This is an optimization exercise on Yosys and OpenROAD, whose aim is small area, not a production implementation.
In this exercise RTL edits were held to simulation tests only and were not proved equivalent to the original.
The series may have gaps, and a smaller design here may also do less where the tests do not look.

==> design/flow/design.v <==
`timescale 1ns / 1ps
module dds_sincos_lut(
    input      [7:0] addr,
    output reg [7:0] sin_out,
    output reg [7:0] cos_out
    );
    always @(*)
    begin
        case (addr)
            8'd0: begin sin_out = 8'h02; cos_out = 8'h7f; end
            8'd1: begin sin_out = 8'h05; cos_out = 8'h7f; end
            8'd2: begin sin_out = 8'h08; cos_out = 8'h7f; end
            8'd3: begin sin_out = 8'h0b; cos_out = 8'h7f; end
            8'd4: begin sin_out = 8'h0e; cos_out = 8'h7e; end
            8'd5: begin sin_out = 8'h11; cos_out = 8'h7e; end
            8'd6: begin sin_out = 8'h14; cos_out = 8'h7d; end
            8'd7: begin sin_out = 8'h17; cos_out = 8'h7d; end
            8'd8: begin sin_out = 8'h1a; cos_out = 8'h7c; end
            8'd9: begin sin_out = 8'h1d; cos_out = 8'h7c; end
            8'd10: begin sin_out = 8'h20; cos_out = 8'h7b; end
            8'd11: begin sin_out = 8'h23; cos_out = 8'h7a; end
            8'd12: begin sin_out = 8'h26; cos_out = 8'h79; end
            8'd13: begin sin_out = 8'h29; cos_out = 8'h78; end
            8'd14: begin sin_out = 8'h2c; cos_out = 8'h77; end
            8'd15: begin sin_out = 8'h2f; cos_out = 8'h76; end
            8'd16: begin sin_out = 8'h32; cos_out = 8'h75; end
            8'd17: begin sin_out = 8'h35; cos_out = 8'h73; end
            8'd18: begin sin_out = 8'h38; cos_out = 8'h72; end
            8'd19: begin sin_out = 8'h3a; cos_out = 8'h71; end
            8'd20: begin sin_out = 8'h3d; cos_out = 8'h6f; end
            8'd21: begin sin_out = 8'h40; cos_out = 8'h6e; end
            8'd22: begin sin_out = 8'h43; cos_out = 8'h6c; end
            8'd23: begin sin_out = 8'h45; cos_out = 8'h6a; end
            8'd24: begin sin_out = 8'h48; cos_out = 8'h69; end
            8'd25: begin sin_out = 8'h4a; cos_out = 8'h67; end
            8'd26: begin sin_out = 8'h4d; cos_out = 8'h65; end
            8'd27: begin sin_out = 8'h4f; cos_out = 8'h63; end
            8'd28: begin sin_out = 8'h52; cos_out = 8'h61; end
            8'd29: begin sin_out = 8'h54; cos_out = 8'h5f; end
            8'd30: begin sin_out = 8'h56; cos_out = 8'h5d; end
            8'd31: begin sin_out = 8'h59; cos_out = 8'h5b; end
            8'd32: begin sin_out = 8'h5b; cos_out = 8'h59; end
            8'd33: begin sin_out = 8'h5d; cos_out = 8'h56; end
            8'd34: begin sin_out = 8'h5f; cos_out = 8'h54; end
            8'd35: begin sin_out = 8'h61; cos_out = 8'h52; end
            8'd36: begin sin_out = 8'h63; cos_out = 8'h4f; end
            8'd37: begin sin_out = 8'h65; cos_out = 8'h4d; end
            8'd38: begin sin_out = 8'h67; cos_out = 8'h4a; end
            8'd39: begin sin_out = 8'h69; cos_out = 8'h48; end
            8'd40: begin sin_out = 8'h6a; cos_out = 8'h45; end
            8'd41: begin sin_out = 8'h6c; cos_out = 8'h43; end
            8'd42: begin sin_out = 8'h6e; cos_out = 8'h40; end
            8'd43: begin sin_out = 8'h6f; cos_out = 8'h3d; end
            8'd44: begin sin_out = 8'h71; cos_out = 8'h3a; end
            8'd45: begin sin_out = 8'h72; cos_out = 8'h38; end
            8'd46: begin sin_out = 8'h73; cos_out = 8'h35; end
            8'd47: begin sin_out = 8'h75; cos_out = 8'h32; end
            8'd48: begin sin_out = 8'h76; cos_out = 8'h2f; end
            8'd49: begin sin_out = 8'h77; cos_out = 8'h2c; end
            8'd50: begin sin_out = 8'h78; cos_out = 8'h29; end
            8'd51: begin sin_out = 8'h79; cos_out = 8'h26; end
            8'd52: begin sin_out = 8'h7a; cos_out = 8'h23; end
            8'd53: begin sin_out = 8'h7b; cos_out = 8'h20; end
            8'd54: begin sin_out = 8'h7c; cos_out = 8'h1d; end
            8'd55: begin sin_out = 8'h7c; cos_out = 8'h1a; end
            8'd56: begin sin_out = 8'h7d; cos_out = 8'h17; end
            8'd57: begin sin_out = 8'h7d; cos_out = 8'h14; end
            8'd58: begin sin_out = 8'h7e; cos_out = 8'h11; end
            8'd59: begin sin_out = 8'h7e; cos_out = 8'h0e; end
            8'd60: begin sin_out = 8'h7f; cos_out = 8'h0b; end
            8'd61: begin sin_out = 8'h7f; cos_out = 8'h08; end
            8'd62: begin sin_out = 8'h7f; cos_out = 8'h05; end
            8'd63: begin sin_out = 8'h7f; cos_out = 8'h02; end
            8'd64: begin sin_out = 8'h7f; cos_out = 8'hfe; end
            8'd65: begin sin_out = 8'h7f; cos_out = 8'hfb; end
            8'd66: begin sin_out = 8'h7f; cos_out = 8'hf8; end
            8'd67: begin sin_out = 8'h7f; cos_out = 8'hf5; end
            8'd68: begin sin_out = 8'h7e; cos_out = 8'hf2; end
            8'd69: begin sin_out = 8'h7e; cos_out = 8'hef; end
            8'd70: begin sin_out = 8'h7d; cos_out = 8'hec; end
            8'd71: begin sin_out = 8'h7d; cos_out = 8'he9; end
            8'd72: begin sin_out = 8'h7c; cos_out = 8'he6; end
            8'd73: begin sin_out = 8'h7c; cos_out = 8'he3; end
            8'd74: begin sin_out = 8'h7b; cos_out = 8'he0; end
            8'd75: begin sin_out = 8'h7a; cos_out = 8'hdd; end
            8'd76: begin sin_out = 8'h79; cos_out = 8'hda; end
            8'd77: begin sin_out = 8'h78; cos_out = 8'hd7; end
            8'd78: begin sin_out = 8'h77; cos_out = 8'hd4; end
            8'd79: begin sin_out = 8'h76; cos_out = 8'hd1; end
            8'd80: begin sin_out = 8'h75; cos_out = 8'hce; end
            8'd81: begin sin_out = 8'h73; cos_out = 8'hcb; end
            8'd82: begin sin_out = 8'h72; cos_out = 8'hc8; end
            8'd83: begin sin_out = 8'h71; cos_out = 8'hc6; end
            8'd84: begin sin_out = 8'h6f; cos_out = 8'hc3; end
            8'd85: begin sin_out = 8'h6e; cos_out = 8'hc0; end
            8'd86: begin sin_out = 8'h6c; cos_out = 8'hbd; end
            8'd87: begin sin_out = 8'h6a; cos_out = 8'hbb; end
            8'd88: begin sin_out = 8'h69; cos_out = 8'hb8; end
            8'd89: begin sin_out = 8'h67; cos_out = 8'hb6; end
            8'd90: begin sin_out = 8'h65; cos_out = 8'hb3; end
            8'd91: begin sin_out = 8'h63; cos_out = 8'hb1; end
            8'd92: begin sin_out = 8'h61; cos_out = 8'hae; end
            8'd93: begin sin_out = 8'h5f; cos_out = 8'hac; end
            8'd94: begin sin_out = 8'h5d; cos_out = 8'haa; end
            8'd95: begin sin_out = 8'h5b; cos_out = 8'ha7; end
            8'd96: begin sin_out = 8'h59; cos_out = 8'ha5; end
            8'd97: begin sin_out = 8'h56; cos_out = 8'ha3; end
            8'd98: begin sin_out = 8'h54; cos_out = 8'ha1; end
            8'd99: begin sin_out = 8'h52; cos_out = 8'h9f; end
            8'd100: begin sin_out = 8'h4f; cos_out = 8'h9d; end
            8'd101: begin sin_out = 8'h4d; cos_out = 8'h9b; end
            8'd102: begin sin_out = 8'h4a; cos_out = 8'h99; end
            8'd103: begin sin_out = 8'h48; cos_out = 8'h97; end
            8'd104: begin sin_out = 8'h45; cos_out = 8'h96; end
            8'd105: begin sin_out = 8'h43; cos_out = 8'h94; end
            8'd106: begin sin_out = 8'h40; cos_out = 8'h92; end
            8'd107: begin sin_out = 8'h3d; cos_out = 8'h91; end
            8'd108: begin sin_out = 8'h3a; cos_out = 8'h8f; end
            8'd109: begin sin_out = 8'h38; cos_out = 8'h8e; end
            8'd110: begin sin_out = 8'h35; cos_out = 8'h8d; end
            8'd111: begin sin_out = 8'h32; cos_out = 8'h8b; end
            8'd112: begin sin_out = 8'h2f; cos_out = 8'h8a; end
            8'd113: begin sin_out = 8'h2c; cos_out = 8'h89; end
            8'd114: begin sin_out = 8'h29; cos_out = 8'h88; end
            8'd115: begin sin_out = 8'h26; cos_out = 8'h87; end
            8'd116: begin sin_out = 8'h23; cos_out = 8'h86; end
            8'd117: begin sin_out = 8'h20; cos_out = 8'h85; end
            8'd118: begin sin_out = 8'h1d; cos_out = 8'h84; end
            8'd119: begin sin_out = 8'h1a; cos_out = 8'h84; end
            8'd120: begin sin_out = 8'h17; cos_out = 8'h83; end
            8'd121: begin sin_out = 8'h14; cos_out = 8'h83; end
            8'd122: begin sin_out = 8'h11; cos_out = 8'h82; end
            8'd123: begin sin_out = 8'h0e; cos_out = 8'h82; end
            8'd124: begin sin_out = 8'h0b; cos_out = 8'h81; end
            8'd125: begin sin_out = 8'h08; cos_out = 8'h81; end
            8'd126: begin sin_out = 8'h05; cos_out = 8'h81; end
            8'd127: begin sin_out = 8'h02; cos_out = 8'h81; end
            8'd128: begin sin_out = 8'hfe; cos_out = 8'h81; end
            8'd129: begin sin_out = 8'hfb; cos_out = 8'h81; end
            8'd130: begin sin_out = 8'hf8; cos_out = 8'h81; end
            8'd131: begin sin_out = 8'hf5; cos_out = 8'h81; end
            8'd132: begin sin_out = 8'hf2; cos_out = 8'h82; end
            8'd133: begin sin_out = 8'hef; cos_out = 8'h82; end
            8'd134: begin sin_out = 8'hec; cos_out = 8'h83; end
            8'd135: begin sin_out = 8'he9; cos_out = 8'h83; end
            8'd136: begin sin_out = 8'he6; cos_out = 8'h84; end
            8'd137: begin sin_out = 8'he3; cos_out = 8'h84; end
            8'd138: begin sin_out = 8'he0; cos_out = 8'h85; end
            8'd139: begin sin_out = 8'hdd; cos_out = 8'h86; end
            8'd140: begin sin_out = 8'hda; cos_out = 8'h87; end
            8'd141: begin sin_out = 8'hd7; cos_out = 8'h88; end
            8'd142: begin sin_out = 8'hd4; cos_out = 8'h89; end
            8'd143: begin sin_out = 8'hd1; cos_out = 8'h8a; end
            8'd144: begin sin_out = 8'hce; cos_out = 8'h8b; end
            8'd145: begin sin_out = 8'hcb; cos_out = 8'h8d; end
            8'd146: begin sin_out = 8'hc8; cos_out = 8'h8e; end
            8'd147: begin sin_out = 8'hc6; cos_out = 8'h8f; end
            8'd148: begin sin_out = 8'hc3; cos_out = 8'h91; end
            8'd149: begin sin_out = 8'hc0; cos_out = 8'h92; end
            8'd150: begin sin_out = 8'hbd; cos_out = 8'h94; end
            8'd151: begin sin_out = 8'hbb; cos_out = 8'h96; end
            8'd152: begin sin_out = 8'hb8; cos_out = 8'h97; end
            8'd153: begin sin_out = 8'hb6; cos_out = 8'h99; end
            8'd154: begin sin_out = 8'hb3; cos_out = 8'h9b; end
            8'd155: begin sin_out = 8'hb1; cos_out = 8'h9d; end
            8'd156: begin sin_out = 8'hae; cos_out = 8'h9f; end
            8'd157: begin sin_out = 8'hac; cos_out = 8'ha1; end
            8'd158: begin sin_out = 8'haa; cos_out = 8'ha3; end
            8'd159: begin sin_out = 8'ha7; cos_out = 8'ha5; end
            8'd160: begin sin_out = 8'ha5; cos_out = 8'ha7; end
            8'd161: begin sin_out = 8'ha3; cos_out = 8'haa; end
            8'd162: begin sin_out = 8'ha1; cos_out = 8'hac; end
            8'd163: begin sin_out = 8'h9f; cos_out = 8'hae; end
            8'd164: begin sin_out = 8'h9d; cos_out = 8'hb1; end
            8'd165: begin sin_out = 8'h9b; cos_out = 8'hb3; end
            8'd166: begin sin_out = 8'h99; cos_out = 8'hb6; end
            8'd167: begin sin_out = 8'h97; cos_out = 8'hb8; end
            8'd168: begin sin_out = 8'h96; cos_out = 8'hbb; end
            8'd169: begin sin_out = 8'h94; cos_out = 8'hbd; end
            8'd170: begin sin_out = 8'h92; cos_out = 8'hc0; end
            8'd171: begin sin_out = 8'h91; cos_out = 8'hc3; end
            8'd172: begin sin_out = 8'h8f; cos_out = 8'hc6; end
            8'd173: begin sin_out = 8'h8e; cos_out = 8'hc8; end
            8'd174: begin sin_out = 8'h8d; cos_out = 8'hcb; end
            8'd175: begin sin_out = 8'h8b; cos_out = 8'hce; end
            8'd176: begin sin_out = 8'h8a; cos_out = 8'hd1; end
            8'd177: begin sin_out = 8'h89; cos_out = 8'hd4; end
            8'd178: begin sin_out = 8'h88; cos_out = 8'hd7; end
            8'd179: begin sin_out = 8'h87; cos_out = 8'hda; end
            8'd180: begin sin_out = 8'h86; cos_out = 8'hdd; end
            8'd181: begin sin_out = 8'h85; cos_out = 8'he0; end
            8'd182: begin sin_out = 8'h84; cos_out = 8'he3; end
            8'd183: begin sin_out = 8'h84; cos_out = 8'he6; end
            8'd184: begin sin_out = 8'h83; cos_out = 8'he9; end
            8'd185: begin sin_out = 8'h83; cos_out = 8'hec; end
            8'd186: begin sin_out = 8'h82; cos_out = 8'hef; end
            8'd187: begin sin_out = 8'h82; cos_out = 8'hf2; end
            8'd188: begin sin_out = 8'h81; cos_out = 8'hf5; end
            8'd189: begin sin_out = 8'h81; cos_out = 8'hf8; end
            8'd190: begin sin_out = 8'h81; cos_out = 8'hfb; end
            8'd191: begin sin_out = 8'h81; cos_out = 8'hfe; end
            8'd192: begin sin_out = 8'h81; cos_out = 8'h02; end
            8'd193: begin sin_out = 8'h81; cos_out = 8'h05; end
            8'd194: begin sin_out = 8'h81; cos_out = 8'h08; end
            8'd195: begin sin_out = 8'h81; cos_out = 8'h0b; end
            8'd196: begin sin_out = 8'h82; cos_out = 8'h0e; end
            8'd197: begin sin_out = 8'h82; cos_out = 8'h11; end
            8'd198: begin sin_out = 8'h83; cos_out = 8'h14; end
            8'd199: begin sin_out = 8'h83; cos_out = 8'h17; end
            8'd200: begin sin_out = 8'h84; cos_out = 8'h1a; end
            8'd201: begin sin_out = 8'h84; cos_out = 8'h1d; end
            8'd202: begin sin_out = 8'h85; cos_out = 8'h20; end
            8'd203: begin sin_out = 8'h86; cos_out = 8'h23; end
            8'd204: begin sin_out = 8'h87; cos_out = 8'h26; end
            8'd205: begin sin_out = 8'h88; cos_out = 8'h29; end
            8'd206: begin sin_out = 8'h89; cos_out = 8'h2c; end
            8'd207: begin sin_out = 8'h8a; cos_out = 8'h2f; end
            8'd208: begin sin_out = 8'h8b; cos_out = 8'h32; end
            8'd209: begin sin_out = 8'h8d; cos_out = 8'h35; end
            8'd210: begin sin_out = 8'h8e; cos_out = 8'h38; end
            8'd211: begin sin_out = 8'h8f; cos_out = 8'h3a; end
            8'd212: begin sin_out = 8'h91; cos_out = 8'h3d; end
            8'd213: begin sin_out = 8'h92; cos_out = 8'h40; end
            8'd214: begin sin_out = 8'h94; cos_out = 8'h43; end
            8'd215: begin sin_out = 8'h96; cos_out = 8'h45; end
            8'd216: begin sin_out = 8'h97; cos_out = 8'h48; end
            8'd217: begin sin_out = 8'h99; cos_out = 8'h4a; end
            8'd218: begin sin_out = 8'h9b; cos_out = 8'h4d; end
            8'd219: begin sin_out = 8'h9d; cos_out = 8'h4f; end
            8'd220: begin sin_out = 8'h9f; cos_out = 8'h52; end
            8'd221: begin sin_out = 8'ha1; cos_out = 8'h54; end
            8'd222: begin sin_out = 8'ha3; cos_out = 8'h56; end
            8'd223: begin sin_out = 8'ha5; cos_out = 8'h59; end
            8'd224: begin sin_out = 8'ha7; cos_out = 8'h5b; end
            8'd225: begin sin_out = 8'haa; cos_out = 8'h5d; end
            8'd226: begin sin_out = 8'hac; cos_out = 8'h5f; end
            8'd227: begin sin_out = 8'hae; cos_out = 8'h61; end
            8'd228: begin sin_out = 8'hb1; cos_out = 8'h63; end
            8'd229: begin sin_out = 8'hb3; cos_out = 8'h65; end
            8'd230: begin sin_out = 8'hb6; cos_out = 8'h67; end
            8'd231: begin sin_out = 8'hb8; cos_out = 8'h69; end
            8'd232: begin sin_out = 8'hbb; cos_out = 8'h6a; end
            8'd233: begin sin_out = 8'hbd; cos_out = 8'h6c; end
            8'd234: begin sin_out = 8'hc0; cos_out = 8'h6e; end
            8'd235: begin sin_out = 8'hc3; cos_out = 8'h6f; end
            8'd236: begin sin_out = 8'hc6; cos_out = 8'h71; end
            8'd237: begin sin_out = 8'hc8; cos_out = 8'h72; end
            8'd238: begin sin_out = 8'hcb; cos_out = 8'h73; end
            8'd239: begin sin_out = 8'hce; cos_out = 8'h75; end
            8'd240: begin sin_out = 8'hd1; cos_out = 8'h76; end
            8'd241: begin sin_out = 8'hd4; cos_out = 8'h77; end
            8'd242: begin sin_out = 8'hd7; cos_out = 8'h78; end
            8'd243: begin sin_out = 8'hda; cos_out = 8'h79; end
            8'd244: begin sin_out = 8'hdd; cos_out = 8'h7a; end
            8'd245: begin sin_out = 8'he0; cos_out = 8'h7b; end
            8'd246: begin sin_out = 8'he3; cos_out = 8'h7c; end
            8'd247: begin sin_out = 8'he6; cos_out = 8'h7c; end
            8'd248: begin sin_out = 8'he9; cos_out = 8'h7d; end
            8'd249: begin sin_out = 8'hec; cos_out = 8'h7d; end
            8'd250: begin sin_out = 8'hef; cos_out = 8'h7e; end
            8'd251: begin sin_out = 8'hf2; cos_out = 8'h7e; end
            8'd252: begin sin_out = 8'hf5; cos_out = 8'h7f; end
            8'd253: begin sin_out = 8'hf8; cos_out = 8'h7f; end
            8'd254: begin sin_out = 8'hfb; cos_out = 8'h7f; end
            8'd255: begin sin_out = 8'hfe; cos_out = 8'h7f; end
            default: begin sin_out = 8'h00; cos_out = 8'h00; end
        endcase
    end
endmodule
`timescale 1ns / 1ps
module dds_config_gen(
    input [26:0] freq_config,
    input [26:0] phas_config,
    output [63:0] m_axis_config_tdata,
    output m_axis_config_tvalid
    );
    assign m_axis_config_tdata = { 10'b0, phas_config, freq_config};
    assign m_axis_config_tvalid = 1'b1;
endmodule
`timescale 1ns / 1ps
module dds_compiler(
    input         aclk,
    input         rst,
    input  [63:0] s_axis_config_tdata,
    input         s_axis_config_tvalid,
    output [15:0] m_axis_data_tdata,
    output        m_axis_data_tvalid
    );
    reg  [26:0] pinc;
    reg  [26:0] poff;
    reg  [26:0] acc;
    reg  [26:0] phase;
    reg  [7:0]  sin_r;
    reg  [7:0]  cos_r;
    wire [7:0]  sin_w;
    wire [7:0]  cos_w;
    always @(posedge aclk)
    begin
        if (s_axis_config_tvalid)
        begin
            pinc <= s_axis_config_tdata[26:0];
            poff <= s_axis_config_tdata[53:27];
        end
    end
    always @(posedge aclk)
    begin
        if (rst)
            acc <= 27'd0;
        else
            acc <= acc + pinc;
    end
    always @(posedge aclk)
    begin
        phase <= acc + poff;
    end
    dds_sincos_lut lut(
        .addr(phase[26:19]),
        .sin_out(sin_w),
        .cos_out(cos_w)
    );
    always @(posedge aclk)
    begin
        sin_r <= sin_w;
        cos_r <= cos_w;
    end
    assign m_axis_data_tdata  = {sin_r, cos_r};
    assign m_axis_data_tvalid = 1'b1;
endmodule
`timescale 1ns / 1ps
module cplx_sep(
    input clk,
    input [15:0] s_axis_data_tdata,
    input s_axis_data_tvalid,
    output reg [7:0] q_out,
    output reg [7:0] i_out
    );
    always @ (posedge clk)
    begin
        if (s_axis_data_tvalid)
        begin
            q_out <= s_axis_data_tdata[15:8];
            i_out <= s_axis_data_tdata[7:0];
        end
    end
endmodule
`timescale 1ns / 1ps
module c_counter_binary #(
    parameter WIDTH = 14,
    parameter INCR  = 1
    )(
    input                  CLK,
    input                  SCLR,
    output reg [WIDTH-1:0] Q
    );
    always @(posedge CLK)
    begin
        if (SCLR)
            Q <= {WIDTH{1'b0}};
        else
            Q <= Q + INCR;
    end
endmodule
`timescale 1ns / 1ps
module mult_gen(
    input             CLK,
    input      [13:0] A,
    input      [7:0]  B,
    output reg [12:0] P
    );
    wire signed [22:0] prod = $signed({1'b0, A}) * $signed(B);
    always @(posedge CLK)
    begin
        P <= prod[21:9];
    end
endmodule
`timescale 1ns / 1ps
module c_addsub(
    input             CLK,
    input      [12:0] A,
    input      [12:0] B,
    output reg [13:0] S
    );
    always @(posedge CLK)
    begin
        S <= {A[12], A} + {B[12], B};
    end
endmodule
`timescale 1ns / 1ps
module top(
    input         clk,
    input         rst,
    input  [26:0] freq_config,
    input  [26:0] phas_config,
    output [13:0] S
    );
    wire [63:0] config_tdata;
    wire        config_tvalid;
    wire [15:0] dds_tdata;
    wire        dds_tvalid;
    wire [7:0]  i_out;
    wire [7:0]  q_out;
    wire [13:0] cnt_i;
    wire [13:0] cnt_q;
    wire [12:0] p_i;
    wire [12:0] p_q;
    dds_config_gen dds_config_gen_0(
        .freq_config(freq_config),
        .phas_config(phas_config),
        .m_axis_config_tdata(config_tdata),
        .m_axis_config_tvalid(config_tvalid)
    );
    dds_compiler dds_compiler_0(
        .aclk(clk),
        .rst(rst),
        .s_axis_config_tdata(config_tdata),
        .s_axis_config_tvalid(config_tvalid),
        .m_axis_data_tdata(dds_tdata),
        .m_axis_data_tvalid(dds_tvalid)
    );
    cplx_sep cplx_sep_0(
        .clk(clk),
        .s_axis_data_tdata(dds_tdata),
        .s_axis_data_tvalid(dds_tvalid),
        .q_out(q_out),
        .i_out(i_out)
    );
    c_counter_binary #(.WIDTH(14), .INCR(11)) c_counter_binary_i(
        .CLK(clk),
        .SCLR(rst),
        .Q(cnt_i)
    );
    c_counter_binary #(.WIDTH(14), .INCR(13)) c_counter_binary_q(
        .CLK(clk),
        .SCLR(rst),
        .Q(cnt_q)
    );
    mult_gen mult_gen_i(
        .CLK(clk),
        .A(cnt_i),
        .B(i_out),
        .P(p_i)
    );
    mult_gen mult_gen_q(
        .CLK(clk),
        .A(cnt_q),
        .B(q_out),
        .P(p_q)
    );
    c_addsub c_addsub_0(
        .CLK(clk),
        .A(p_q),
        .B(p_i),
        .S(S)
    );
endmodule
==> design/flow/run.sh <==
#!/bin/bash
# synth_recipe.tcl (not shown) runs the flow's synth.tcl, then flattens the netlist and writes it again
# the make line also repeats each setting of config.mk as NAME=value (left out here)
make -C /OpenROAD-flow-scripts/flow DESIGN_CONFIG=/design/flow/config.mk WORK_HOME=/design/flow/orfs CLKGATE_MAP_FILE= SYNTH_SCRIPT=/design/flow/synth_recipe.tcl finish
==> design/flow/config.mk <==
export PLATFORM = sky130hd
export DESIGN_NAME = top
export DESIGN_NICKNAME = top
export VERILOG_FILES = /design/flow/design.v
export SDC_FILE = /design/flow/constraint.sdc
export NUM_CORES = 4
export LEC_CHECK = 0
export CAP_MARGIN = 20
export CORE_MARGIN = 2
export CORE_UTILIZATION = 40
export SLEW_MARGIN = 20
==> design/flow/constraint.sdc <==
create_clock -name core_clock -period 8.0 [get_ports {clk}]
set_input_delay 1.6000 -clock core_clock [delete_from_list [all_inputs] [get_ports {clk}]]
set_output_delay 1.6000 -clock core_clock [all_outputs]
set_load 0.01 [all_outputs]
==> summary.txt, run 1 <==
status=timing/DRC/antenna clean; capture point of the worst reg-to-reg path=mult_gen_q.P[12]; drc violations=0; fraction of post-synthesis cell area in the top cell type by area=23.76%; overall die area=0.04143 mm2; CP endpoint kind=register; IO buf count=69; initial antenna violation count=0; worst-case hold slack=325.7 ps; post-synthesis area per instance=between 8 and 9 um2; GR Util All Layers=17.13%; Post-Route Setup TNS=0 ps; DR vias=between 10,000 and 15,000; fraction of the mapped netlist area in compound gates=13.77%; sum of net half-perimeters after detailed placement=26,140 um; post-detailed-route count of antenna-violating nets=0; Post-CTS Hold Buffers=0; Core Region=0.03955 mm2; # H-tree levels=4; arrival time of the worst setup path=5520 ps; clk sink count=189; total congestion overflow=0; multiplexer share of the synthesized area=1.477%; hold path startpoint=dds_compiler_0.cos_r[0]; initial core utilization=40.27%; yosys warns=7; number of flops mapped to enable cells by yosys=0; setup repair after global routing missed its margin=false; final worst path period share=between 60 and 70%; number of endpoints failing setup at the final stage=0; slew of the pin with the lowest slew margin=839.5 ps; post-CTS setup repair buffer count=0; clock-pin slew reported for the worst setup and hold paths after clock tree synthesis=about 80 ps; worst hold path class=reg -> reg
run 1: registers in the layout, indices dropped and copies added (netlist names):
name / flops
c_counter_binary_q.Q: 14
c_addsub_0.S: 14
mult_gen_i.P: 13
cplx_sep_0.i_out: 8
dds_compiler_0.phase: 8
dds_compiler_0.sin_r: 8
dds_compiler_0.acc: 27
dds_compiler_0.poff: 27
dds_compiler_0.cos_r: 8
c_counter_binary_i.Q: 14
mult_gen_q.P: 13
cplx_sep_0.q_out: 8
dds_compiler_0.pinc: 27
run 1: metal layers:
metal	wire [um]	part of all wire (%)	up-vias	global-route usage, %
met5	0	0	-	0
met4	427	1.3	0	4.275
met3	1079	3.2	30	2.509
met2	16090	47	215	28.89
met1	16420	48	5761	23.06
li1	-	-	5987	-
run 1: critical path: stages (launching register included):
cell and delay [ps]:
sky130_fd_sc_hd__dfxtp_1 600, sky130_fd_sc_hd__nand2_1 140, sky130_fd_sc_hd__fa_1 500, sky130_fd_sc_hd__fa_1 580
sky130_fd_sc_hd__inv_1 60, sky130_fd_sc_hd__fa_1 500, sky130_fd_sc_hd__fa_1 500, sky130_fd_sc_hd__ha_1 240
sky130_fd_sc_hd__nor2_1 100, sky130_fd_sc_hd__o311ai_0 200, sky130_fd_sc_hd__a41oi_1 590, sky130_fd_sc_hd__o31a_2 300
sky130_fd_sc_hd__o21ai_2 110, sky130_fd_sc_hd__or3_1 320, sky130_fd_sc_hd__a31oi_1 200, sky130_fd_sc_hd__xnor2_1 140
run 1: layout make-up:
class,count,area (um2),share of cell area (%)
Multi-Input combinational cell,1323,10990,62.47
Sequential cell,189,3785,21.51
Inverter,213,799.5,4.544
Timing Repair Buffer,76,738.2,4.196
Tap cell,525,656.9,3.733
Clock buffer,17,425.4,2.418
Clock inverter,15,198.9,1.131
run 1: worst max path at each step:
stage / start / to / slack (ps)
2_1_floorplan: cplx_sep_0.q_out[7] / mult_gen_q.P[12] / 3250
3_3_place_gp: cplx_sep_0.q_out[7] / mult_gen_q.P[12] / 2990
3_5_place_dp: cplx_sep_0.q_out[7] / mult_gen_q.P[12] / 2830
4_1_cts: cplx_sep_0.q_out[3] / mult_gen_q.P[12] / 2830
5_1_grt: cplx_sep_0.q_out[6] / mult_gen_q.P[12] / 2630
6_report: cplx_sep_0.q_out[6] / mult_gen_q.P[12] / 2850
Figure 1. The whole layout, all layers (run 1).
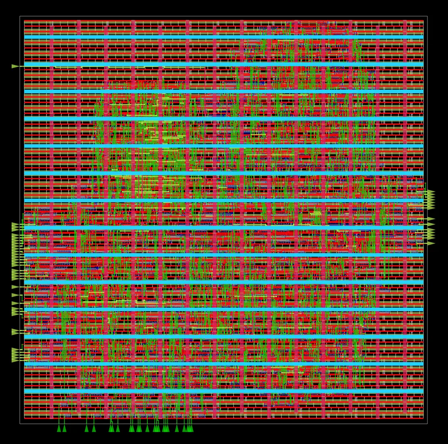
number of standard cells in the layout, taps in and fillers out: 2,358
total wirelength of the detailed-routed design: 34,020 um
x dimension of the die: 203.5 um

Figure 2. Layout detail (run 1).
Region (38, 38) to (63, 63) um. Cells in gray, sequential cells in the stronger gray; small squares are vias.
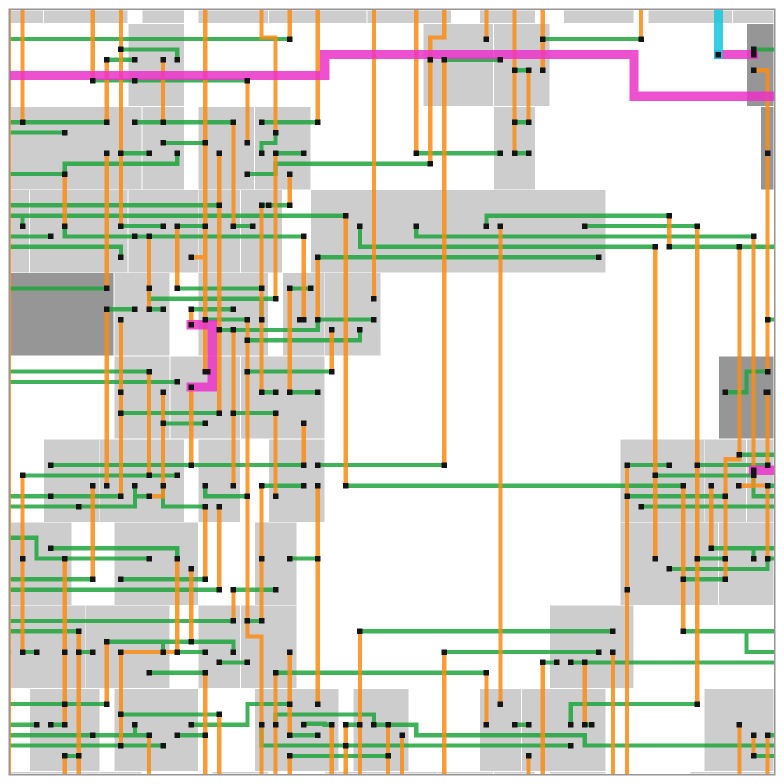
- magenta: met3
- green: met1
- cyan: met4
- orange: met2
- sequential cells in the window: 0
- most frequent: a21oi_1 (5)
- cells with their middle in the window: 43

Figure 3. Clock network drawn from the DEF (run 1).
Scale bar: 50 um.
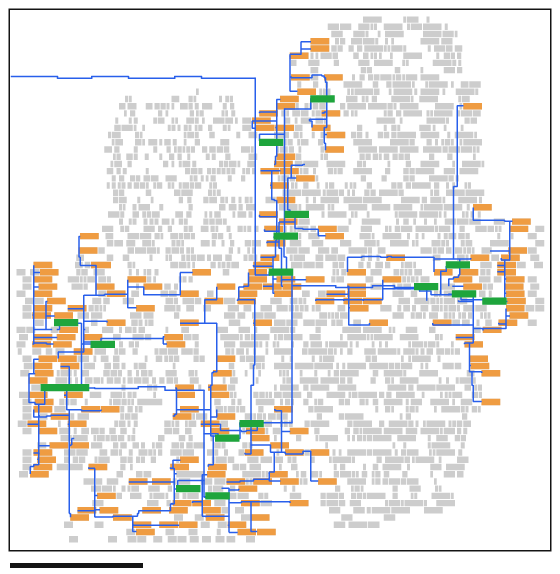
- blue: clock wires (length 2,370 um)
- green: cells driving clock nets (count 17)
- orange: flip-flops (count 189)
- flops lie: spread over the die
- routed clock nets: 18
worst clock skew: 25.62 ps
clock latency of the later-clocked register in the worst-skew pair: 460 ps

Figure 4. Placement by cell class (run 1).
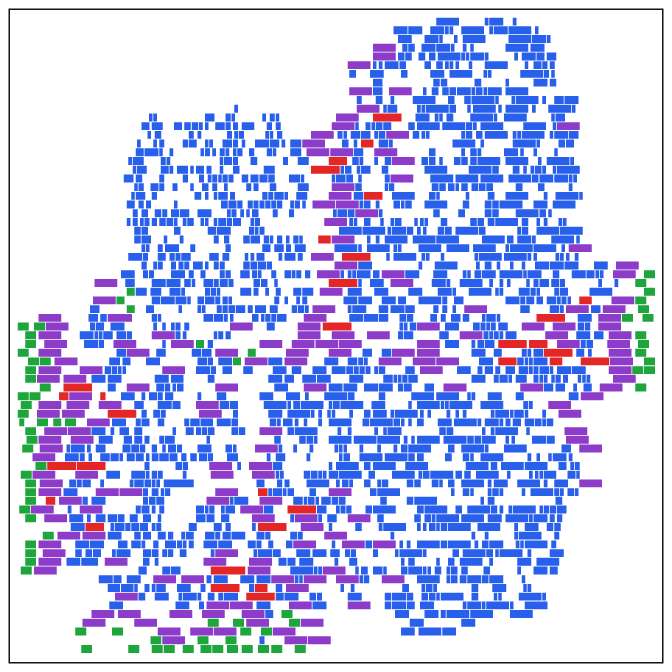

--- run 2 (changed files replaced; the others as in run 1) ---
==> design/flow/design.v <==
`timescale 1ns / 1ps
module top(
    input         clk,
    input         rst,
    input  [26:0] freq_config,
    input  [26:0] phas_config,
    output reg [13:0] S
    );
    reg [26:0] T;
    reg        tc;
    wire [26:0] a = T & {27{~rst}};
    wire        am = tc & ~rst;
    wire s0 = a[0] ^ freq_config[0];
    wire c1 = a[0] & freq_config[0];
    wire s2 = a[1] ^ freq_config[1] ^ c1;
    wire c3 = (a[1] & freq_config[1]) | (c1 & (a[1] ^ freq_config[1]));
    wire s4 = a[2] ^ freq_config[2] ^ c3;
    wire c5 = (a[2] & freq_config[2]) | (c3 & (a[2] ^ freq_config[2]));
    wire s6 = a[3] ^ freq_config[3] ^ c5;
    wire c7 = (a[3] & freq_config[3]) | (c5 & (a[3] ^ freq_config[3]));
    wire s8 = a[4] ^ freq_config[4] ^ c7;
    wire c9 = (a[4] & freq_config[4]) | (c7 & (a[4] ^ freq_config[4]));
    wire s10 = a[5] ^ freq_config[5] ^ c9;
    wire c11 = (a[5] & freq_config[5]) | (c9 & (a[5] ^ freq_config[5]));
    wire s12 = a[6] ^ freq_config[6] ^ c11;
    wire c13 = (a[6] & freq_config[6]) | (c11 & (a[6] ^ freq_config[6]));
    wire s14 = a[7] ^ freq_config[7] ^ c13;
    wire c15 = (a[7] & freq_config[7]) | (c13 & (a[7] ^ freq_config[7]));
    wire s16 = a[8] ^ freq_config[8] ^ c15;
    wire c17 = (a[8] & freq_config[8]) | (c15 & (a[8] ^ freq_config[8]));
    wire s18 = a[9] ^ freq_config[9] ^ c17;
    wire c19 = (a[9] & freq_config[9]) | (c17 & (a[9] ^ freq_config[9]));
    wire s20 = a[10] ^ freq_config[10] ^ c19;
    wire c21 = (a[10] & freq_config[10]) | (c19 & (a[10] ^ freq_config[10]));
    wire s22 = a[11] ^ freq_config[11] ^ c21;
    wire c23 = (a[11] & freq_config[11]) | (c21 & (a[11] ^ freq_config[11]));
    wire s24 = a[12] ^ freq_config[12] ^ c23;
    wire c25 = (a[12] & freq_config[12]) | (c23 & (a[12] ^ freq_config[12]));
    wire s26 = a[13] ^ freq_config[13] ^ c25;
    wire c27 = (a[13] & freq_config[13]) | (c25 & (a[13] ^ freq_config[13]));
    wire s28 = a[14] ^ freq_config[14] ^ am;
    wire c29 = (a[14] & freq_config[14]) | (am & (a[14] ^ freq_config[14]));
    wire s30 = a[15] ^ freq_config[15] ^ c29;
    wire c31 = (a[15] & freq_config[15]) | (c29 & (a[15] ^ freq_config[15]));
    wire s32 = a[16] ^ freq_config[16] ^ c31;
    wire c33 = (a[16] & freq_config[16]) | (c31 & (a[16] ^ freq_config[16]));
    wire s34 = a[17] ^ freq_config[17] ^ c33;
    wire c35 = (a[17] & freq_config[17]) | (c33 & (a[17] ^ freq_config[17]));
    wire s36 = a[18] ^ freq_config[18] ^ c35;
    wire c37 = (a[18] & freq_config[18]) | (c35 & (a[18] ^ freq_config[18]));
    wire s38 = a[19] ^ freq_config[19] ^ c37;
    wire c39 = (a[19] & freq_config[19]) | (c37 & (a[19] ^ freq_config[19]));
    wire s40 = a[20] ^ freq_config[20] ^ c39;
    wire c41 = (a[20] & freq_config[20]) | (c39 & (a[20] ^ freq_config[20]));
    wire s42 = a[21] ^ freq_config[21] ^ c41;
    wire c43 = (a[21] & freq_config[21]) | (c41 & (a[21] ^ freq_config[21]));
    wire s44 = a[22] ^ freq_config[22] ^ c43;
    wire c45 = (a[22] & freq_config[22]) | (c43 & (a[22] ^ freq_config[22]));
    wire s46 = a[23] ^ freq_config[23] ^ c45;
    wire c47 = (a[23] & freq_config[23]) | (c45 & (a[23] ^ freq_config[23]));
    wire s48 = a[24] ^ freq_config[24] ^ c47;
    wire c49 = (a[24] & freq_config[24]) | (c47 & (a[24] ^ freq_config[24]));
    wire s50 = a[25] ^ freq_config[25] ^ c49;
    wire c51 = (a[25] & freq_config[25]) | (c49 & (a[25] ^ freq_config[25]));
    wire s52 = a[26] ^ freq_config[26] ^ c51;
    wire c53 = (a[26] & freq_config[26]) | (c51 & (a[26] ^ freq_config[26]));
    always @(posedge clk) begin
        T  <= {s52, s50, s48, s46, s44, s42, s40, s38, s36, s34, s32, s30, s28, s26, s24, s22, s20, s18, s16, s14, s12, s10, s8, s6, s4, s2, s0};
        tc <= c27;
    end
    wire s54 = a[14] ^ am;
    wire c55 = a[14] & am;
    wire s56 = a[15] ^ c55;
    wire c57 = a[15] & c55;
    wire s58 = a[16] ^ c57;
    wire c59 = a[16] & c57;
    wire s60 = a[17] ^ c59;
    wire c61 = a[17] & c59;
    wire s62 = a[18] ^ c61;
    wire c63 = a[18] & c61;
    wire s64 = a[19] ^ phas_config[19] ^ c63;
    wire c65 = (a[19] & phas_config[19]) | (c63 & (a[19] ^ phas_config[19]));
    wire s66 = a[20] ^ phas_config[20] ^ c65;
    wire c67 = (a[20] & phas_config[20]) | (c65 & (a[20] ^ phas_config[20]));
    wire s68 = a[21] ^ phas_config[21] ^ c67;
    wire c69 = (a[21] & phas_config[21]) | (c67 & (a[21] ^ phas_config[21]));
    wire s70 = a[22] ^ phas_config[22] ^ c69;
    wire c71 = (a[22] & phas_config[22]) | (c69 & (a[22] ^ phas_config[22]));
    wire s72 = a[23] ^ phas_config[23] ^ c71;
    wire c73 = (a[23] & phas_config[23]) | (c71 & (a[23] ^ phas_config[23]));
    wire s74 = a[24] ^ phas_config[24] ^ c73;
    wire c75 = (a[24] & phas_config[24]) | (c73 & (a[24] ^ phas_config[24]));
    wire s76 = a[25] ^ phas_config[25] ^ c75;
    wire c77 = (a[25] & phas_config[25]) | (c75 & (a[25] ^ phas_config[25]));
    wire s78 = a[26] ^ phas_config[26] ^ c77;
    wire c79 = a[0] & phas_config[0];
    wire c80 = (a[1] & phas_config[1]) | (c79 & (a[1] | phas_config[1]));
    wire c81 = (a[2] & phas_config[2]) | (c80 & (a[2] | phas_config[2]));
    wire c82 = (a[3] & phas_config[3]) | (c81 & (a[3] | phas_config[3]));
    wire c83 = (a[4] & phas_config[4]) | (c82 & (a[4] | phas_config[4]));
    wire c84 = (a[5] & phas_config[5]) | (c83 & (a[5] | phas_config[5]));
    wire c85 = (a[6] & phas_config[6]) | (c84 & (a[6] | phas_config[6]));
    wire c86 = (a[7] & phas_config[7]) | (c85 & (a[7] | phas_config[7]));
    wire c87 = (a[8] & phas_config[8]) | (c86 & (a[8] | phas_config[8]));
    wire c88 = (a[9] & phas_config[9]) | (c87 & (a[9] | phas_config[9]));
    wire c89 = (a[10] & phas_config[10]) | (c88 & (a[10] | phas_config[10]));
    wire c90 = (a[11] & phas_config[11]) | (c89 & (a[11] | phas_config[11]));
    wire c91 = (a[12] & phas_config[12]) | (c90 & (a[12] | phas_config[12]));
    wire c92 = (a[13] & phas_config[13]) | (c91 & (a[13] | phas_config[13]));
    wire c93 = (s54 & phas_config[14]) | (c92 & (s54 | phas_config[14]));
    wire c94 = (s56 & phas_config[15]) | (c93 & (s56 | phas_config[15]));
    wire c95 = (s58 & phas_config[16]) | (c94 & (s58 | phas_config[16]));
    wire c96 = (s60 & phas_config[17]) | (c95 & (s60 | phas_config[17]));
    wire c97 = (s62 & phas_config[18]) | (c96 & (s62 | phas_config[18]));
    reg [7:0] z0;
    reg       k0;
    always @(posedge clk) begin
        z0 <= {s78, s76, s74, s72, s70, s68, s66, s64};
        k0 <= c97;
    end
    wire k98 = k0;
    wire s99 = z0[0] ^ k98;
    wire c100 = z0[0] & k98;
    wire s101 = z0[1] ^ c100;
    wire c102 = z0[1] & c100;
    wire s103 = z0[2] ^ c102;
    wire c104 = z0[2] & c102;
    wire s105 = z0[3] ^ c104;
    wire c106 = z0[3] & c104;
    wire s107 = z0[4] ^ c106;
    wire c108 = z0[4] & c106;
    wire s109 = z0[5] ^ c108;
    wire c110 = z0[5] & c108;
    wire s111 = z0[6] ^ c110;
    wire c112 = z0[6] & c110;
    wire s113 = z0[7] ^ c112;
    reg [7:0] ph1, ph2, ph3;
    reg [5:0] u4;
    reg       ss4, sc4;
    always @(posedge clk) begin
        ph1 <= {s113, s111, s109, s107, s105, s103, s101, s99};
        ph2 <= ph1;
        ph3 <= ph2;
        u4  <= ph3[5:0] ^ {6{ph3[6]}};
        ss4 <= ph3[7];
        sc4 <= ph3[7] ^ ph3[6];
    end
    reg        rd;
    reg [13:0] ci, cq;
    wire s114 = ~ci[0];
    wire s115 = ~(ci[1] ^ ci[0]);
    wire c116 = ci[1] | ci[0];
    wire s117 = ci[2] ^ c116;
    wire c118 = ci[2] & c116;
    wire s119 = ~(ci[3] ^ c118);
    wire c120 = ci[3] | c118;
    wire s121 = ci[4] ^ c120;
    wire c122 = ci[4] & c120;
    wire s123 = ci[5] ^ c122;
    wire c124 = ci[5] & c122;
    wire s125 = ci[6] ^ c124;
    wire c126 = ci[6] & c124;
    wire s127 = ci[7] ^ c126;
    wire c128 = ci[7] & c126;
    wire s129 = ci[8] ^ c128;
    wire c130 = ci[8] & c128;
    wire s131 = ci[9] ^ c130;
    wire c132 = ci[9] & c130;
    wire s133 = ci[10] ^ c132;
    wire c134 = ci[10] & c132;
    wire s135 = ci[11] ^ c134;
    wire c136 = ci[11] & c134;
    wire s137 = ci[12] ^ c136;
    wire c138 = ci[12] & c136;
    wire s139 = ci[13] ^ c138;
    wire c140 = ci[13] & c138;
    wire s141 = ~cq[0];
    wire s142 = cq[1] ^ cq[0];
    wire c143 = cq[1] & cq[0];
    wire s144 = ~(cq[2] ^ c143);
    wire c145 = cq[2] | c143;
    wire s146 = ~(cq[3] ^ c145);
    wire c147 = cq[3] | c145;
    wire s148 = cq[4] ^ c147;
    wire c149 = cq[4] & c147;
    wire s150 = cq[5] ^ c149;
    wire c151 = cq[5] & c149;
    wire s152 = cq[6] ^ c151;
    wire c153 = cq[6] & c151;
    wire s154 = cq[7] ^ c153;
    wire c155 = cq[7] & c153;
    wire s156 = cq[8] ^ c155;
    wire c157 = cq[8] & c155;
    wire s158 = cq[9] ^ c157;
    wire c159 = cq[9] & c157;
    wire s160 = cq[10] ^ c159;
    wire c161 = cq[10] & c159;
    wire s162 = cq[11] ^ c161;
    wire c163 = cq[11] & c161;
    wire s164 = cq[12] ^ c163;
    wire c165 = cq[12] & c163;
    wire s166 = cq[13] ^ c165;
    wire c167 = cq[13] & c165;
    always @(posedge clk) begin
        rd <= rst;
        ci <= {s139, s137, s135, s133, s131, s129, s127, s125, s123, s121, s119, s117, s115, s114} & {14{~rd}};
        cq <= {s166, s164, s162, s160, s158, s156, s154, s152, s150, s148, s146, s144, s142, s141} & {14{~rd}};
    end
    wire [5:0] ul = u4;
    reg [3:0] qs_one, qs_two, qs_neg;
    always @(*) begin
        case (u4)
            6'd0: begin qs_one = 4'd2; qs_two = 4'd1; qs_neg = 4'd1; end
            6'd1: begin qs_one = 4'd3; qs_two = 4'd0; qs_neg = 4'd0; end
            6'd2: begin qs_one = 4'd4; qs_two = 4'd2; qs_neg = 4'd2; end
            6'd3: begin qs_one = 4'd7; qs_two = 4'd0; qs_neg = 4'd3; end
            6'd4: begin qs_one = 4'd4; qs_two = 4'd1; qs_neg = 4'd1; end
            6'd5: begin qs_one = 4'd5; qs_two = 4'd0; qs_neg = 4'd0; end
            6'd6: begin qs_one = 4'd6; qs_two = 4'd0; qs_neg = 4'd0; end
            6'd7: begin qs_one = 4'd5; qs_two = 4'd2; qs_neg = 4'd1; end
            6'd8: begin qs_one = 4'd2; qs_two = 4'd5; qs_neg = 4'd3; end
            6'd9: begin qs_one = 4'd3; qs_two = 4'd4; qs_neg = 4'd2; end
            6'd10: begin qs_one = 4'd8; qs_two = 4'd4; qs_neg = 4'd4; end
            6'd11: begin qs_one = 4'd11; qs_two = 4'd4; qs_neg = 4'd5; end
            6'd12: begin qs_one = 4'd8; qs_two = 4'd7; qs_neg = 4'd5; end
            6'd13: begin qs_one = 4'd13; qs_two = 4'd2; qs_neg = 4'd6; end
            6'd14: begin qs_one = 4'd14; qs_two = 4'd0; qs_neg = 4'd6; end
            6'd15: begin qs_one = 4'd13; qs_two = 4'd0; qs_neg = 4'd5; end
            6'd16: begin qs_one = 4'd14; qs_two = 4'd1; qs_neg = 4'd5; end
            6'd17: begin qs_one = 4'd15; qs_two = 4'd0; qs_neg = 4'd4; end
            6'd18: begin qs_one = 4'd8; qs_two = 4'd2; qs_neg = 4'd2; end
            6'd19: begin qs_one = 4'd10; qs_two = 4'd1; qs_neg = 4'd3; end
            6'd20: begin qs_one = 4'd11; qs_two = 4'd0; qs_neg = 4'd2; end
            6'd21: begin qs_one = 4'd8; qs_two = 4'd0; qs_neg = 4'd0; end
            6'd22: begin qs_one = 4'd11; qs_two = 4'd0; qs_neg = 4'd1; end
            6'd23: begin qs_one = 4'd11; qs_two = 4'd0; qs_neg = 4'd0; end
            6'd24: begin qs_one = 4'd12; qs_two = 4'd2; qs_neg = 4'd2; end
            6'd25: begin qs_one = 4'd14; qs_two = 4'd1; qs_neg = 4'd3; end
            6'd26: begin qs_one = 4'd15; qs_two = 4'd0; qs_neg = 4'd2; end
            6'd27: begin qs_one = 4'd13; qs_two = 4'd0; qs_neg = 4'd1; end
            6'd28: begin qs_one = 4'd14; qs_two = 4'd1; qs_neg = 4'd1; end
            6'd29: begin qs_one = 4'd14; qs_two = 4'd0; qs_neg = 4'd0; end
            6'd30: begin qs_one = 4'd12; qs_two = 4'd3; qs_neg = 4'd1; end
            6'd31: begin qs_one = 4'd9; qs_two = 4'd6; qs_neg = 4'd2; end
            6'd32: begin qs_one = 4'd11; qs_two = 4'd4; qs_neg = 4'd3; end
            6'd33: begin qs_one = 4'd11; qs_two = 4'd4; qs_neg = 4'd2; end
            6'd34: begin qs_one = 4'd9; qs_two = 4'd4; qs_neg = 4'd1; end
            6'd35: begin qs_one = 4'd1; qs_two = 4'd12; qs_neg = 4'd4; end
            6'd36: begin qs_one = 4'd3; qs_two = 4'd12; qs_neg = 4'd5; end
            6'd37: begin qs_one = 4'd3; qs_two = 4'd12; qs_neg = 4'd4; end
            6'd38: begin qs_one = 4'd1; qs_two = 4'd14; qs_neg = 4'd5; end
            6'd39: begin qs_one = 4'd5; qs_two = 4'd10; qs_neg = 4'd6; end
            6'd40: begin qs_one = 4'd6; qs_two = 4'd9; qs_neg = 4'd7; end
            6'd41: begin qs_one = 4'd6; qs_two = 4'd8; qs_neg = 4'd6; end
            6'd42: begin qs_one = 4'd4; qs_two = 4'd9; qs_neg = 4'd5; end
            6'd43: begin qs_one = 4'd5; qs_two = 4'd8; qs_neg = 4'd5; end
            6'd44: begin qs_one = 4'd5; qs_two = 4'd8; qs_neg = 4'd4; end
            6'd45: begin qs_one = 4'd6; qs_two = 4'd9; qs_neg = 4'd5; end
            6'd46: begin qs_one = 4'd7; qs_two = 4'd8; qs_neg = 4'd5; end
            6'd47: begin qs_one = 4'd7; qs_two = 4'd8; qs_neg = 4'd4; end
            6'd48: begin qs_one = 4'd4; qs_two = 4'd11; qs_neg = 4'd5; end
            6'd49: begin qs_one = 4'd5; qs_two = 4'd10; qs_neg = 4'd5; end
            6'd50: begin qs_one = 4'd0; qs_two = 4'd10; qs_neg = 4'd2; end
            6'd51: begin qs_one = 4'd1; qs_two = 4'd10; qs_neg = 4'd2; end
            6'd52: begin qs_one = 4'd2; qs_two = 4'd9; qs_neg = 4'd3; end
            6'd53: begin qs_one = 4'd3; qs_two = 4'd8; qs_neg = 4'd3; end
            6'd54: begin qs_one = 4'd2; qs_two = 4'd8; qs_neg = 4'd2; end
            6'd55: begin qs_one = 4'd2; qs_two = 4'd8; qs_neg = 4'd2; end
            6'd56: begin qs_one = 4'd3; qs_two = 4'd8; qs_neg = 4'd2; end
            6'd57: begin qs_one = 4'd3; qs_two = 4'd8; qs_neg = 4'd2; end
            6'd58: begin qs_one = 4'd0; qs_two = 4'd9; qs_neg = 4'd1; end
            6'd59: begin qs_one = 4'd0; qs_two = 4'd9; qs_neg = 4'd1; end
            6'd60: begin qs_one = 4'd1; qs_two = 4'd8; qs_neg = 4'd1; end
            6'd61: begin qs_one = 4'd1; qs_two = 4'd8; qs_neg = 4'd1; end
            6'd62: begin qs_one = 4'd1; qs_two = 4'd8; qs_neg = 4'd1; end
            6'd63: begin qs_one = 4'd1; qs_two = 4'd8; qs_neg = 4'd1; end
            default: begin qs_one = 4'd0; qs_two = 4'd0; qs_neg = 4'd0; end
        endcase
    end
    reg [3:0] qc_one, qc_two, qc_neg;
    always @(*) begin
        case (u4)
            6'd0: begin qc_one = 4'd1; qc_two = 4'd8; qc_neg = 4'd1; end
            6'd1: begin qc_one = 4'd1; qc_two = 4'd8; qc_neg = 4'd1; end
            6'd2: begin qc_one = 4'd1; qc_two = 4'd8; qc_neg = 4'd1; end
            6'd3: begin qc_one = 4'd1; qc_two = 4'd8; qc_neg = 4'd1; end
            6'd4: begin qc_one = 4'd0; qc_two = 4'd9; qc_neg = 4'd1; end
            6'd5: begin qc_one = 4'd0; qc_two = 4'd9; qc_neg = 4'd1; end
            6'd6: begin qc_one = 4'd3; qc_two = 4'd8; qc_neg = 4'd2; end
            6'd7: begin qc_one = 4'd3; qc_two = 4'd8; qc_neg = 4'd2; end
            6'd8: begin qc_one = 4'd2; qc_two = 4'd8; qc_neg = 4'd2; end
            6'd9: begin qc_one = 4'd2; qc_two = 4'd8; qc_neg = 4'd2; end
            6'd10: begin qc_one = 4'd3; qc_two = 4'd8; qc_neg = 4'd3; end
            6'd11: begin qc_one = 4'd2; qc_two = 4'd9; qc_neg = 4'd3; end
            6'd12: begin qc_one = 4'd1; qc_two = 4'd10; qc_neg = 4'd2; end
            6'd13: begin qc_one = 4'd0; qc_two = 4'd10; qc_neg = 4'd2; end
            6'd14: begin qc_one = 4'd5; qc_two = 4'd10; qc_neg = 4'd5; end
            6'd15: begin qc_one = 4'd4; qc_two = 4'd11; qc_neg = 4'd5; end
            6'd16: begin qc_one = 4'd7; qc_two = 4'd8; qc_neg = 4'd4; end
            6'd17: begin qc_one = 4'd7; qc_two = 4'd8; qc_neg = 4'd5; end
            6'd18: begin qc_one = 4'd6; qc_two = 4'd9; qc_neg = 4'd5; end
            6'd19: begin qc_one = 4'd5; qc_two = 4'd8; qc_neg = 4'd4; end
            6'd20: begin qc_one = 4'd5; qc_two = 4'd8; qc_neg = 4'd5; end
            6'd21: begin qc_one = 4'd4; qc_two = 4'd9; qc_neg = 4'd5; end
            6'd22: begin qc_one = 4'd6; qc_two = 4'd8; qc_neg = 4'd6; end
            6'd23: begin qc_one = 4'd6; qc_two = 4'd9; qc_neg = 4'd7; end
            6'd24: begin qc_one = 4'd5; qc_two = 4'd10; qc_neg = 4'd6; end
            6'd25: begin qc_one = 4'd1; qc_two = 4'd14; qc_neg = 4'd5; end
            6'd26: begin qc_one = 4'd3; qc_two = 4'd12; qc_neg = 4'd4; end
            6'd27: begin qc_one = 4'd3; qc_two = 4'd12; qc_neg = 4'd5; end
            6'd28: begin qc_one = 4'd1; qc_two = 4'd12; qc_neg = 4'd4; end
            6'd29: begin qc_one = 4'd9; qc_two = 4'd4; qc_neg = 4'd1; end
            6'd30: begin qc_one = 4'd11; qc_two = 4'd4; qc_neg = 4'd2; end
            6'd31: begin qc_one = 4'd11; qc_two = 4'd4; qc_neg = 4'd3; end
            6'd32: begin qc_one = 4'd9; qc_two = 4'd6; qc_neg = 4'd2; end
            6'd33: begin qc_one = 4'd12; qc_two = 4'd3; qc_neg = 4'd1; end
            6'd34: begin qc_one = 4'd14; qc_two = 4'd0; qc_neg = 4'd0; end
            6'd35: begin qc_one = 4'd14; qc_two = 4'd1; qc_neg = 4'd1; end
            6'd36: begin qc_one = 4'd13; qc_two = 4'd0; qc_neg = 4'd1; end
            6'd37: begin qc_one = 4'd15; qc_two = 4'd0; qc_neg = 4'd2; end
            6'd38: begin qc_one = 4'd14; qc_two = 4'd1; qc_neg = 4'd3; end
            6'd39: begin qc_one = 4'd12; qc_two = 4'd2; qc_neg = 4'd2; end
            6'd40: begin qc_one = 4'd11; qc_two = 4'd0; qc_neg = 4'd0; end
            6'd41: begin qc_one = 4'd11; qc_two = 4'd0; qc_neg = 4'd1; end
            6'd42: begin qc_one = 4'd8; qc_two = 4'd0; qc_neg = 4'd0; end
            6'd43: begin qc_one = 4'd11; qc_two = 4'd0; qc_neg = 4'd2; end
            6'd44: begin qc_one = 4'd10; qc_two = 4'd1; qc_neg = 4'd3; end
            6'd45: begin qc_one = 4'd8; qc_two = 4'd2; qc_neg = 4'd2; end
            6'd46: begin qc_one = 4'd15; qc_two = 4'd0; qc_neg = 4'd4; end
            6'd47: begin qc_one = 4'd14; qc_two = 4'd1; qc_neg = 4'd5; end
            6'd48: begin qc_one = 4'd13; qc_two = 4'd0; qc_neg = 4'd5; end
            6'd49: begin qc_one = 4'd14; qc_two = 4'd0; qc_neg = 4'd6; end
            6'd50: begin qc_one = 4'd13; qc_two = 4'd2; qc_neg = 4'd6; end
            6'd51: begin qc_one = 4'd8; qc_two = 4'd7; qc_neg = 4'd5; end
            6'd52: begin qc_one = 4'd11; qc_two = 4'd4; qc_neg = 4'd5; end
            6'd53: begin qc_one = 4'd8; qc_two = 4'd4; qc_neg = 4'd4; end
            6'd54: begin qc_one = 4'd3; qc_two = 4'd4; qc_neg = 4'd2; end
            6'd55: begin qc_one = 4'd2; qc_two = 4'd5; qc_neg = 4'd3; end
            6'd56: begin qc_one = 4'd5; qc_two = 4'd2; qc_neg = 4'd1; end
            6'd57: begin qc_one = 4'd6; qc_two = 4'd0; qc_neg = 4'd0; end
            6'd58: begin qc_one = 4'd5; qc_two = 4'd0; qc_neg = 4'd0; end
            6'd59: begin qc_one = 4'd4; qc_two = 4'd1; qc_neg = 4'd1; end
            6'd60: begin qc_one = 4'd7; qc_two = 4'd0; qc_neg = 4'd3; end
            6'd61: begin qc_one = 4'd4; qc_two = 4'd2; qc_neg = 4'd2; end
            6'd62: begin qc_one = 4'd3; qc_two = 4'd0; qc_neg = 4'd0; end
            6'd63: begin qc_one = 4'd2; qc_two = 4'd1; qc_neg = 4'd1; end
            default: begin qc_one = 4'd0; qc_two = 4'd0; qc_neg = 4'd0; end
        endcase
    end
    wire g168 = qc_neg[0] ^ sc4;
    wire p169 = ((qc_one[0] & ci[0])) ^ g168;
    wire p170 = ((qc_one[0] & ci[1]) | (qc_two[0] & ci[0])) ^ g168;
    wire p171 = ((qc_one[0] & ci[2]) | (qc_two[0] & ci[1])) ^ g168;
    wire p172 = ((qc_one[0] & ci[3]) | (qc_two[0] & ci[2])) ^ g168;
    wire p173 = ((qc_one[0] & ci[4]) | (qc_two[0] & ci[3])) ^ g168;
    wire p174 = ((qc_one[0] & ci[5]) | (qc_two[0] & ci[4])) ^ g168;
    wire p175 = ((qc_one[0] & ci[6]) | (qc_two[0] & ci[5])) ^ g168;
    wire p176 = ((qc_one[0] & ci[7]) | (qc_two[0] & ci[6])) ^ g168;
    wire p177 = ((qc_one[0] & ci[8]) | (qc_two[0] & ci[7])) ^ g168;
    wire p178 = ((qc_one[0] & ci[9]) | (qc_two[0] & ci[8])) ^ g168;
    wire p179 = ((qc_one[0] & ci[10]) | (qc_two[0] & ci[9])) ^ g168;
    wire p180 = ((qc_one[0] & ci[11]) | (qc_two[0] & ci[10])) ^ g168;
    wire p181 = ((qc_one[0] & ci[12]) | (qc_two[0] & ci[11])) ^ g168;
    wire p182 = ((qc_one[0] & ci[13]) | (qc_two[0] & ci[12])) ^ g168;
    wire p183 = ((qc_two[0] & ci[13])) ^ g168;
    wire g184 = ~g168;
    wire g185 = qc_neg[1] ^ sc4;
    wire p186 = ((qc_one[1] & ci[0])) ^ g185;
    wire p187 = ((qc_one[1] & ci[1]) | (qc_two[1] & ci[0])) ^ g185;
    wire p188 = ((qc_one[1] & ci[2]) | (qc_two[1] & ci[1])) ^ g185;
    wire p189 = ((qc_one[1] & ci[3]) | (qc_two[1] & ci[2])) ^ g185;
    wire p190 = ((qc_one[1] & ci[4]) | (qc_two[1] & ci[3])) ^ g185;
    wire p191 = ((qc_one[1] & ci[5]) | (qc_two[1] & ci[4])) ^ g185;
    wire p192 = ((qc_one[1] & ci[6]) | (qc_two[1] & ci[5])) ^ g185;
    wire p193 = ((qc_one[1] & ci[7]) | (qc_two[1] & ci[6])) ^ g185;
    wire p194 = ((qc_one[1] & ci[8]) | (qc_two[1] & ci[7])) ^ g185;
    wire p195 = ((qc_one[1] & ci[9]) | (qc_two[1] & ci[8])) ^ g185;
    wire p196 = ((qc_one[1] & ci[10]) | (qc_two[1] & ci[9])) ^ g185;
    wire p197 = ((qc_one[1] & ci[11]) | (qc_two[1] & ci[10])) ^ g185;
    wire p198 = ((qc_one[1] & ci[12]) | (qc_two[1] & ci[11])) ^ g185;
    wire p199 = ((qc_one[1] & ci[13]) | (qc_two[1] & ci[12])) ^ g185;
    wire p200 = ((qc_two[1] & ci[13])) ^ g185;
    wire g201 = ~g185;
    wire g202 = qc_neg[2] ^ sc4;
    wire p203 = ((qc_one[2] & ci[0])) ^ g202;
    wire p204 = ((qc_one[2] & ci[1]) | (qc_two[2] & ci[0])) ^ g202;
    wire p205 = ((qc_one[2] & ci[2]) | (qc_two[2] & ci[1])) ^ g202;
    wire p206 = ((qc_one[2] & ci[3]) | (qc_two[2] & ci[2])) ^ g202;
    wire p207 = ((qc_one[2] & ci[4]) | (qc_two[2] & ci[3])) ^ g202;
    wire p208 = ((qc_one[2] & ci[5]) | (qc_two[2] & ci[4])) ^ g202;
    wire p209 = ((qc_one[2] & ci[6]) | (qc_two[2] & ci[5])) ^ g202;
    wire p210 = ((qc_one[2] & ci[7]) | (qc_two[2] & ci[6])) ^ g202;
    wire p211 = ((qc_one[2] & ci[8]) | (qc_two[2] & ci[7])) ^ g202;
    wire p212 = ((qc_one[2] & ci[9]) | (qc_two[2] & ci[8])) ^ g202;
    wire p213 = ((qc_one[2] & ci[10]) | (qc_two[2] & ci[9])) ^ g202;
    wire p214 = ((qc_one[2] & ci[11]) | (qc_two[2] & ci[10])) ^ g202;
    wire p215 = ((qc_one[2] & ci[12]) | (qc_two[2] & ci[11])) ^ g202;
    wire p216 = ((qc_one[2] & ci[13]) | (qc_two[2] & ci[12])) ^ g202;
    wire p217 = ((qc_two[2] & ci[13])) ^ g202;
    wire g218 = ~g202;
    wire g219 = qc_neg[3] ^ sc4;
    wire p220 = ((qc_one[3] & ci[0])) ^ g219;
    wire p221 = ((qc_one[3] & ci[1]) | (qc_two[3] & ci[0])) ^ g219;
    wire p222 = ((qc_one[3] & ci[2]) | (qc_two[3] & ci[1])) ^ g219;
    wire p223 = ((qc_one[3] & ci[3]) | (qc_two[3] & ci[2])) ^ g219;
    wire p224 = ((qc_one[3] & ci[4]) | (qc_two[3] & ci[3])) ^ g219;
    wire p225 = ((qc_one[3] & ci[5]) | (qc_two[3] & ci[4])) ^ g219;
    wire p226 = ((qc_one[3] & ci[6]) | (qc_two[3] & ci[5])) ^ g219;
    wire p227 = ((qc_one[3] & ci[7]) | (qc_two[3] & ci[6])) ^ g219;
    wire p228 = ((qc_one[3] & ci[8]) | (qc_two[3] & ci[7])) ^ g219;
    wire p229 = ((qc_one[3] & ci[9]) | (qc_two[3] & ci[8])) ^ g219;
    wire p230 = ((qc_one[3] & ci[10]) | (qc_two[3] & ci[9])) ^ g219;
    wire p231 = ((qc_one[3] & ci[11]) | (qc_two[3] & ci[10])) ^ g219;
    wire p232 = ((qc_one[3] & ci[12]) | (qc_two[3] & ci[11])) ^ g219;
    wire p233 = ((qc_one[3] & ci[13]) | (qc_two[3] & ci[12])) ^ g219;
    wire p234 = ((qc_two[3] & ci[13])) ^ g219;
    wire g235 = ~g219;
    wire g236 = qs_neg[0] ^ ss4;
    wire p237 = ((qs_one[0] & cq[0])) ^ g236;
    wire p238 = ((qs_one[0] & cq[1]) | (qs_two[0] & cq[0])) ^ g236;
    wire p239 = ((qs_one[0] & cq[2]) | (qs_two[0] & cq[1])) ^ g236;
    wire p240 = ((qs_one[0] & cq[3]) | (qs_two[0] & cq[2])) ^ g236;
    wire p241 = ((qs_one[0] & cq[4]) | (qs_two[0] & cq[3])) ^ g236;
    wire p242 = ((qs_one[0] & cq[5]) | (qs_two[0] & cq[4])) ^ g236;
    wire p243 = ((qs_one[0] & cq[6]) | (qs_two[0] & cq[5])) ^ g236;
    wire p244 = ((qs_one[0] & cq[7]) | (qs_two[0] & cq[6])) ^ g236;
    wire p245 = ((qs_one[0] & cq[8]) | (qs_two[0] & cq[7])) ^ g236;
    wire p246 = ((qs_one[0] & cq[9]) | (qs_two[0] & cq[8])) ^ g236;
    wire p247 = ((qs_one[0] & cq[10]) | (qs_two[0] & cq[9])) ^ g236;
    wire p248 = ((qs_one[0] & cq[11]) | (qs_two[0] & cq[10])) ^ g236;
    wire p249 = ((qs_one[0] & cq[12]) | (qs_two[0] & cq[11])) ^ g236;
    wire p250 = ((qs_one[0] & cq[13]) | (qs_two[0] & cq[12])) ^ g236;
    wire p251 = ((qs_two[0] & cq[13])) ^ g236;
    wire g252 = ~g236;
    wire g253 = qs_neg[1] ^ ss4;
    wire p254 = ((qs_one[1] & cq[0])) ^ g253;
    wire p255 = ((qs_one[1] & cq[1]) | (qs_two[1] & cq[0])) ^ g253;
    wire p256 = ((qs_one[1] & cq[2]) | (qs_two[1] & cq[1])) ^ g253;
    wire p257 = ((qs_one[1] & cq[3]) | (qs_two[1] & cq[2])) ^ g253;
    wire p258 = ((qs_one[1] & cq[4]) | (qs_two[1] & cq[3])) ^ g253;
    wire p259 = ((qs_one[1] & cq[5]) | (qs_two[1] & cq[4])) ^ g253;
    wire p260 = ((qs_one[1] & cq[6]) | (qs_two[1] & cq[5])) ^ g253;
    wire p261 = ((qs_one[1] & cq[7]) | (qs_two[1] & cq[6])) ^ g253;
    wire p262 = ((qs_one[1] & cq[8]) | (qs_two[1] & cq[7])) ^ g253;
    wire p263 = ((qs_one[1] & cq[9]) | (qs_two[1] & cq[8])) ^ g253;
    wire p264 = ((qs_one[1] & cq[10]) | (qs_two[1] & cq[9])) ^ g253;
    wire p265 = ((qs_one[1] & cq[11]) | (qs_two[1] & cq[10])) ^ g253;
    wire p266 = ((qs_one[1] & cq[12]) | (qs_two[1] & cq[11])) ^ g253;
    wire p267 = ((qs_one[1] & cq[13]) | (qs_two[1] & cq[12])) ^ g253;
    wire p268 = ((qs_two[1] & cq[13])) ^ g253;
    wire g269 = ~g253;
    wire g270 = qs_neg[2] ^ ss4;
    wire p271 = ((qs_one[2] & cq[0])) ^ g270;
    wire p272 = ((qs_one[2] & cq[1]) | (qs_two[2] & cq[0])) ^ g270;
    wire p273 = ((qs_one[2] & cq[2]) | (qs_two[2] & cq[1])) ^ g270;
    wire p274 = ((qs_one[2] & cq[3]) | (qs_two[2] & cq[2])) ^ g270;
    wire p275 = ((qs_one[2] & cq[4]) | (qs_two[2] & cq[3])) ^ g270;
    wire p276 = ((qs_one[2] & cq[5]) | (qs_two[2] & cq[4])) ^ g270;
    wire p277 = ((qs_one[2] & cq[6]) | (qs_two[2] & cq[5])) ^ g270;
    wire p278 = ((qs_one[2] & cq[7]) | (qs_two[2] & cq[6])) ^ g270;
    wire p279 = ((qs_one[2] & cq[8]) | (qs_two[2] & cq[7])) ^ g270;
    wire p280 = ((qs_one[2] & cq[9]) | (qs_two[2] & cq[8])) ^ g270;
    wire p281 = ((qs_one[2] & cq[10]) | (qs_two[2] & cq[9])) ^ g270;
    wire p282 = ((qs_one[2] & cq[11]) | (qs_two[2] & cq[10])) ^ g270;
    wire p283 = ((qs_one[2] & cq[12]) | (qs_two[2] & cq[11])) ^ g270;
    wire p284 = ((qs_one[2] & cq[13]) | (qs_two[2] & cq[12])) ^ g270;
    wire p285 = ((qs_two[2] & cq[13])) ^ g270;
    wire g286 = ~g270;
    wire g287 = qs_neg[3] ^ ss4;
    wire p288 = ((qs_one[3] & cq[0])) ^ g287;
    wire p289 = ((qs_one[3] & cq[1]) | (qs_two[3] & cq[0])) ^ g287;
    wire p290 = ((qs_one[3] & cq[2]) | (qs_two[3] & cq[1])) ^ g287;
    wire p291 = ((qs_one[3] & cq[3]) | (qs_two[3] & cq[2])) ^ g287;
    wire p292 = ((qs_one[3] & cq[4]) | (qs_two[3] & cq[3])) ^ g287;
    wire p293 = ((qs_one[3] & cq[5]) | (qs_two[3] & cq[4])) ^ g287;
    wire p294 = ((qs_one[3] & cq[6]) | (qs_two[3] & cq[5])) ^ g287;
    wire p295 = ((qs_one[3] & cq[7]) | (qs_two[3] & cq[6])) ^ g287;
    wire p296 = ((qs_one[3] & cq[8]) | (qs_two[3] & cq[7])) ^ g287;
    wire p297 = ((qs_one[3] & cq[9]) | (qs_two[3] & cq[8])) ^ g287;
    wire p298 = ((qs_one[3] & cq[10]) | (qs_two[3] & cq[9])) ^ g287;
    wire p299 = ((qs_one[3] & cq[11]) | (qs_two[3] & cq[10])) ^ g287;
    wire p300 = ((qs_one[3] & cq[12]) | (qs_two[3] & cq[11])) ^ g287;
    wire p301 = ((qs_one[3] & cq[13]) | (qs_two[3] & cq[12])) ^ g287;
    wire p302 = ((qs_two[3] & cq[13])) ^ g287;
    wire g303 = ~g287;
    wire s304 = g185 ^ p171;
    wire c305 = g185 & p171;
    wire s306 = p172 ^ p187;
    wire c307 = p172 & p187;
    wire s308 = g202 ^ p173 ^ p188;
    wire c309 = (g202 & p173) | (p188 & (g202 ^ p173));
    wire s310 = p203 ^ c307;
    wire c311 = p203 & c307;
    wire s312 = p174 ^ p189 ^ p204;
    wire c313 = (p174 & p189) | (p204 & (p174 ^ p189));
    wire s314 = c309 ^ s312;
    wire c315 = c309 & s312;
    wire s316 = g219 ^ p175 ^ p190;
    wire c317 = (g219 & p175) | (p190 & (g219 ^ p175));
    wire s318 = p205 ^ p220 ^ c313;
    wire c319 = (p205 & p220) | (c313 & (p205 ^ p220));
    wire s320 = s316 ^ c315;
    wire c321 = s316 & c315;
    wire s322 = p176 ^ p191 ^ p206;
    wire c323 = (p176 & p191) | (p206 & (p176 ^ p191));
    wire s324 = p221 ^ c317 ^ s322;
    wire c325 = (p221 & c317) | (s322 & (p221 ^ c317));
    wire s326 = c319 ^ s324;
    wire c327 = c319 & s324;
    wire s328 = p177 ^ p192 ^ p207;
    wire c329 = (p177 & p192) | (p207 & (p177 ^ p192));
    wire s330 = p222 ^ c323 ^ s328;
    wire c331 = (p222 & c323) | (s328 & (p222 ^ c323));
    wire s332 = c325 ^ s330;
    wire c333 = c325 & s330;
    wire [8:0] lxA = {c327, c321, s318, c311, s308, c305, p186, p170, g168};
    wire [8:0] lyA = {s332, s326, s320, s314, s310, s306, s304, 1'b0, p169};
    wire [9:0] lsA = lxA + lyA;
    wire s334 = g253 ^ p239;
    wire c335 = g253 & p239;
    wire s336 = p240 ^ p255;
    wire c337 = p240 & p255;
    wire s338 = g270 ^ p241 ^ p256;
    wire c339 = (g270 & p241) | (p256 & (g270 ^ p241));
    wire s340 = p271 ^ c337;
    wire c341 = p271 & c337;
    wire s342 = p242 ^ p257 ^ p272;
    wire c343 = (p242 & p257) | (p272 & (p242 ^ p257));
    wire s344 = c339 ^ s342;
    wire c345 = c339 & s342;
    wire s346 = g287 ^ p243 ^ p258;
    wire c347 = (g287 & p243) | (p258 & (g287 ^ p243));
    wire s348 = p273 ^ p288 ^ c343;
    wire c349 = (p273 & p288) | (c343 & (p273 ^ p288));
    wire s350 = s346 ^ c345;
    wire c351 = s346 & c345;
    wire s352 = p244 ^ p259 ^ p274;
    wire c353 = (p244 & p259) | (p274 & (p244 ^ p259));
    wire s354 = p289 ^ c347 ^ s352;
    wire c355 = (p289 & c347) | (s352 & (p289 ^ c347));
    wire s356 = c349 ^ s354;
    wire c357 = c349 & s354;
    wire s358 = p245 ^ p260 ^ p275;
    wire c359 = (p245 & p260) | (p275 & (p245 ^ p260));
    wire s360 = p290 ^ c353 ^ s358;
    wire c361 = (p290 & c353) | (s358 & (p290 ^ c353));
    wire s362 = c355 ^ s360;
    wire c363 = c355 & s360;
    wire [8:0] lxB = {c357, c351, s348, c341, s338, c335, p254, p238, g236};
    wire [8:0] lyB = {s362, s356, s350, s344, s340, s336, s334, 1'b0, p237};
    wire [9:0] lsB = lxB + lyB;
    wire s364 = p178 ^ p193 ^ p208;
    wire c365 = (p178 & p193) | (p208 & (p178 ^ p193));
    wire s366 = p223 ^ p246 ^ p261;
    wire c367 = (p223 & p246) | (p261 & (p223 ^ p246));
    wire s368 = p276 ^ p291 ^ c329;
    wire c369 = (p276 & p291) | (c329 & (p276 ^ p291));
    wire s370 = c359 ^ s364 ^ s366;
    wire c371 = (c359 & s364) | (s366 & (c359 ^ s364));
    wire s372 = c331 ^ c361 ^ s368;
    wire c373 = (c331 & c361) | (s368 & (c331 ^ c361));
    wire s374 = s370 ^ c333 ^ c363;
    wire c375 = (s370 & c333) | (c363 & (s370 ^ c333));
    wire s376 = s372 ^ s374;
    wire c377 = s372 & s374;
    wire s378 = p179 ^ p194 ^ p209;
    wire c379 = (p179 & p194) | (p209 & (p179 ^ p194));
    wire s380 = p224 ^ p247 ^ p262;
    wire c381 = (p224 & p247) | (p262 & (p224 ^ p247));
    wire s382 = p277 ^ p292 ^ c365;
    wire c383 = (p277 & p292) | (c365 & (p277 ^ p292));
    wire s384 = c367 ^ s378 ^ s380;
    wire c385 = (c367 & s378) | (s380 & (c367 ^ s378));
    wire s386 = c369 ^ c371 ^ s382;
    wire c387 = (c369 & c371) | (s382 & (c369 ^ c371));
    wire s388 = s384 ^ c373 ^ s386;
    wire c389 = (s384 & c373) | (s386 & (s384 ^ c373));
    wire s390 = c375 ^ s388;
    wire c391 = c375 & s388;
    wire s392 = p180 ^ p195 ^ p210;
    wire c393 = (p180 & p195) | (p210 & (p180 ^ p195));
    wire s394 = p225 ^ p248 ^ p263;
    wire c395 = (p225 & p248) | (p263 & (p225 ^ p248));
    wire s396 = p278 ^ p293 ^ c379;
    wire c397 = (p278 & p293) | (c379 & (p278 ^ p293));
    wire s398 = c381 ^ s392 ^ s394;
    wire c399 = (c381 & s392) | (s394 & (c381 ^ s392));
    wire s400 = c383 ^ c385 ^ s396;
    wire c401 = (c383 & c385) | (s396 & (c383 ^ c385));
    wire s402 = s398 ^ c387 ^ s400;
    wire c403 = (s398 & c387) | (s400 & (s398 ^ c387));
    wire s404 = c389 ^ s402;
    wire c405 = c389 & s402;
    wire s406 = p181 ^ p196 ^ p211;
    wire c407 = (p181 & p196) | (p211 & (p181 ^ p196));
    wire s408 = p226 ^ p249 ^ p264;
    wire c409 = (p226 & p249) | (p264 & (p226 ^ p249));
    wire s410 = p279 ^ p294 ^ c393;
    wire c411 = (p279 & p294) | (c393 & (p279 ^ p294));
    wire s412 = c395 ^ s406 ^ s408;
    wire c413 = (c395 & s406) | (s408 & (c395 ^ s406));
    wire s414 = c397 ^ c399 ^ s410;
    wire c415 = (c397 & c399) | (s410 & (c397 ^ c399));
    wire s416 = s412 ^ c401 ^ s414;
    wire c417 = (s412 & c401) | (s414 & (s412 ^ c401));
    wire s418 = c403 ^ s416;
    wire c419 = c403 & s416;
    wire s420 = p182 ^ p197 ^ p212;
    wire c421 = (p182 & p197) | (p212 & (p182 ^ p197));
    wire s422 = p227 ^ p250 ^ p265;
    wire c423 = (p227 & p250) | (p265 & (p227 ^ p250));
    wire s424 = p280 ^ p295 ^ c407;
    wire c425 = (p280 & p295) | (c407 & (p280 ^ p295));
    wire s426 = c409 ^ s420 ^ s422;
    wire c427 = (c409 & s420) | (s422 & (c409 ^ s420));
    wire s428 = c411 ^ c413 ^ s424;
    wire c429 = (c411 & c413) | (s424 & (c411 ^ c413));
    wire s430 = s426 ^ c415 ^ s428;
    wire c431 = (s426 & c415) | (s428 & (s426 ^ c415));
    wire s432 = c417 ^ s430;
    wire c433 = c417 & s430;
    wire s434 = p183 ^ p198 ^ p213;
    wire c435 = (p183 & p198) | (p213 & (p183 ^ p198));
    wire s436 = p228 ^ p251 ^ p266;
    wire c437 = (p228 & p251) | (p266 & (p228 ^ p251));
    wire s438 = p281 ^ p296 ^ c421;
    wire c439 = (p281 & p296) | (c421 & (p281 ^ p296));
    wire s440 = c423 ^ s434 ^ s436;
    wire c441 = (c423 & s434) | (s436 & (c423 ^ s434));
    wire s442 = c425 ^ c427 ^ s438;
    wire c443 = (c425 & c427) | (s438 & (c425 ^ c427));
    wire s444 = s440 ^ c429 ^ s442;
    wire c445 = (s440 & c429) | (s442 & (s440 ^ c429));
    wire s446 = c431 ^ s444;
    wire c447 = c431 & s444;
    wire s448 = g184 ^ g252 ^ p199;
    wire c449 = (g184 & g252) | (p199 & (g184 ^ g252));
    wire s450 = p214 ^ p229 ^ p267;
    wire c451 = (p214 & p229) | (p267 & (p214 ^ p229));
    wire s452 = p282 ^ p297 ^ c435;
    wire c453 = (p282 & p297) | (c435 & (p282 ^ p297));
    wire s454 = c437 ^ s448 ^ s450;
    wire c455 = (c437 & s448) | (s450 & (c437 ^ s448));
    wire s456 = c439 ^ c441 ^ s452;
    wire c457 = (c439 & c441) | (s452 & (c439 ^ c441));
    wire s458 = s454 ^ c443 ^ s456;
    wire c459 = (s454 & c443) | (s456 & (s454 ^ c443));
    wire s460 = c445 ^ s458;
    wire c461 = c445 & s458;
    wire s462 = 1'b1 ^ p200 ^ p215;
    wire c463 = (1'b1 & p200) | (p215 & (1'b1 ^ p200));
    wire s464 = p230 ^ p268 ^ p283;
    wire c465 = (p230 & p268) | (p283 & (p230 ^ p268));
    wire s466 = p298 ^ c449 ^ c451;
    wire c467 = (p298 & c449) | (c451 & (p298 ^ c449));
    wire s468 = s462 ^ s464 ^ c453;
    wire c469 = (s462 & s464) | (c453 & (s462 ^ s464));
    wire s470 = c455 ^ s466 ^ c457;
    wire c471 = (c455 & s466) | (c457 & (c455 ^ s466));
    wire s472 = s468 ^ c459 ^ s470;
    wire c473 = (s468 & c459) | (s470 & (s468 ^ c459));
    wire s474 = 1'b1 ^ g201 ^ g269;
    wire c475 = (1'b1 & g201) | (g269 & (1'b1 ^ g201));
    wire s476 = p216 ^ p231 ^ p284;
    wire c477 = (p216 & p231) | (p284 & (p216 ^ p231));
    wire s478 = p299 ^ s474 ^ c463;
    wire c479 = (p299 & s474) | (c463 & (p299 ^ s474));
    wire s480 = c465 ^ s476 ^ c467;
    wire c481 = (c465 & s476) | (c467 & (c465 ^ s476));
    wire s482 = s478 ^ c469 ^ s480;
    wire c483 = (s478 & c469) | (s480 & (s478 ^ c469));
    wire s484 = c471 ^ s482;
    wire c485 = c471 & s482;
    wire s486 = p217 ^ p232 ^ p285;
    wire c487 = (p217 & p232) | (p285 & (p217 ^ p232));
    wire s488 = p300 ^ c475 ^ c477;
    wire c489 = (p300 & c475) | (c477 & (p300 ^ c475));
    wire s490 = s486 ^ c479 ^ s488;
    wire c491 = (s486 & c479) | (s488 & (s486 ^ c479));
    wire s492 = c481 ^ s490 ^ c483;
    wire c493 = (c481 & s490) | (c483 & (c481 ^ s490));
    wire s494 = 1'b1 ^ g218 ^ g286;
    wire c495 = (1'b1 & g218) | (g286 & (1'b1 ^ g218));
    wire s496 = p233 ^ p301 ^ s494;
    wire c497 = (p233 & p301) | (s494 & (p233 ^ p301));
    wire s498 = c487 ^ c489 ^ s496;
    wire c499 = (c487 & c489) | (s496 & (c487 ^ c489));
    wire s500 = c491 ^ s498;
    wire c501 = c491 & s498;
    wire s502 = p234 ^ p302 ^ c495;
    wire c503 = (p234 & p302) | (c495 & (p234 ^ p302));
    wire s504 = c497 ^ s502 ^ c499;
    wire c505 = (c497 & s502) | (c499 & (c497 ^ s502));
    wire s506 = 1'b1 ^ g235 ^ g303;
    wire c507 = (1'b1 & g235) | (g303 & (1'b1 ^ g235));
    wire s508 = s506 ^ c503;
    wire c509 = s506 & c503;
    wire [14:0] r1 = {c507, s508, c501, s500, c485, s484, c461, c447, c433, c419, c405, c391, c377, s376, 1'b1};
    wire [14:0] r2 = {c509, c505, s504, c493, s492, c473, s472, s460, s446, s432, s418, s404, s390, lsA[9], lsB[9]};
    wire [14:0] rs = r1 + r2;
    always @(posedge clk) S <= rs[14:1];
endmodule
Figure 5. Placement by cell class (run 2).
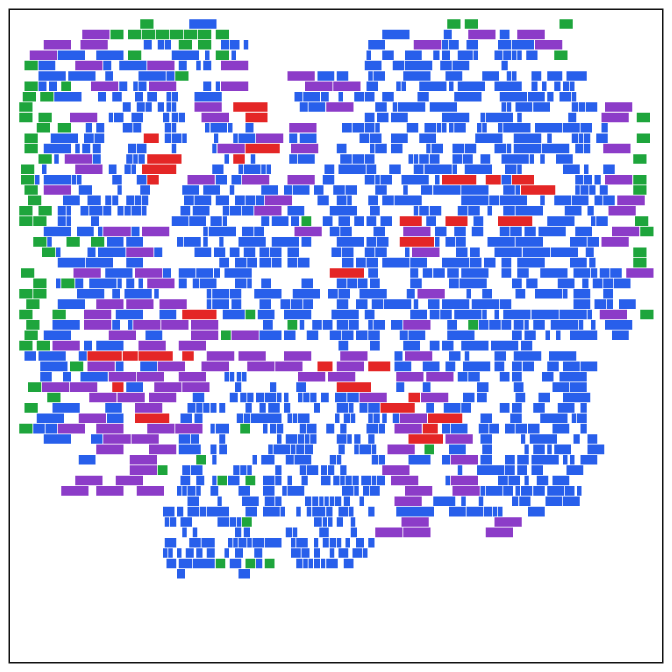
- red: clock drivers and dummy loads (cells 32; share of their area 4.9%)
- green: other buffers and delay cells (cells 85; share of their area 6.6%)
- blue: all other logic (cells 965; share of their area 68%)
- purple: flops (cells 128; share of their area 21%)

Figure 6. Metal 3 (run 2).
Scale bar: 50 um.
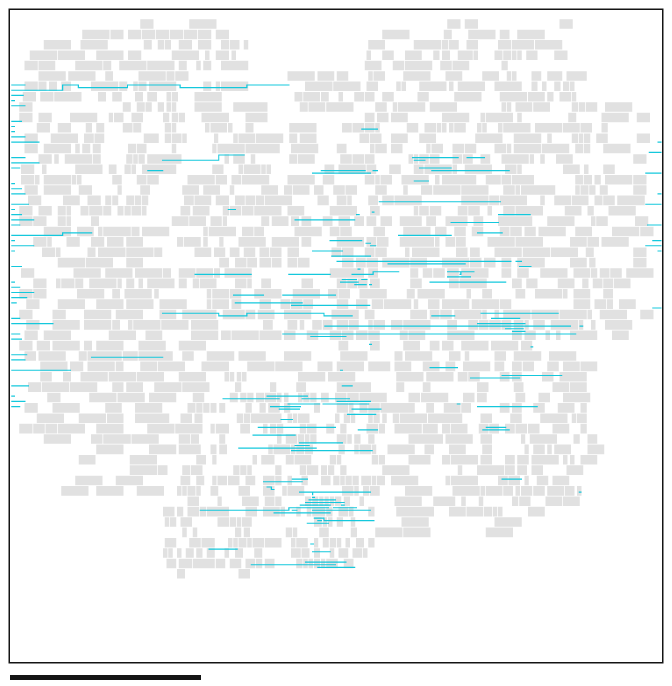
- wire length on this layer: 1,450 um
- nets with wire on the layer: 122
- share of all routed wire: 6.0%
DR vias: 8,403
total wirelength of the detailed-routed design: 24,220 um

Figure 7. Clock network drawn from the DEF (run 2).
Scale bar: 50 um.
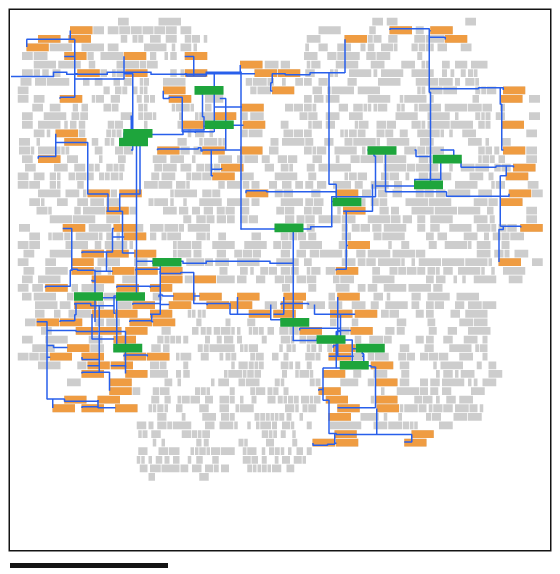
- blue: clock wires (length 1,940 um)
- orange: flip-flops (count 128)
- green: cells driving clock nets (count 17)
- flops lie: spread over the die
- routed clock nets: 18
worst clock skew: 8.754 ps

Figure 8. The whole layout, all layers (run 2).
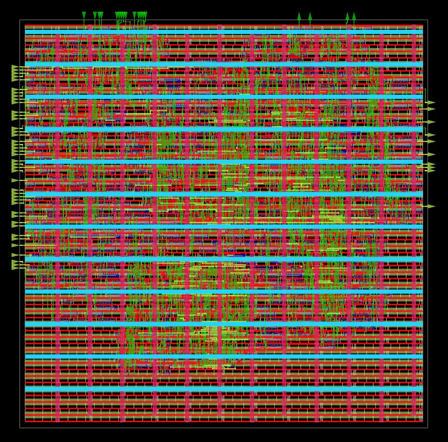
Core Util, Final: 46.10%
overall die area: 0.02923 mm2
number of placement rows: 61
Final Instance Area: 0.01274 mm2
x dimension of the die: 171.0 um

==> run 2 against run 1 <==
  * Still clean
  * Cell area shrank 28%
  * Register-to-register slack lost 980 ps
  * Sequential share of layout area shrank 1.4 points
  * Core utilization grew 1.6 points
  * Die area shrank 29%
  * Synthesized area shrank 30%
  * Via count shrank 30%
  * Critical path type is now in -> reg
==> summary.txt, run 2 <==
status=timing/DRC/antenna clean; most common cell after layout, fill and taps aside=sky130_fd_sc_hd__dfxtp_1; Slowest Stage Delay on Critical Path=540 ps; initial antenna violation count=0; worst hold path class=reg -> reg; grt met2 use=29.12%; type of the setup path with the least slack=in -> reg; clock-pin slew reported for the worst setup and hold paths after clock tree synthesis=70 ps; vias in the first global route=8,476; highest achievable clock rate=between 0.1 and 0.15 GHz; clk root buf=sky130_fd_sc_hd__clkbuf_16; Placement Setup Slack=between 300 and 400 ps; number of gates given a new drive strength after cts=0; fraction of post-synthesis cell area in the top cell type by area=22.98%; Filler cells=2,678; register with the most flip-flops=T; flip-flop count of the largest register, all copies and words added=27; pin count of the biggest net entering global routing=32; cell family contributing the most delay on the critical path=adder cells; ranking of synthesized cells by instance count=sky130_fd_sc_hd__dfxtp_1 (128), sky130_fd_sc_hd__fa_1 (108), sky130_fd_sc_hd__xnor2_1 (107); slew of the pin with the lowest slew margin=1088 ps; Bufs on Longest Clock Path=2; data required time at the worst endpoint=8370 ps; Post-CTS Hold Buffers=0; most used standard cell by instance count after synthesis=sky130_fd_sc_hd__dfxtp_1; Ant. Diodes=0; largest fanout on the critical path=5; PnR worst setup slack=866.3 ps; post-synthesis area per instance=9.435 um2; number of detailed-routing iterations run before antenna repair=5; average via count per standard cell=5.292; Final Hold Viols=0; worst-case hold slack=about 330 ps; type of element launching the critical path=primary input; share of layout cells above drive strength 1=5.455%; # Max-Cap Violations=0; sequential-to-total area share from yosys stat=22.98%; clk sink count=128; # H-tree levels=4; layout overhead on the synthesized area=14.22%; Routed WL per cell=~15 um; first-iteration detailed-routing DRC count=529; slowest cell on the critical path=sky130_fd_sc_hd__clkdlybuf4s50_1; drc violations=0; global-route wire length before repair=41,260 um; synthesized flop and latch total=128; GP Congestion=0.8662; Distinct cells, synth=64; total congestion overflow=0; top library cells by usage in the layout, fill and taps aside=sky130_fd_sc_hd__dfxtp_1 (128), sky130_fd_sc_hd__fa_1 (108), sky130_fd_sc_hd__xnor2_1 (106); GRT met1 Usage=approximately 23%; GRT busiest layer=met2; number of pins with negative max-slew slack in the final report=0; number of flops mapped to enable cells by yosys=0; clock latency of the later-clocked register in the worst-skew pair=420 ps; yosys warns=1; most used cell along the critical path=sky130_fd_sc_hd__fa_1; CTS tree=yes; primary flip-flop cell chosen by synthesis mapping=sky130_fd_sc_hd__dfxtp_1; GR Util All Layers=17.43%; Slew Limit Headroom=27.25%; arrival time of the worst setup path=7510 ps; Mapped Area=0.01115 mm2; Post-Route Setup TNS=0 ps; global routing met3 resource utilization=3.678%; number of nets at the end of the flow=about 1,500; largest cells by area after synthesis=sky130_fd_sc_hd__dfxtp_1 (23%), sky130_fd_sc_hd__fa_1 (19%), sky130_fd_sc_hd__ha_1 (11%); number of endpoints failing setup at the final stage=0; DP Area=0.01213 mm2; cell count after synthesis=1,182; final worst path period share=89.17%; Num CTS Buffers=17; initial core utilization=40.36%; setup repair after global routing missed its margin=false; sum of net half-perimeters after detailed placement=18,340 um; post-detailed-route count of antenna-violating nets=0; Core Region=0.02763 mm2; top cell type by total area after synthesis=sky130_fd_sc_hd__dfxtp_1; Placed Cells=1,556; series of cell instances along the critical path=clkdlybuf4s50_1 -> nor2b_1 -> ha_1 -> fa_1 -> inv_1 -> fa_1 -> inv_1 -> fa_1 -> fa_1 -> fa_1 -> fa_1 -> fa_1 -> fa_1 -> fa_1 -> fa_1 -> fa_1 -> fa_1 -> inv_1 -> fa_1 -> inv_1; syn_nets=about 1,400; Post-synth ARST share=0%; CP endpoint kind=register; post-layout min period=7134 ps; post-CTS setup repair buffer count=0; number of buffers and inverters on the critical path=5; number of standard cells in the layout, taps in and fillers out=1,588; Ports=70; IO buf count=69
==> run 2: cells by family after synthesis <==
group                      count (synthesis)  share of synthesized area [%]
AOI/OAI and AO/OA                        289                          17.77
and+or+nand+nor                          224                          9.795
adders and majority gates                209                          30.65
buffers and inverters                    174                          6.070
xor gates and xnor gates                 154                          12.26
DFF                                      128                          22.98
muxes                                      4                         0.4712
==> run 2: routing by layer <==
metal / up-vias / wire length, um
met5: - / 0
met4: 0 / 355
met3: 35 / 1450
met2: 264 / 11380
met1: 4018 / 11040
li1: 4086 / -
==> run 2: path summary, 6_finish.rpt <==
path	cells past startpoint	startpoint	slack (ps)	endpoint
setup / recovery	20	rst	870	T[13]
hold / removal	0	ph1[7]	330	ph2[7]
setup reg to reg	19	sc4	1870	S[12]
hold reg to reg	0	ph1[7]	330	ph2[7]
==> run 2: layout make-up <==
type | instances | area [um2] | area share (%)
tap | 378 | 473.0 | 3.713
inverter | 85 | 319.1 | 2.505
clock inverter | 15 | 181.4 | 1.424
sequential | 128 | 2562 | 20.12
clock buffer | 17 | 425.4 | 3.340
multi-input combinational | 880 | 7965 | 62.53
timing repair buffer | 85 | 810.8 | 6.365
==> run 2: worst register-to-register path: stages, from the launching register on <==
cell and delay [ps]:
sky130_fd_sc_hd__dfxtp_1 310, sky130_fd_sc_hd__buf_4 330, sky130_fd_sc_hd__xor2_1 900, sky130_fd_sc_hd__buf_4 330
sky130_fd_sc_hd__xnor2_1 150, sky130_fd_sc_hd__fa_1 470, sky130_fd_sc_hd__fa_1 510, sky130_fd_sc_hd__ha_1 310
sky130_fd_sc_hd__ha_1 270, sky130_fd_sc_hd__o21ai_1 60, sky130_fd_sc_hd__a21oi_1 510, sky130_fd_sc_hd__ha_1 360
sky130_fd_sc_hd__o21a_1 180, sky130_fd_sc_hd__o21a_1 150, sky130_fd_sc_hd__o21ai_0 190, sky130_fd_sc_hd__a31oi_2 80
sky130_fd_sc_hd__nand2b_1 230, sky130_fd_sc_hd__a2111oi_2 370, sky130_fd_sc_hd__or3_4 210, sky130_fd_sc_hd__o311ai_2 90
Figure 9. Layout detail (run 2).
Region (30, 30) to (55, 55) um. Cells in gray, sequential cells in the stronger gray; small squares are vias.
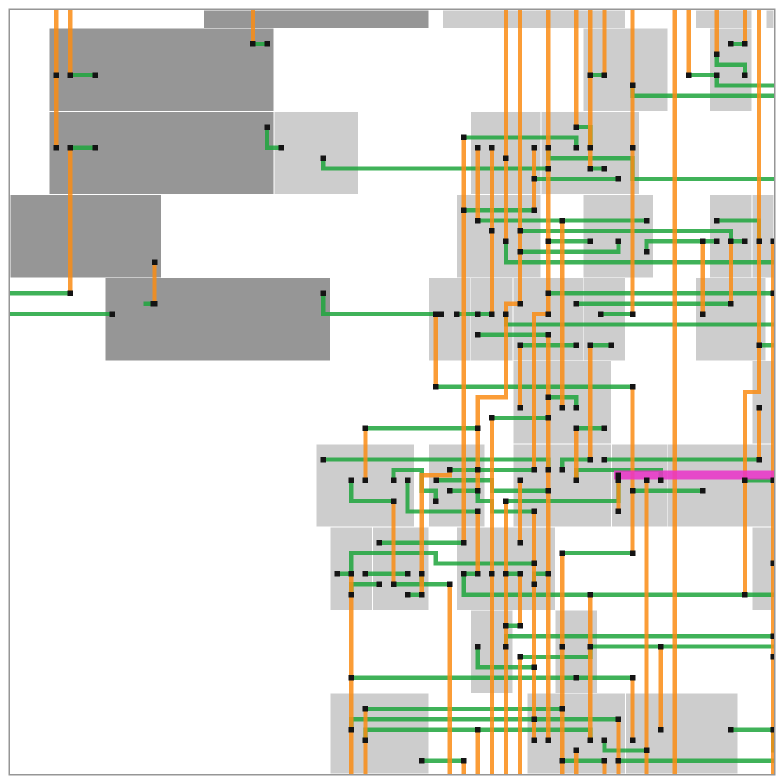

--- run 3: outline of the changes from run 2 ---
design/flow/design.v: 702 -> 689 lines; modules unchanged: 0
  top: edited, 701 -> 677 lines
  fadd: new, 4 lines
  hadd: new, 4 lines
  cmaj: new, 3 lines
==> module cmaj as of run 3 <==
module cmaj(input a, input b, input c, output co);
    assign co = (a & b) | (c & (a | b));
endmodule
==> module fadd as of run 3 <==
module fadd(input a, input b, input c, output s, output co);
    assign s  = a ^ b ^ c;
    assign co = (a & b) | (c & (a ^ b));
endmodule
==> module hadd as of run 3 <==
module hadd(input a, input b, output s, output co);
    assign s  = a ^ b;
    assign co = a & b;
endmodule
==> design/flow/flow/run.sh (new file) <==
#!/bin/bash
# The standard layout (standard.sh), with two changes:
#  - the port buffers are the smallest buffer, sky130_fd_sc_hd__buf_1;
#  - clock tree synthesis inserts no dummy loads.
set -euo pipefail
bash standard.sh \
  'BUFFER_PORTS_ARGS=-buffer_cell sky130_fd_sc_hd__buf_1' \
  'CTS_ARGS=-sink_clustering_enable -repair_clock_nets -dont_use_dummy_load' \
  finish > standard_flow.log 2>&1
==> design/flow/standard.sh (new file) <==
#!/bin/bash
# synth_recipe.tcl (not shown) runs the flow's synth.tcl, then flattens the netlist and writes it again
# the make line also repeats each setting of config.mk as NAME=value (left out here)
make -C /OpenROAD-flow-scripts/flow DESIGN_CONFIG=/design/flow/config.mk WORK_HOME=/design/flow/orfs CLKGATE_MAP_FILE= SYNTH_SCRIPT=/design/flow/synth_recipe.tcl "${@:-finish}"
--- a/design/flow/config.mk
+++ b/design/flow/config.mk
@@ -8,4 +8,6 @@
 export CAP_MARGIN = 20
 export CORE_MARGIN = 2
-export CORE_UTILIZATION = 40
+export CORE_UTILIZATION = 60
 export SLEW_MARGIN = 20
+export SYNTH_HIERARCHICAL = 1
+export SYNTH_MINIMUM_KEEP_SIZE = 0
removed: design/flow/run.sh
Figure 10. Layout detail (run 3).
Region (22, 22) to (47, 47) um. Cells in gray, sequential cells in the stronger gray; small squares are vias.
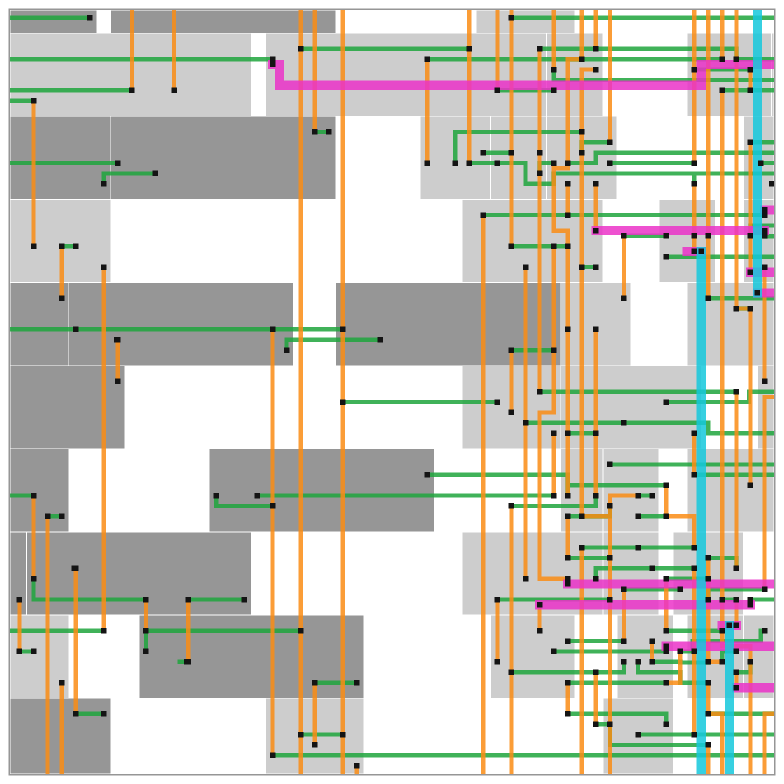
- magenta: met3
- orange: met2
- green: met1
- cyan: met4
- netlist names of flops here include: ph2 (3), ph3 (2)
- most frequent: dfxtp_1 (7), ha_1 (6), a21oi_1 (4)
- sequential cells in the window: 7
- cells with their middle in the window: 34

Figure 11. Placement by cell class (run 3).
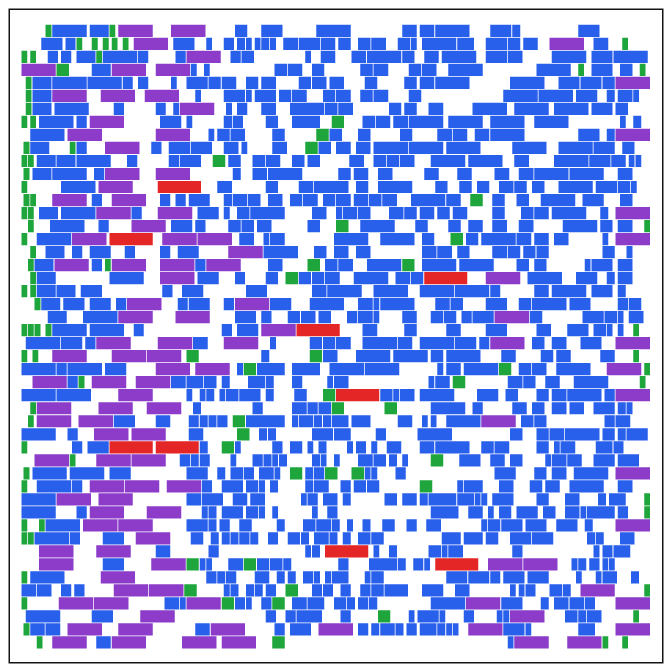
- purple: flops (cells 112; share of their area 21%)
- green: other buffers and delay cells (cells 104; share of their area 4.8%)
- blue: all other logic (cells 844; share of their area 73%)
- red: cells driving clock nets (cells 9; share of their area 2.1%)
flip-flop and latch share of the layout cell area: 20.08%
Final Instance Area: 0.01116 mm2
Core Util, Final: 65.00%
number of placement rows: 48
Core Region: 0.01718 mm2

Figure 12. Clock network drawn from the DEF (run 3).
Scale bar: 50 um.
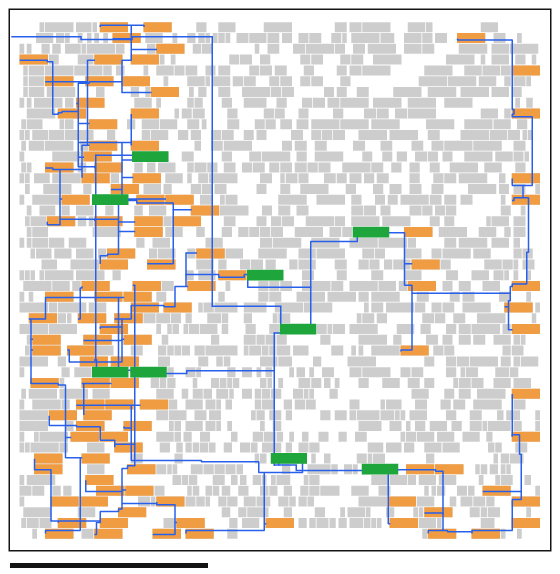
- blue: clock wires (length 1,570 um)
- green: cells driving clock nets (count 9)
- orange: flip-flops (count 112)
- routed clock nets: 10
- flops lie: spread over the die

Figure 13. Metal 3 (run 3).
Scale bar: 50 um.
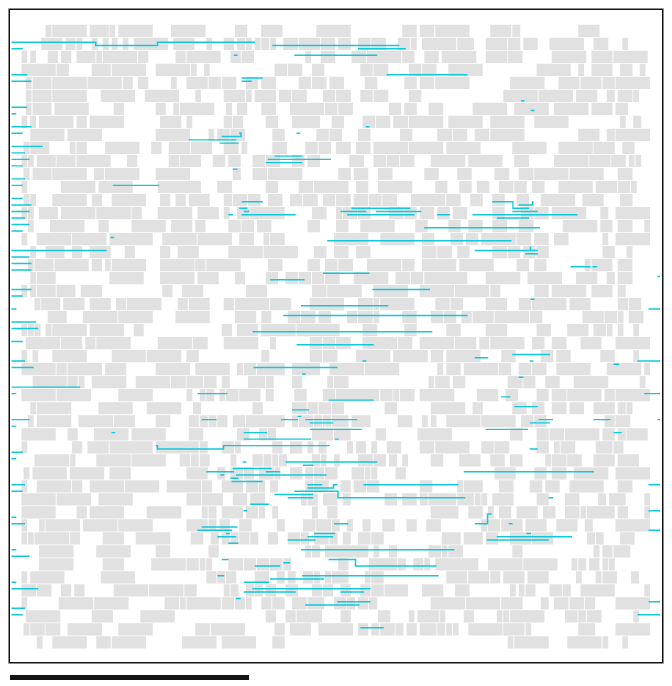
- share of all routed wire: 5.2%
- longest straight run: 38.2 um
global routing met3 resource utilization: 3.990%
total wirelength of the detailed-routed design: 24,360 um
DR vias: 7,768

==> run 3 against run 2 <==
  * Global-route usage is 9.9 points higher
  * Cell count is 19% lower
  * Count of clock-buffer cells in the layout is 8 lower
  * Routed wire length is 0.58% higher
  * Sequential share of layout area hardly changed
  * Die area is 36% lower
  * First-iteration DRC count is 1.5% lower
  * Flip-flop and latch count is 16 lower
==> summary.txt, run 3 <==
setup repair after global routing missed its margin=false; Num CTS Buffers=9; number of gates given a new drive strength after cts=0; type of element launching the critical path=primary input; final worst path period share=about nine tenths; most common cell after layout, fill and taps aside=sky130_fd_sc_hd__dfxtp_1; Placement Setup Slack=332.1 ps; Placed Cells=1,285; overall die area=0.01857 mm2; syn_nets=1,296; GR Util All Layers=27.35%; CTS tree=yes; yosys warns=7; average via count per standard cell=6.003; cell count after synthesis=~1,000; # H-tree levels=3; post-detailed-route count of antenna-violating nets=0; largest cells by area after synthesis=sky130_fd_sc_hd__dfxtp_1 (21%), sky130_fd_sc_hd__fa_1 (21%), sky130_fd_sc_hd__ha_1 (10%); synthesized flop and latch total=roughly 110; number of detailed-routing iterations run before antenna repair=5; status=timing/DRC/antenna clean; clk root buf=sky130_fd_sc_hd__clkbuf_16; pin count of the biggest net entering global routing=41; number of endpoints failing setup at the final stage=0; clock latency of the later-clocked register in the worst-skew pair=370 ps; Post-Route Setup TNS=0 ps; Routed WL per cell=18.82 um; global-route wire length before repair=39,330 um; Post-CTS Hold Buffers=0; ranking of synthesized cells by instance count=sky130_fd_sc_hd__dfxtp_1 (112), sky130_fd_sc_hd__fa_1 (111), sky130_fd_sc_hd__a22oi_1 (103), sky130_fd_sc_hd__xnor2_1 (103), sky130_fd_sc_hd__ha_1 (88); number of pins with negative max-slew slack in the final report=0; data required time at the worst endpoint=8240 ps; Ant. Diodes=0; sum of net half-perimeters after detailed placement=18,870 um; top cell type by total area after synthesis=sky130_fd_sc_hd__dfxtp_1; primary flip-flop cell chosen by synthesis mapping=sky130_fd_sc_hd__dfxtp_1; top library cells by usage in the layout, fill and taps aside=sky130_fd_sc_hd__dfxtp_1 (112), sky130_fd_sc_hd__fa_1 (111), sky130_fd_sc_hd__a22oi_1 (103); worst clock skew=25.04 ps; sequential-to-total area share from yosys stat=21.36%; flip-flop count of the largest register, all copies and words added=27; post-layout min period=7287 ps; initial antenna violation count=0; drc violations=0; Final Hold Viols=0
[run 3: worst paths after layout]
check | from | endpoint | slack (ps) | depth (start not counted)
max reg2reg | u4[3] | S[13] | 750 | 25
min | ph1[6] | ph2[6] | 310 | 0
min reg2reg | ph1[6] | ph2[6] | 310 | 0
max | rst | k0 | 710 | 21
[run 3: critical path, stage by stage]
cell,delay [ps]
sky130_fd_sc_hd__buf_1,110
sky130_fd_sc_hd__nor2b_1,70
sky130_fd_sc_hd__and2_1,160
sky130_fd_sc_hd__maj3_2,310
sky130_fd_sc_hd__maj3_2,310
sky130_fd_sc_hd__maj3_2,320
sky130_fd_sc_hd__maj3_2,310
sky130_fd_sc_hd__maj3_2,310
sky130_fd_sc_hd__maj3_2,310
sky130_fd_sc_hd__maj3_2,310
sky130_fd_sc_hd__maj3_2,310
sky130_fd_sc_hd__maj3_2,310
sky130_fd_sc_hd__maj3_2,320
sky130_fd_sc_hd__maj3_2,310
sky130_fd_sc_hd__maj3_2,310
sky130_fd_sc_hd__maj3_2,310
sky130_fd_sc_hd__maj3_2,310
sky130_fd_sc_hd__maj3_2,310
sky130_fd_sc_hd__maj3_2,310
sky130_fd_sc_hd__maj3_2,310
sky130_fd_sc_hd__maj3_2,300
[run 3: cells by family (layout without fill, tap and decap cells)]
family / after synthesis / in the layout / share of synthesized area (%)
XOR/XNOR: 145 / 145 / 12.24
AND/OR/NAND/NOR: 184 / 184 / 9.391
multiplexers: 5 / 5 / 0.6078
buffers and inverters: 116 / 144 / 4.779
flip-flops: 112 / 112 / 21.36
adder cells (fa/ha/maj): 219 / 219 / 33.77
AO/OA/AOI/OAI: 260 / 260 / 17.85
[run 3: layout make-up]
cell class	count	area [um2]
Tap cell	225	281.5
Timing Repair Buffer	104	521.8
Clock buffer	9	225.2
Fill cell	1455	6012
Inverter	31	116.4
Multi-Input combinational cell	813	7777
Sequential cell	112	2242
[run 3: per-module statistics from Yosys, one instance, submodules excluded]
module | copies in the design | cells inside
hadd | 63 | 1
fadd | 110 | 1
cmaj | 18 | 1
top | 1 | 850
[run 3: per-layer routing]
layer	global-route usage (%)	part of all wire, %	vias up
met5	0	0	-
met4	10.76	3.5	0
met3	3.990	5.2	56
met2	45.03	47	288
met1	36.40	44	3725
li1	-	-	3699
==> run 4: changes to the inputs <==
--- a/design/flow/config.mk
+++ b/design/flow/config.mk
@@ -7,6 +7,6 @@
 export LEC_CHECK = 0
-export CAP_MARGIN = 20
+export CAP_MARGIN = 0
 export CORE_MARGIN = 2
 export CORE_UTILIZATION = 60
-export SLEW_MARGIN = 20
+export SLEW_MARGIN = 0
 export SYNTH_HIERARCHICAL = 1
Figure 14. The whole layout, all layers (run 4).
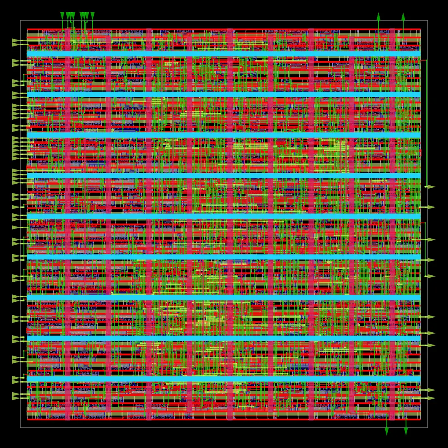
number of standard cells in the layout, taps in and fillers out: 1,294
Ports: 70
overall die area: 0.01857 mm2
Chip Height: 136.3 um
x dimension of the die: 136.3 um

==> run 4 against run 3 <==
  * Worst setup slack did not move
  * Clock skew did not move
  * Highest routed layer unchanged
  * Critical endpoint unchanged
  * Register-to-register slack barely moved
  * Maximum frequency did not move
  * Still clean
==> summary.txt, run 4 <==
status=timing/DRC/antenna clean; number of gates on the worst path with buffers counted=21; cell count after synthesis=1,041; syn_nets=around 1,300; Final Hold Viols=0; average via count per standard cell=6.003; final worst path period share=between 90% and 100%; DP Area=roughly 0.011 mm2; clk sink count=112; CP endpoint kind=register; Distinct cells, synth=just over 80; number of endpoints failing setup at the final stage=0; primary flip-flop cell chosen by synthesis mapping=sky130_fd_sc_hd__dfxtp_1; arrival time of the worst setup path=about 7500 ps; data required time at the worst endpoint=about 8200 ps; initial antenna violation count=0; slew of the pin with the lowest slew margin=1011 ps; Worst Reg2Reg Path Length in Cells=25; Ant. Diodes=0; worst hold path class=reg -> reg; GR Util All Layers=27.35%; highest achievable clock rate=~0.14 GHz; IO buf count=slightly below 70; grt met2 use=a little under half; Mapped Area=around 0.010 mm2; post-CTS setup repair buffer count=0; number of gates given a new drive strength after cts=0; number of placement rows=48; vias in the first global route=about 7,600; number of flops mapped to enable cells by yosys=0; most common cell after layout, fill and taps aside=sky130_fd_sc_hd__dfxtp_1; GRT met1 Usage=a little over a third; type of element launching the critical path=primary input; total congestion overflow=0; largest cells by area after synthesis=sky130_fd_sc_hd__dfxtp_1 (21%), sky130_fd_sc_hd__fa_1 (21%), sky130_fd_sc_hd__ha_1 (10%); Bufs on Longest Clock Path=2; PnR worst setup slack=713.2 ps; Slowest Stage Delay on Critical Path=320 ps; post-synthesis area per instance=10.09 um2; CTS tree=yes; post-layout min period=7287 ps; register with the most flip-flops=T; number of pins with negative max-slew slack in the final report=0; worst clock skew=~25 ps; global-route wire length before repair=39,330 um; largest fanout on the critical path=3; sum of net half-perimeters after detailed placement=18,870 um; share of layout cells above drive strength 1=7.951%; number of detailed-routing iterations run before antenna repair=5; GRT busiest layer=met2; Final Instance Area=about 0.011 mm2; global routing met3 resource utilization=between 3 and 4%; clock latency of the later-clocked register in the worst-skew pair=370 ps; top cell type by total area after synthesis=sky130_fd_sc_hd__dfxtp_1; sequential-to-total area share from yosys stat=21.36%; pin count of the biggest net entering global routing=41
-- run 4: per-stage QoR --
step,hold slack (ps),util (%)
2_1_floorplan,309.6,-
3_3_place_gp,309.6,63.69
3_5_place_dp,312.1,63.69
4_1_cts,315.9,65.00
5_1_grt,321.9,65.00
6_report,314.9,65.00
-- run 4: area by class of cell --
type / count / area (um2)
Multi-Input combinational cell: 813 / 7777
Fill cell: 1455 / 6012
Sequential cell: 112 / 2242
Timing Repair Buffer: 104 / 521.8
Tap cell: 225 / 281.5
Clock buffer: 9 / 225.2
Inverter: 31 / 116.4
-- run 4: logic make-up (layout without fill, tap and decap cells) --
kind of cell	after synthesis	in the layout	share of synthesized area (%)
adder cells (fa/ha/maj)	219	219	33.77
AND/OR/NAND/NOR	184	184	9.391
multiplexers	5	5	0.6078
AO/OA/AOI/OAI	260	260	17.85
buffers and inverters	116	144	4.779
flip-flops	112	112	21.36
XOR/XNOR	145	145	12.24
-- run 4: final timing paths --
kind / from / end / slack [ps]
max: rst / k0 / 710
min: ph1[6] / ph2[6] / 310
max reg2reg: u4[3] / S[13] / 750
min reg2reg: ph1[6] / ph2[6] / 310
-- run 4: modules after synthesis (local to each module, per instance) --
| module | cell area, um2 | cells | copies in the design | flops+latches |
|---|---|---|---|---|
| top | 7306 | 850 | 1 | 112 |
| cmaj | 11.26 | 1 | 18 | 0 |
| hadd | 12.51 | 1 | 63 | 0 |
| fadd | 20.02 | 1 | 110 | 0 |
-- run 4: per-layer routing --
metal | routed length, um | share of wire (%)
met2 | 11550 | 47
met3 | 1266 | 5.2
met4 | 852 | 3.5
met1 | 10690 | 44
met5 | 0 | 0
==> run 5: changes to the inputs <==
--- a/design/flow/flow/run.sh
+++ b/design/flow/flow/run.sh
@@ -7,3 +7,3 @@
   'BUFFER_PORTS_ARGS=-buffer_cell sky130_fd_sc_hd__buf_1' \
-  'CTS_ARGS=-sink_clustering_enable -repair_clock_nets -dont_use_dummy_load' \
+  'CTS_ARGS=-sink_clustering_enable -repair_clock_nets -dont_use_dummy_load -buf_list sky130_fd_sc_hd__clkbuf_8 -sink_clustering_size 10 -sink_clustering_max_diameter 50' \
   finish > standard_flow.log 2>&1
--- a/design/flow/config.mk
+++ b/design/flow/config.mk
@@ -7,6 +7,6 @@
 export LEC_CHECK = 0
-export CAP_MARGIN = 0
+export CAP_MARGIN = 20
 export CORE_MARGIN = 2
 export CORE_UTILIZATION = 60
-export SLEW_MARGIN = 0
+export SLEW_MARGIN = 20
 export SYNTH_HIERARCHICAL = 1
Figure 15. The whole layout, all layers (run 5).
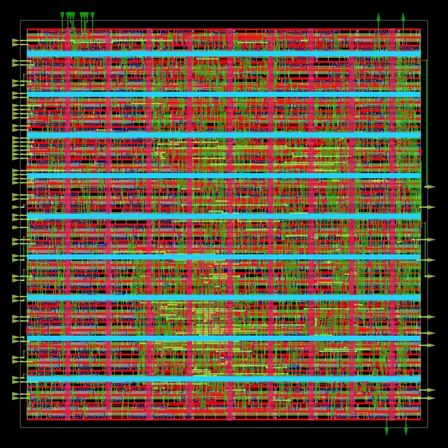
Final Instance Area: 0.01106 mm2
total wirelength of the detailed-routed design: 24,310 um
Core Util, Final: 64.41%

Figure 16. Metal 3 (run 5).
Scale bar: 50 um.
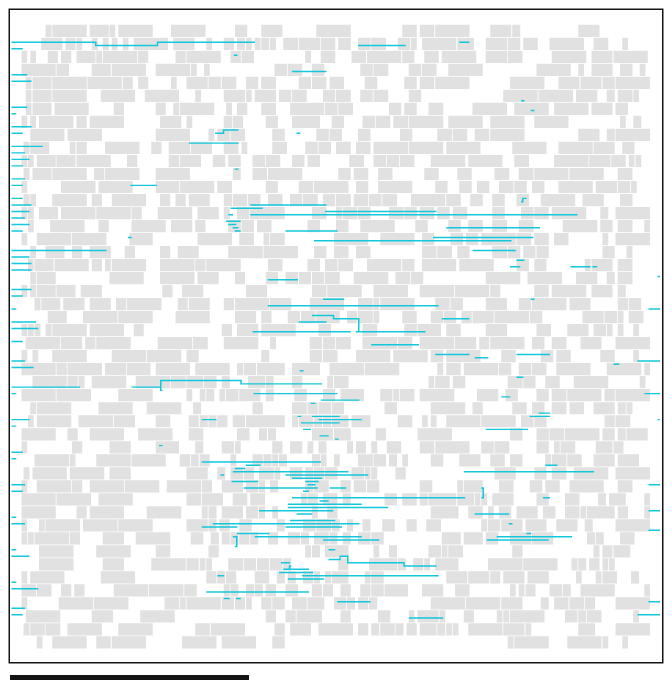
- nets with wire on the layer: 129
- share of all routed wire: 5.0%
- longest straight run: 68.1 um
global routing met3 resource utilization: 4.288%
DR vias: 7,764

Figure 17. Placement by cell class (run 5).
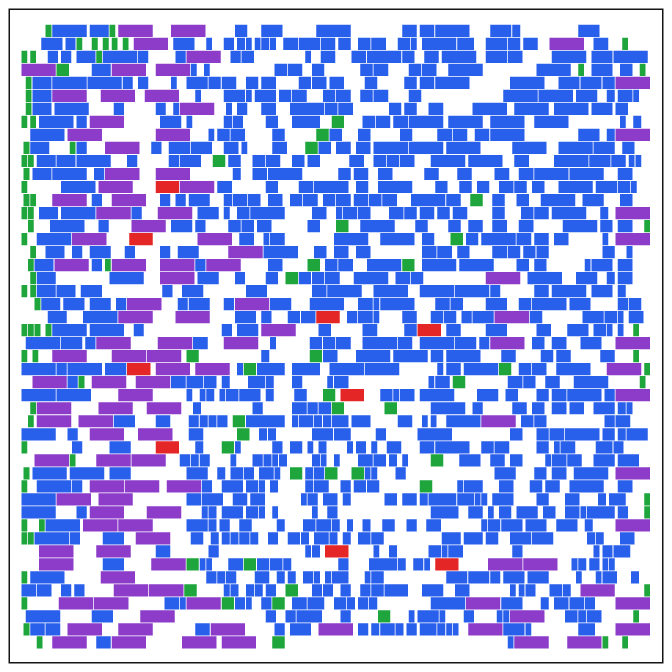
- blue: all other logic (cells 844; share of their area 73%)
- red: cells driving clock nets (cells 9; share of their area 1.1%)
- purple: flops (cells 112; share of their area 21%)
- green: other buffers and delay cells (cells 104; share of their area 4.8%)

Figure 18. Clock network drawn from the DEF (run 5).
Scale bar: 50 um.
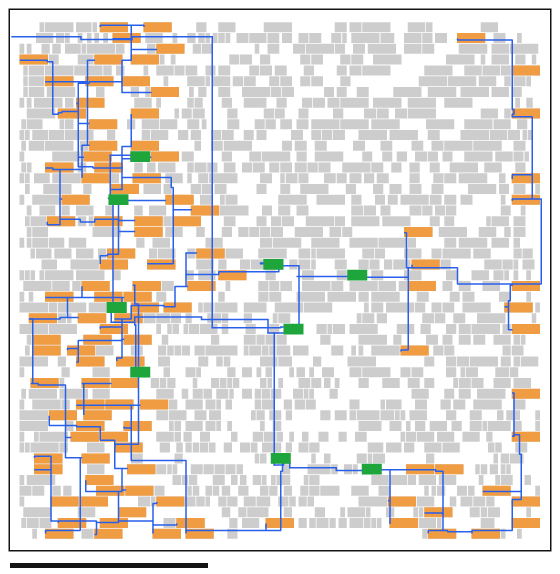
- orange: flip-flops (count 112)
- blue: clock wires (length 1,540 um)
- green: cells driving clock nets (count 9)
- flops lie: spread over the die
worst clock skew: 35.16 ps

==> run 5 against run 4 <==
  * Still clean
  * Cell area fell by 0.91%
  * Maximum frequency increased by 0.37%
  * Cell count did not move
  * Critical path depth unchanged
  * Flip-flop and latch count did not move
  * Die area unchanged
  * Via count is essentially flat
  * Global-route usage hardly changed
  * Routed wire length down 0.22%
  * Core utilization is 0.59 points lower
  * Register-to-register slack about the same
  * Largest cell class unchanged
==> summary.txt, run 5 <==
status=timing/DRC/antenna clean; CTS tree=yes; synthesized-area fraction occupied by adder cells=33.77%; primary flip-flop cell chosen by synthesis mapping=sky130_fd_sc_hd__dfxtp_1; sum of net half-perimeters after detailed placement=about 19,000 um; yosys warns=7; post-synthesis simple-gate area fraction=9.391%; most used cell along the critical path=sky130_fd_sc_hd__maj3_2; number of detailed-routing iterations run before antenna repair=6; CP endpoint kind=register; number of flops mapped to enable cells by yosys=0; syn_nets=1,296; data required time at the worst endpoint=8260 ps; clk sink count=approximately 110; Chip Height=136.3 um; Filler cells=~1,500; post-synthesis area per instance=10.09 um2; clock-pin slew reported for the worst setup and hold paths after clock tree synthesis=110 ps; total congestion overflow=0; post-layout min period=7260 ps; Num CTS Buffers=9; most common cell after layout, fill and taps aside=sky130_fd_sc_hd__dfxtp_1; slowest cell on the critical path=sky130_fd_sc_hd__maj3_2; IO buf count=69; cell count after synthesis=1,041; series of cell instances along the critical path=buf_1 -> nor2b_1 -> and2_1 -> maj3_2 -> maj3_2 -> maj3_2 -> maj3_2 -> maj3_2 -> maj3_2 -> maj3_2 -> maj3_2 -> maj3_2 -> maj3_2 -> maj3_2 -> maj3_2 -> maj3_2 -> maj3_2 -> maj3_2 -> maj3_2 -> maj3_2 -> maj3_2; top library cells by usage in the layout, fill and taps aside=sky130_fd_sc_hd__dfxtp_1 (112), sky130_fd_sc_hd__fa_1 (111), sky130_fd_sc_hd__a22oi_1 (103); cell family contributing the most delay on the critical path=adder cells; initial core utilization=61.12%; x dimension of the die=136.3 um; number of gates on the worst path with buffers counted=21; final worst path period share=90.75%; pin count of the biggest net entering global routing=41; slew of the pin with the lowest slew margin=just over 1000 ps; drc violations=0; overall die area=about 0.019 mm2; # Max-Cap Violations=0; worst hold stages=0; Placement Setup Slack=332.1 ps; Worst Reg2Reg Path Length in Cells=25; largest cells by area after synthesis=sky130_fd_sc_hd__dfxtp_1 (21%), sky130_fd_sc_hd__fa_1 (21%), sky130_fd_sc_hd__ha_1 (10%); arrival time of the worst setup path=7520 ps; number of gates given a new drive strength after cts=0; global-route wire length before repair=39,280 um; largest family of logic cells by synthesized area=adder cells; initial antenna violation count=0; flip-flop count of the largest register, all copies and words added=27; worst-case hold slack=308.3 ps; # H-tree levels=3; Post-CTS Hold Buffers=0; number of endpoints failing setup at the final stage=0; ranking of synthesized cells by instance count=sky130_fd_sc_hd__dfxtp_1 (112), sky130_fd_sc_hd__fa_1 (111), sky130_fd_sc_hd__a22oi_1 (103), sky130_fd_sc_hd__xnor2_1 (103), sky130_fd_sc_hd__ha_1 (88); Routed WL per cell=18.78 um; setup repair after global routing missed its margin=false; Mapped Area=0.01050 mm2; layout overhead on the synthesized area=5.375%; Slew Limit Headroom=a little under a third; most used standard cell by instance count after synthesis=sky130_fd_sc_hd__dfxtp_1; Slowest Stage Delay on Critical Path=~320 ps; type of element launching the critical path=primary input; post-CTS setup repair buffer count=0; type of the setup path with the least slack=in -> reg; top cell type by total area after synthesis=sky130_fd_sc_hd__dfxtp_1; PnR worst setup slack=739.7 ps; number of buffers and inverters on the critical path=1; Post-synth ARST share=0%; GR Util All Layers=27.32%; sequential-to-total area share from yosys stat=21.36%; synthesized flop and latch total=112
run 5: cells by family (layout without fill, tap and decap cells):
kind of cell    Yosys count  after routing
buf+inv                 116            144
simple gates            184            184
flops                   112            112
xor+xnor                145            145
compound gates          260            260
fa+ha+maj               219            219
mux                       5              5
run 5: worst paths after layout:
path                            slack [ps]  endpoint  startpoint
worst max register to register         740     S[13]       u4[3]
worst min register to register         310    ph2[6]      ph1[6]
worst max-delay path                   740        k0         rst
worst min-delay path                   310    ph2[6]      ph1[6]
run 5: final cells by class:
type	instances	area, um2	area share (%)
repair buffers	104	521.8	4.716
flip-flops and latches	112	2242	20.27
inverters	31	116.4	1.052
clock buffers	9	123.9	1.120
well taps	225	281.5	2.545
multi-input cells	813	7777	70.30
run 5: routing by layer:
| metal | vias up | wire [um] | global-route usage (%) |
|---|---|---|---|
| li1 | 3698 | - | - |
| met1 | 3758 | 10730 | 36.24 |
| met2 | 258 | 11600 | 45.09 |
| met3 | 50 | 1224 | 4.288 |
| met4 | 0 | 754 | 10.36 |
| met5 | - | 0 | 0 |
run 5: Yosys stat by module (local to each module, per instance):
module / copies in the design / area, um2 / cells / flops+latches
cmaj: 18 / 11.26 / 1 / 0
fadd: 110 / 20.02 / 1 / 0
hadd: 63 / 12.51 / 1 / 0
top: 1 / 7306 / 850 / 112
run 5: stage by stage:
stage	area [um2]	instances	utilization (%)
CTS	11060	1294	64.41
floorplan	10500	1041	-
finish	11060	1294	64.41
global placement	10940	1285	63.69
detailed placement	10940	1285	63.69
global route	11060	1294	64.41

## what the ideal ports hide
In the flow no input, the clock included, has a driving cell. The finished layouts below were timed again as built, in two steps.
Step 1 sets driving cells, clkbuf_16 on the clock port and buf_2 on the other inputs (assumed; they add their load-dependent delay and slew).
Step 2 times the ports against the registers' clock, not the clock port: input delays grow and output delays shrink by t, the midpoint of the rising clock arrivals with the driver on.
Three values: ideal, step 1, step 2; two values: the first two.
run	shift t [ns]	setup slack, ns	worst register clock-pin slew, ns
run 1	0.492	2.854 / 2.854 / 2.854	0.09 / 0.09
run 2	0.465	0.866 / 0.891 / 0.426	0.07 / 0.07
run 3	0.400	0.713 / 0.738 / 0.337	0.09 / 0.09
run 4	0.400	0.713 / 0.738 / 0.337	0.09 / 0.09
run 5	0.418	0.740 / 0.744 / 0.343	0.12 / 0.12
After both steps setup and hold are still met in every run listed. For run 2, which loses most, drivers alone change the setup slack by +0.025 ns; drivers and shift together by -0.440 ns.
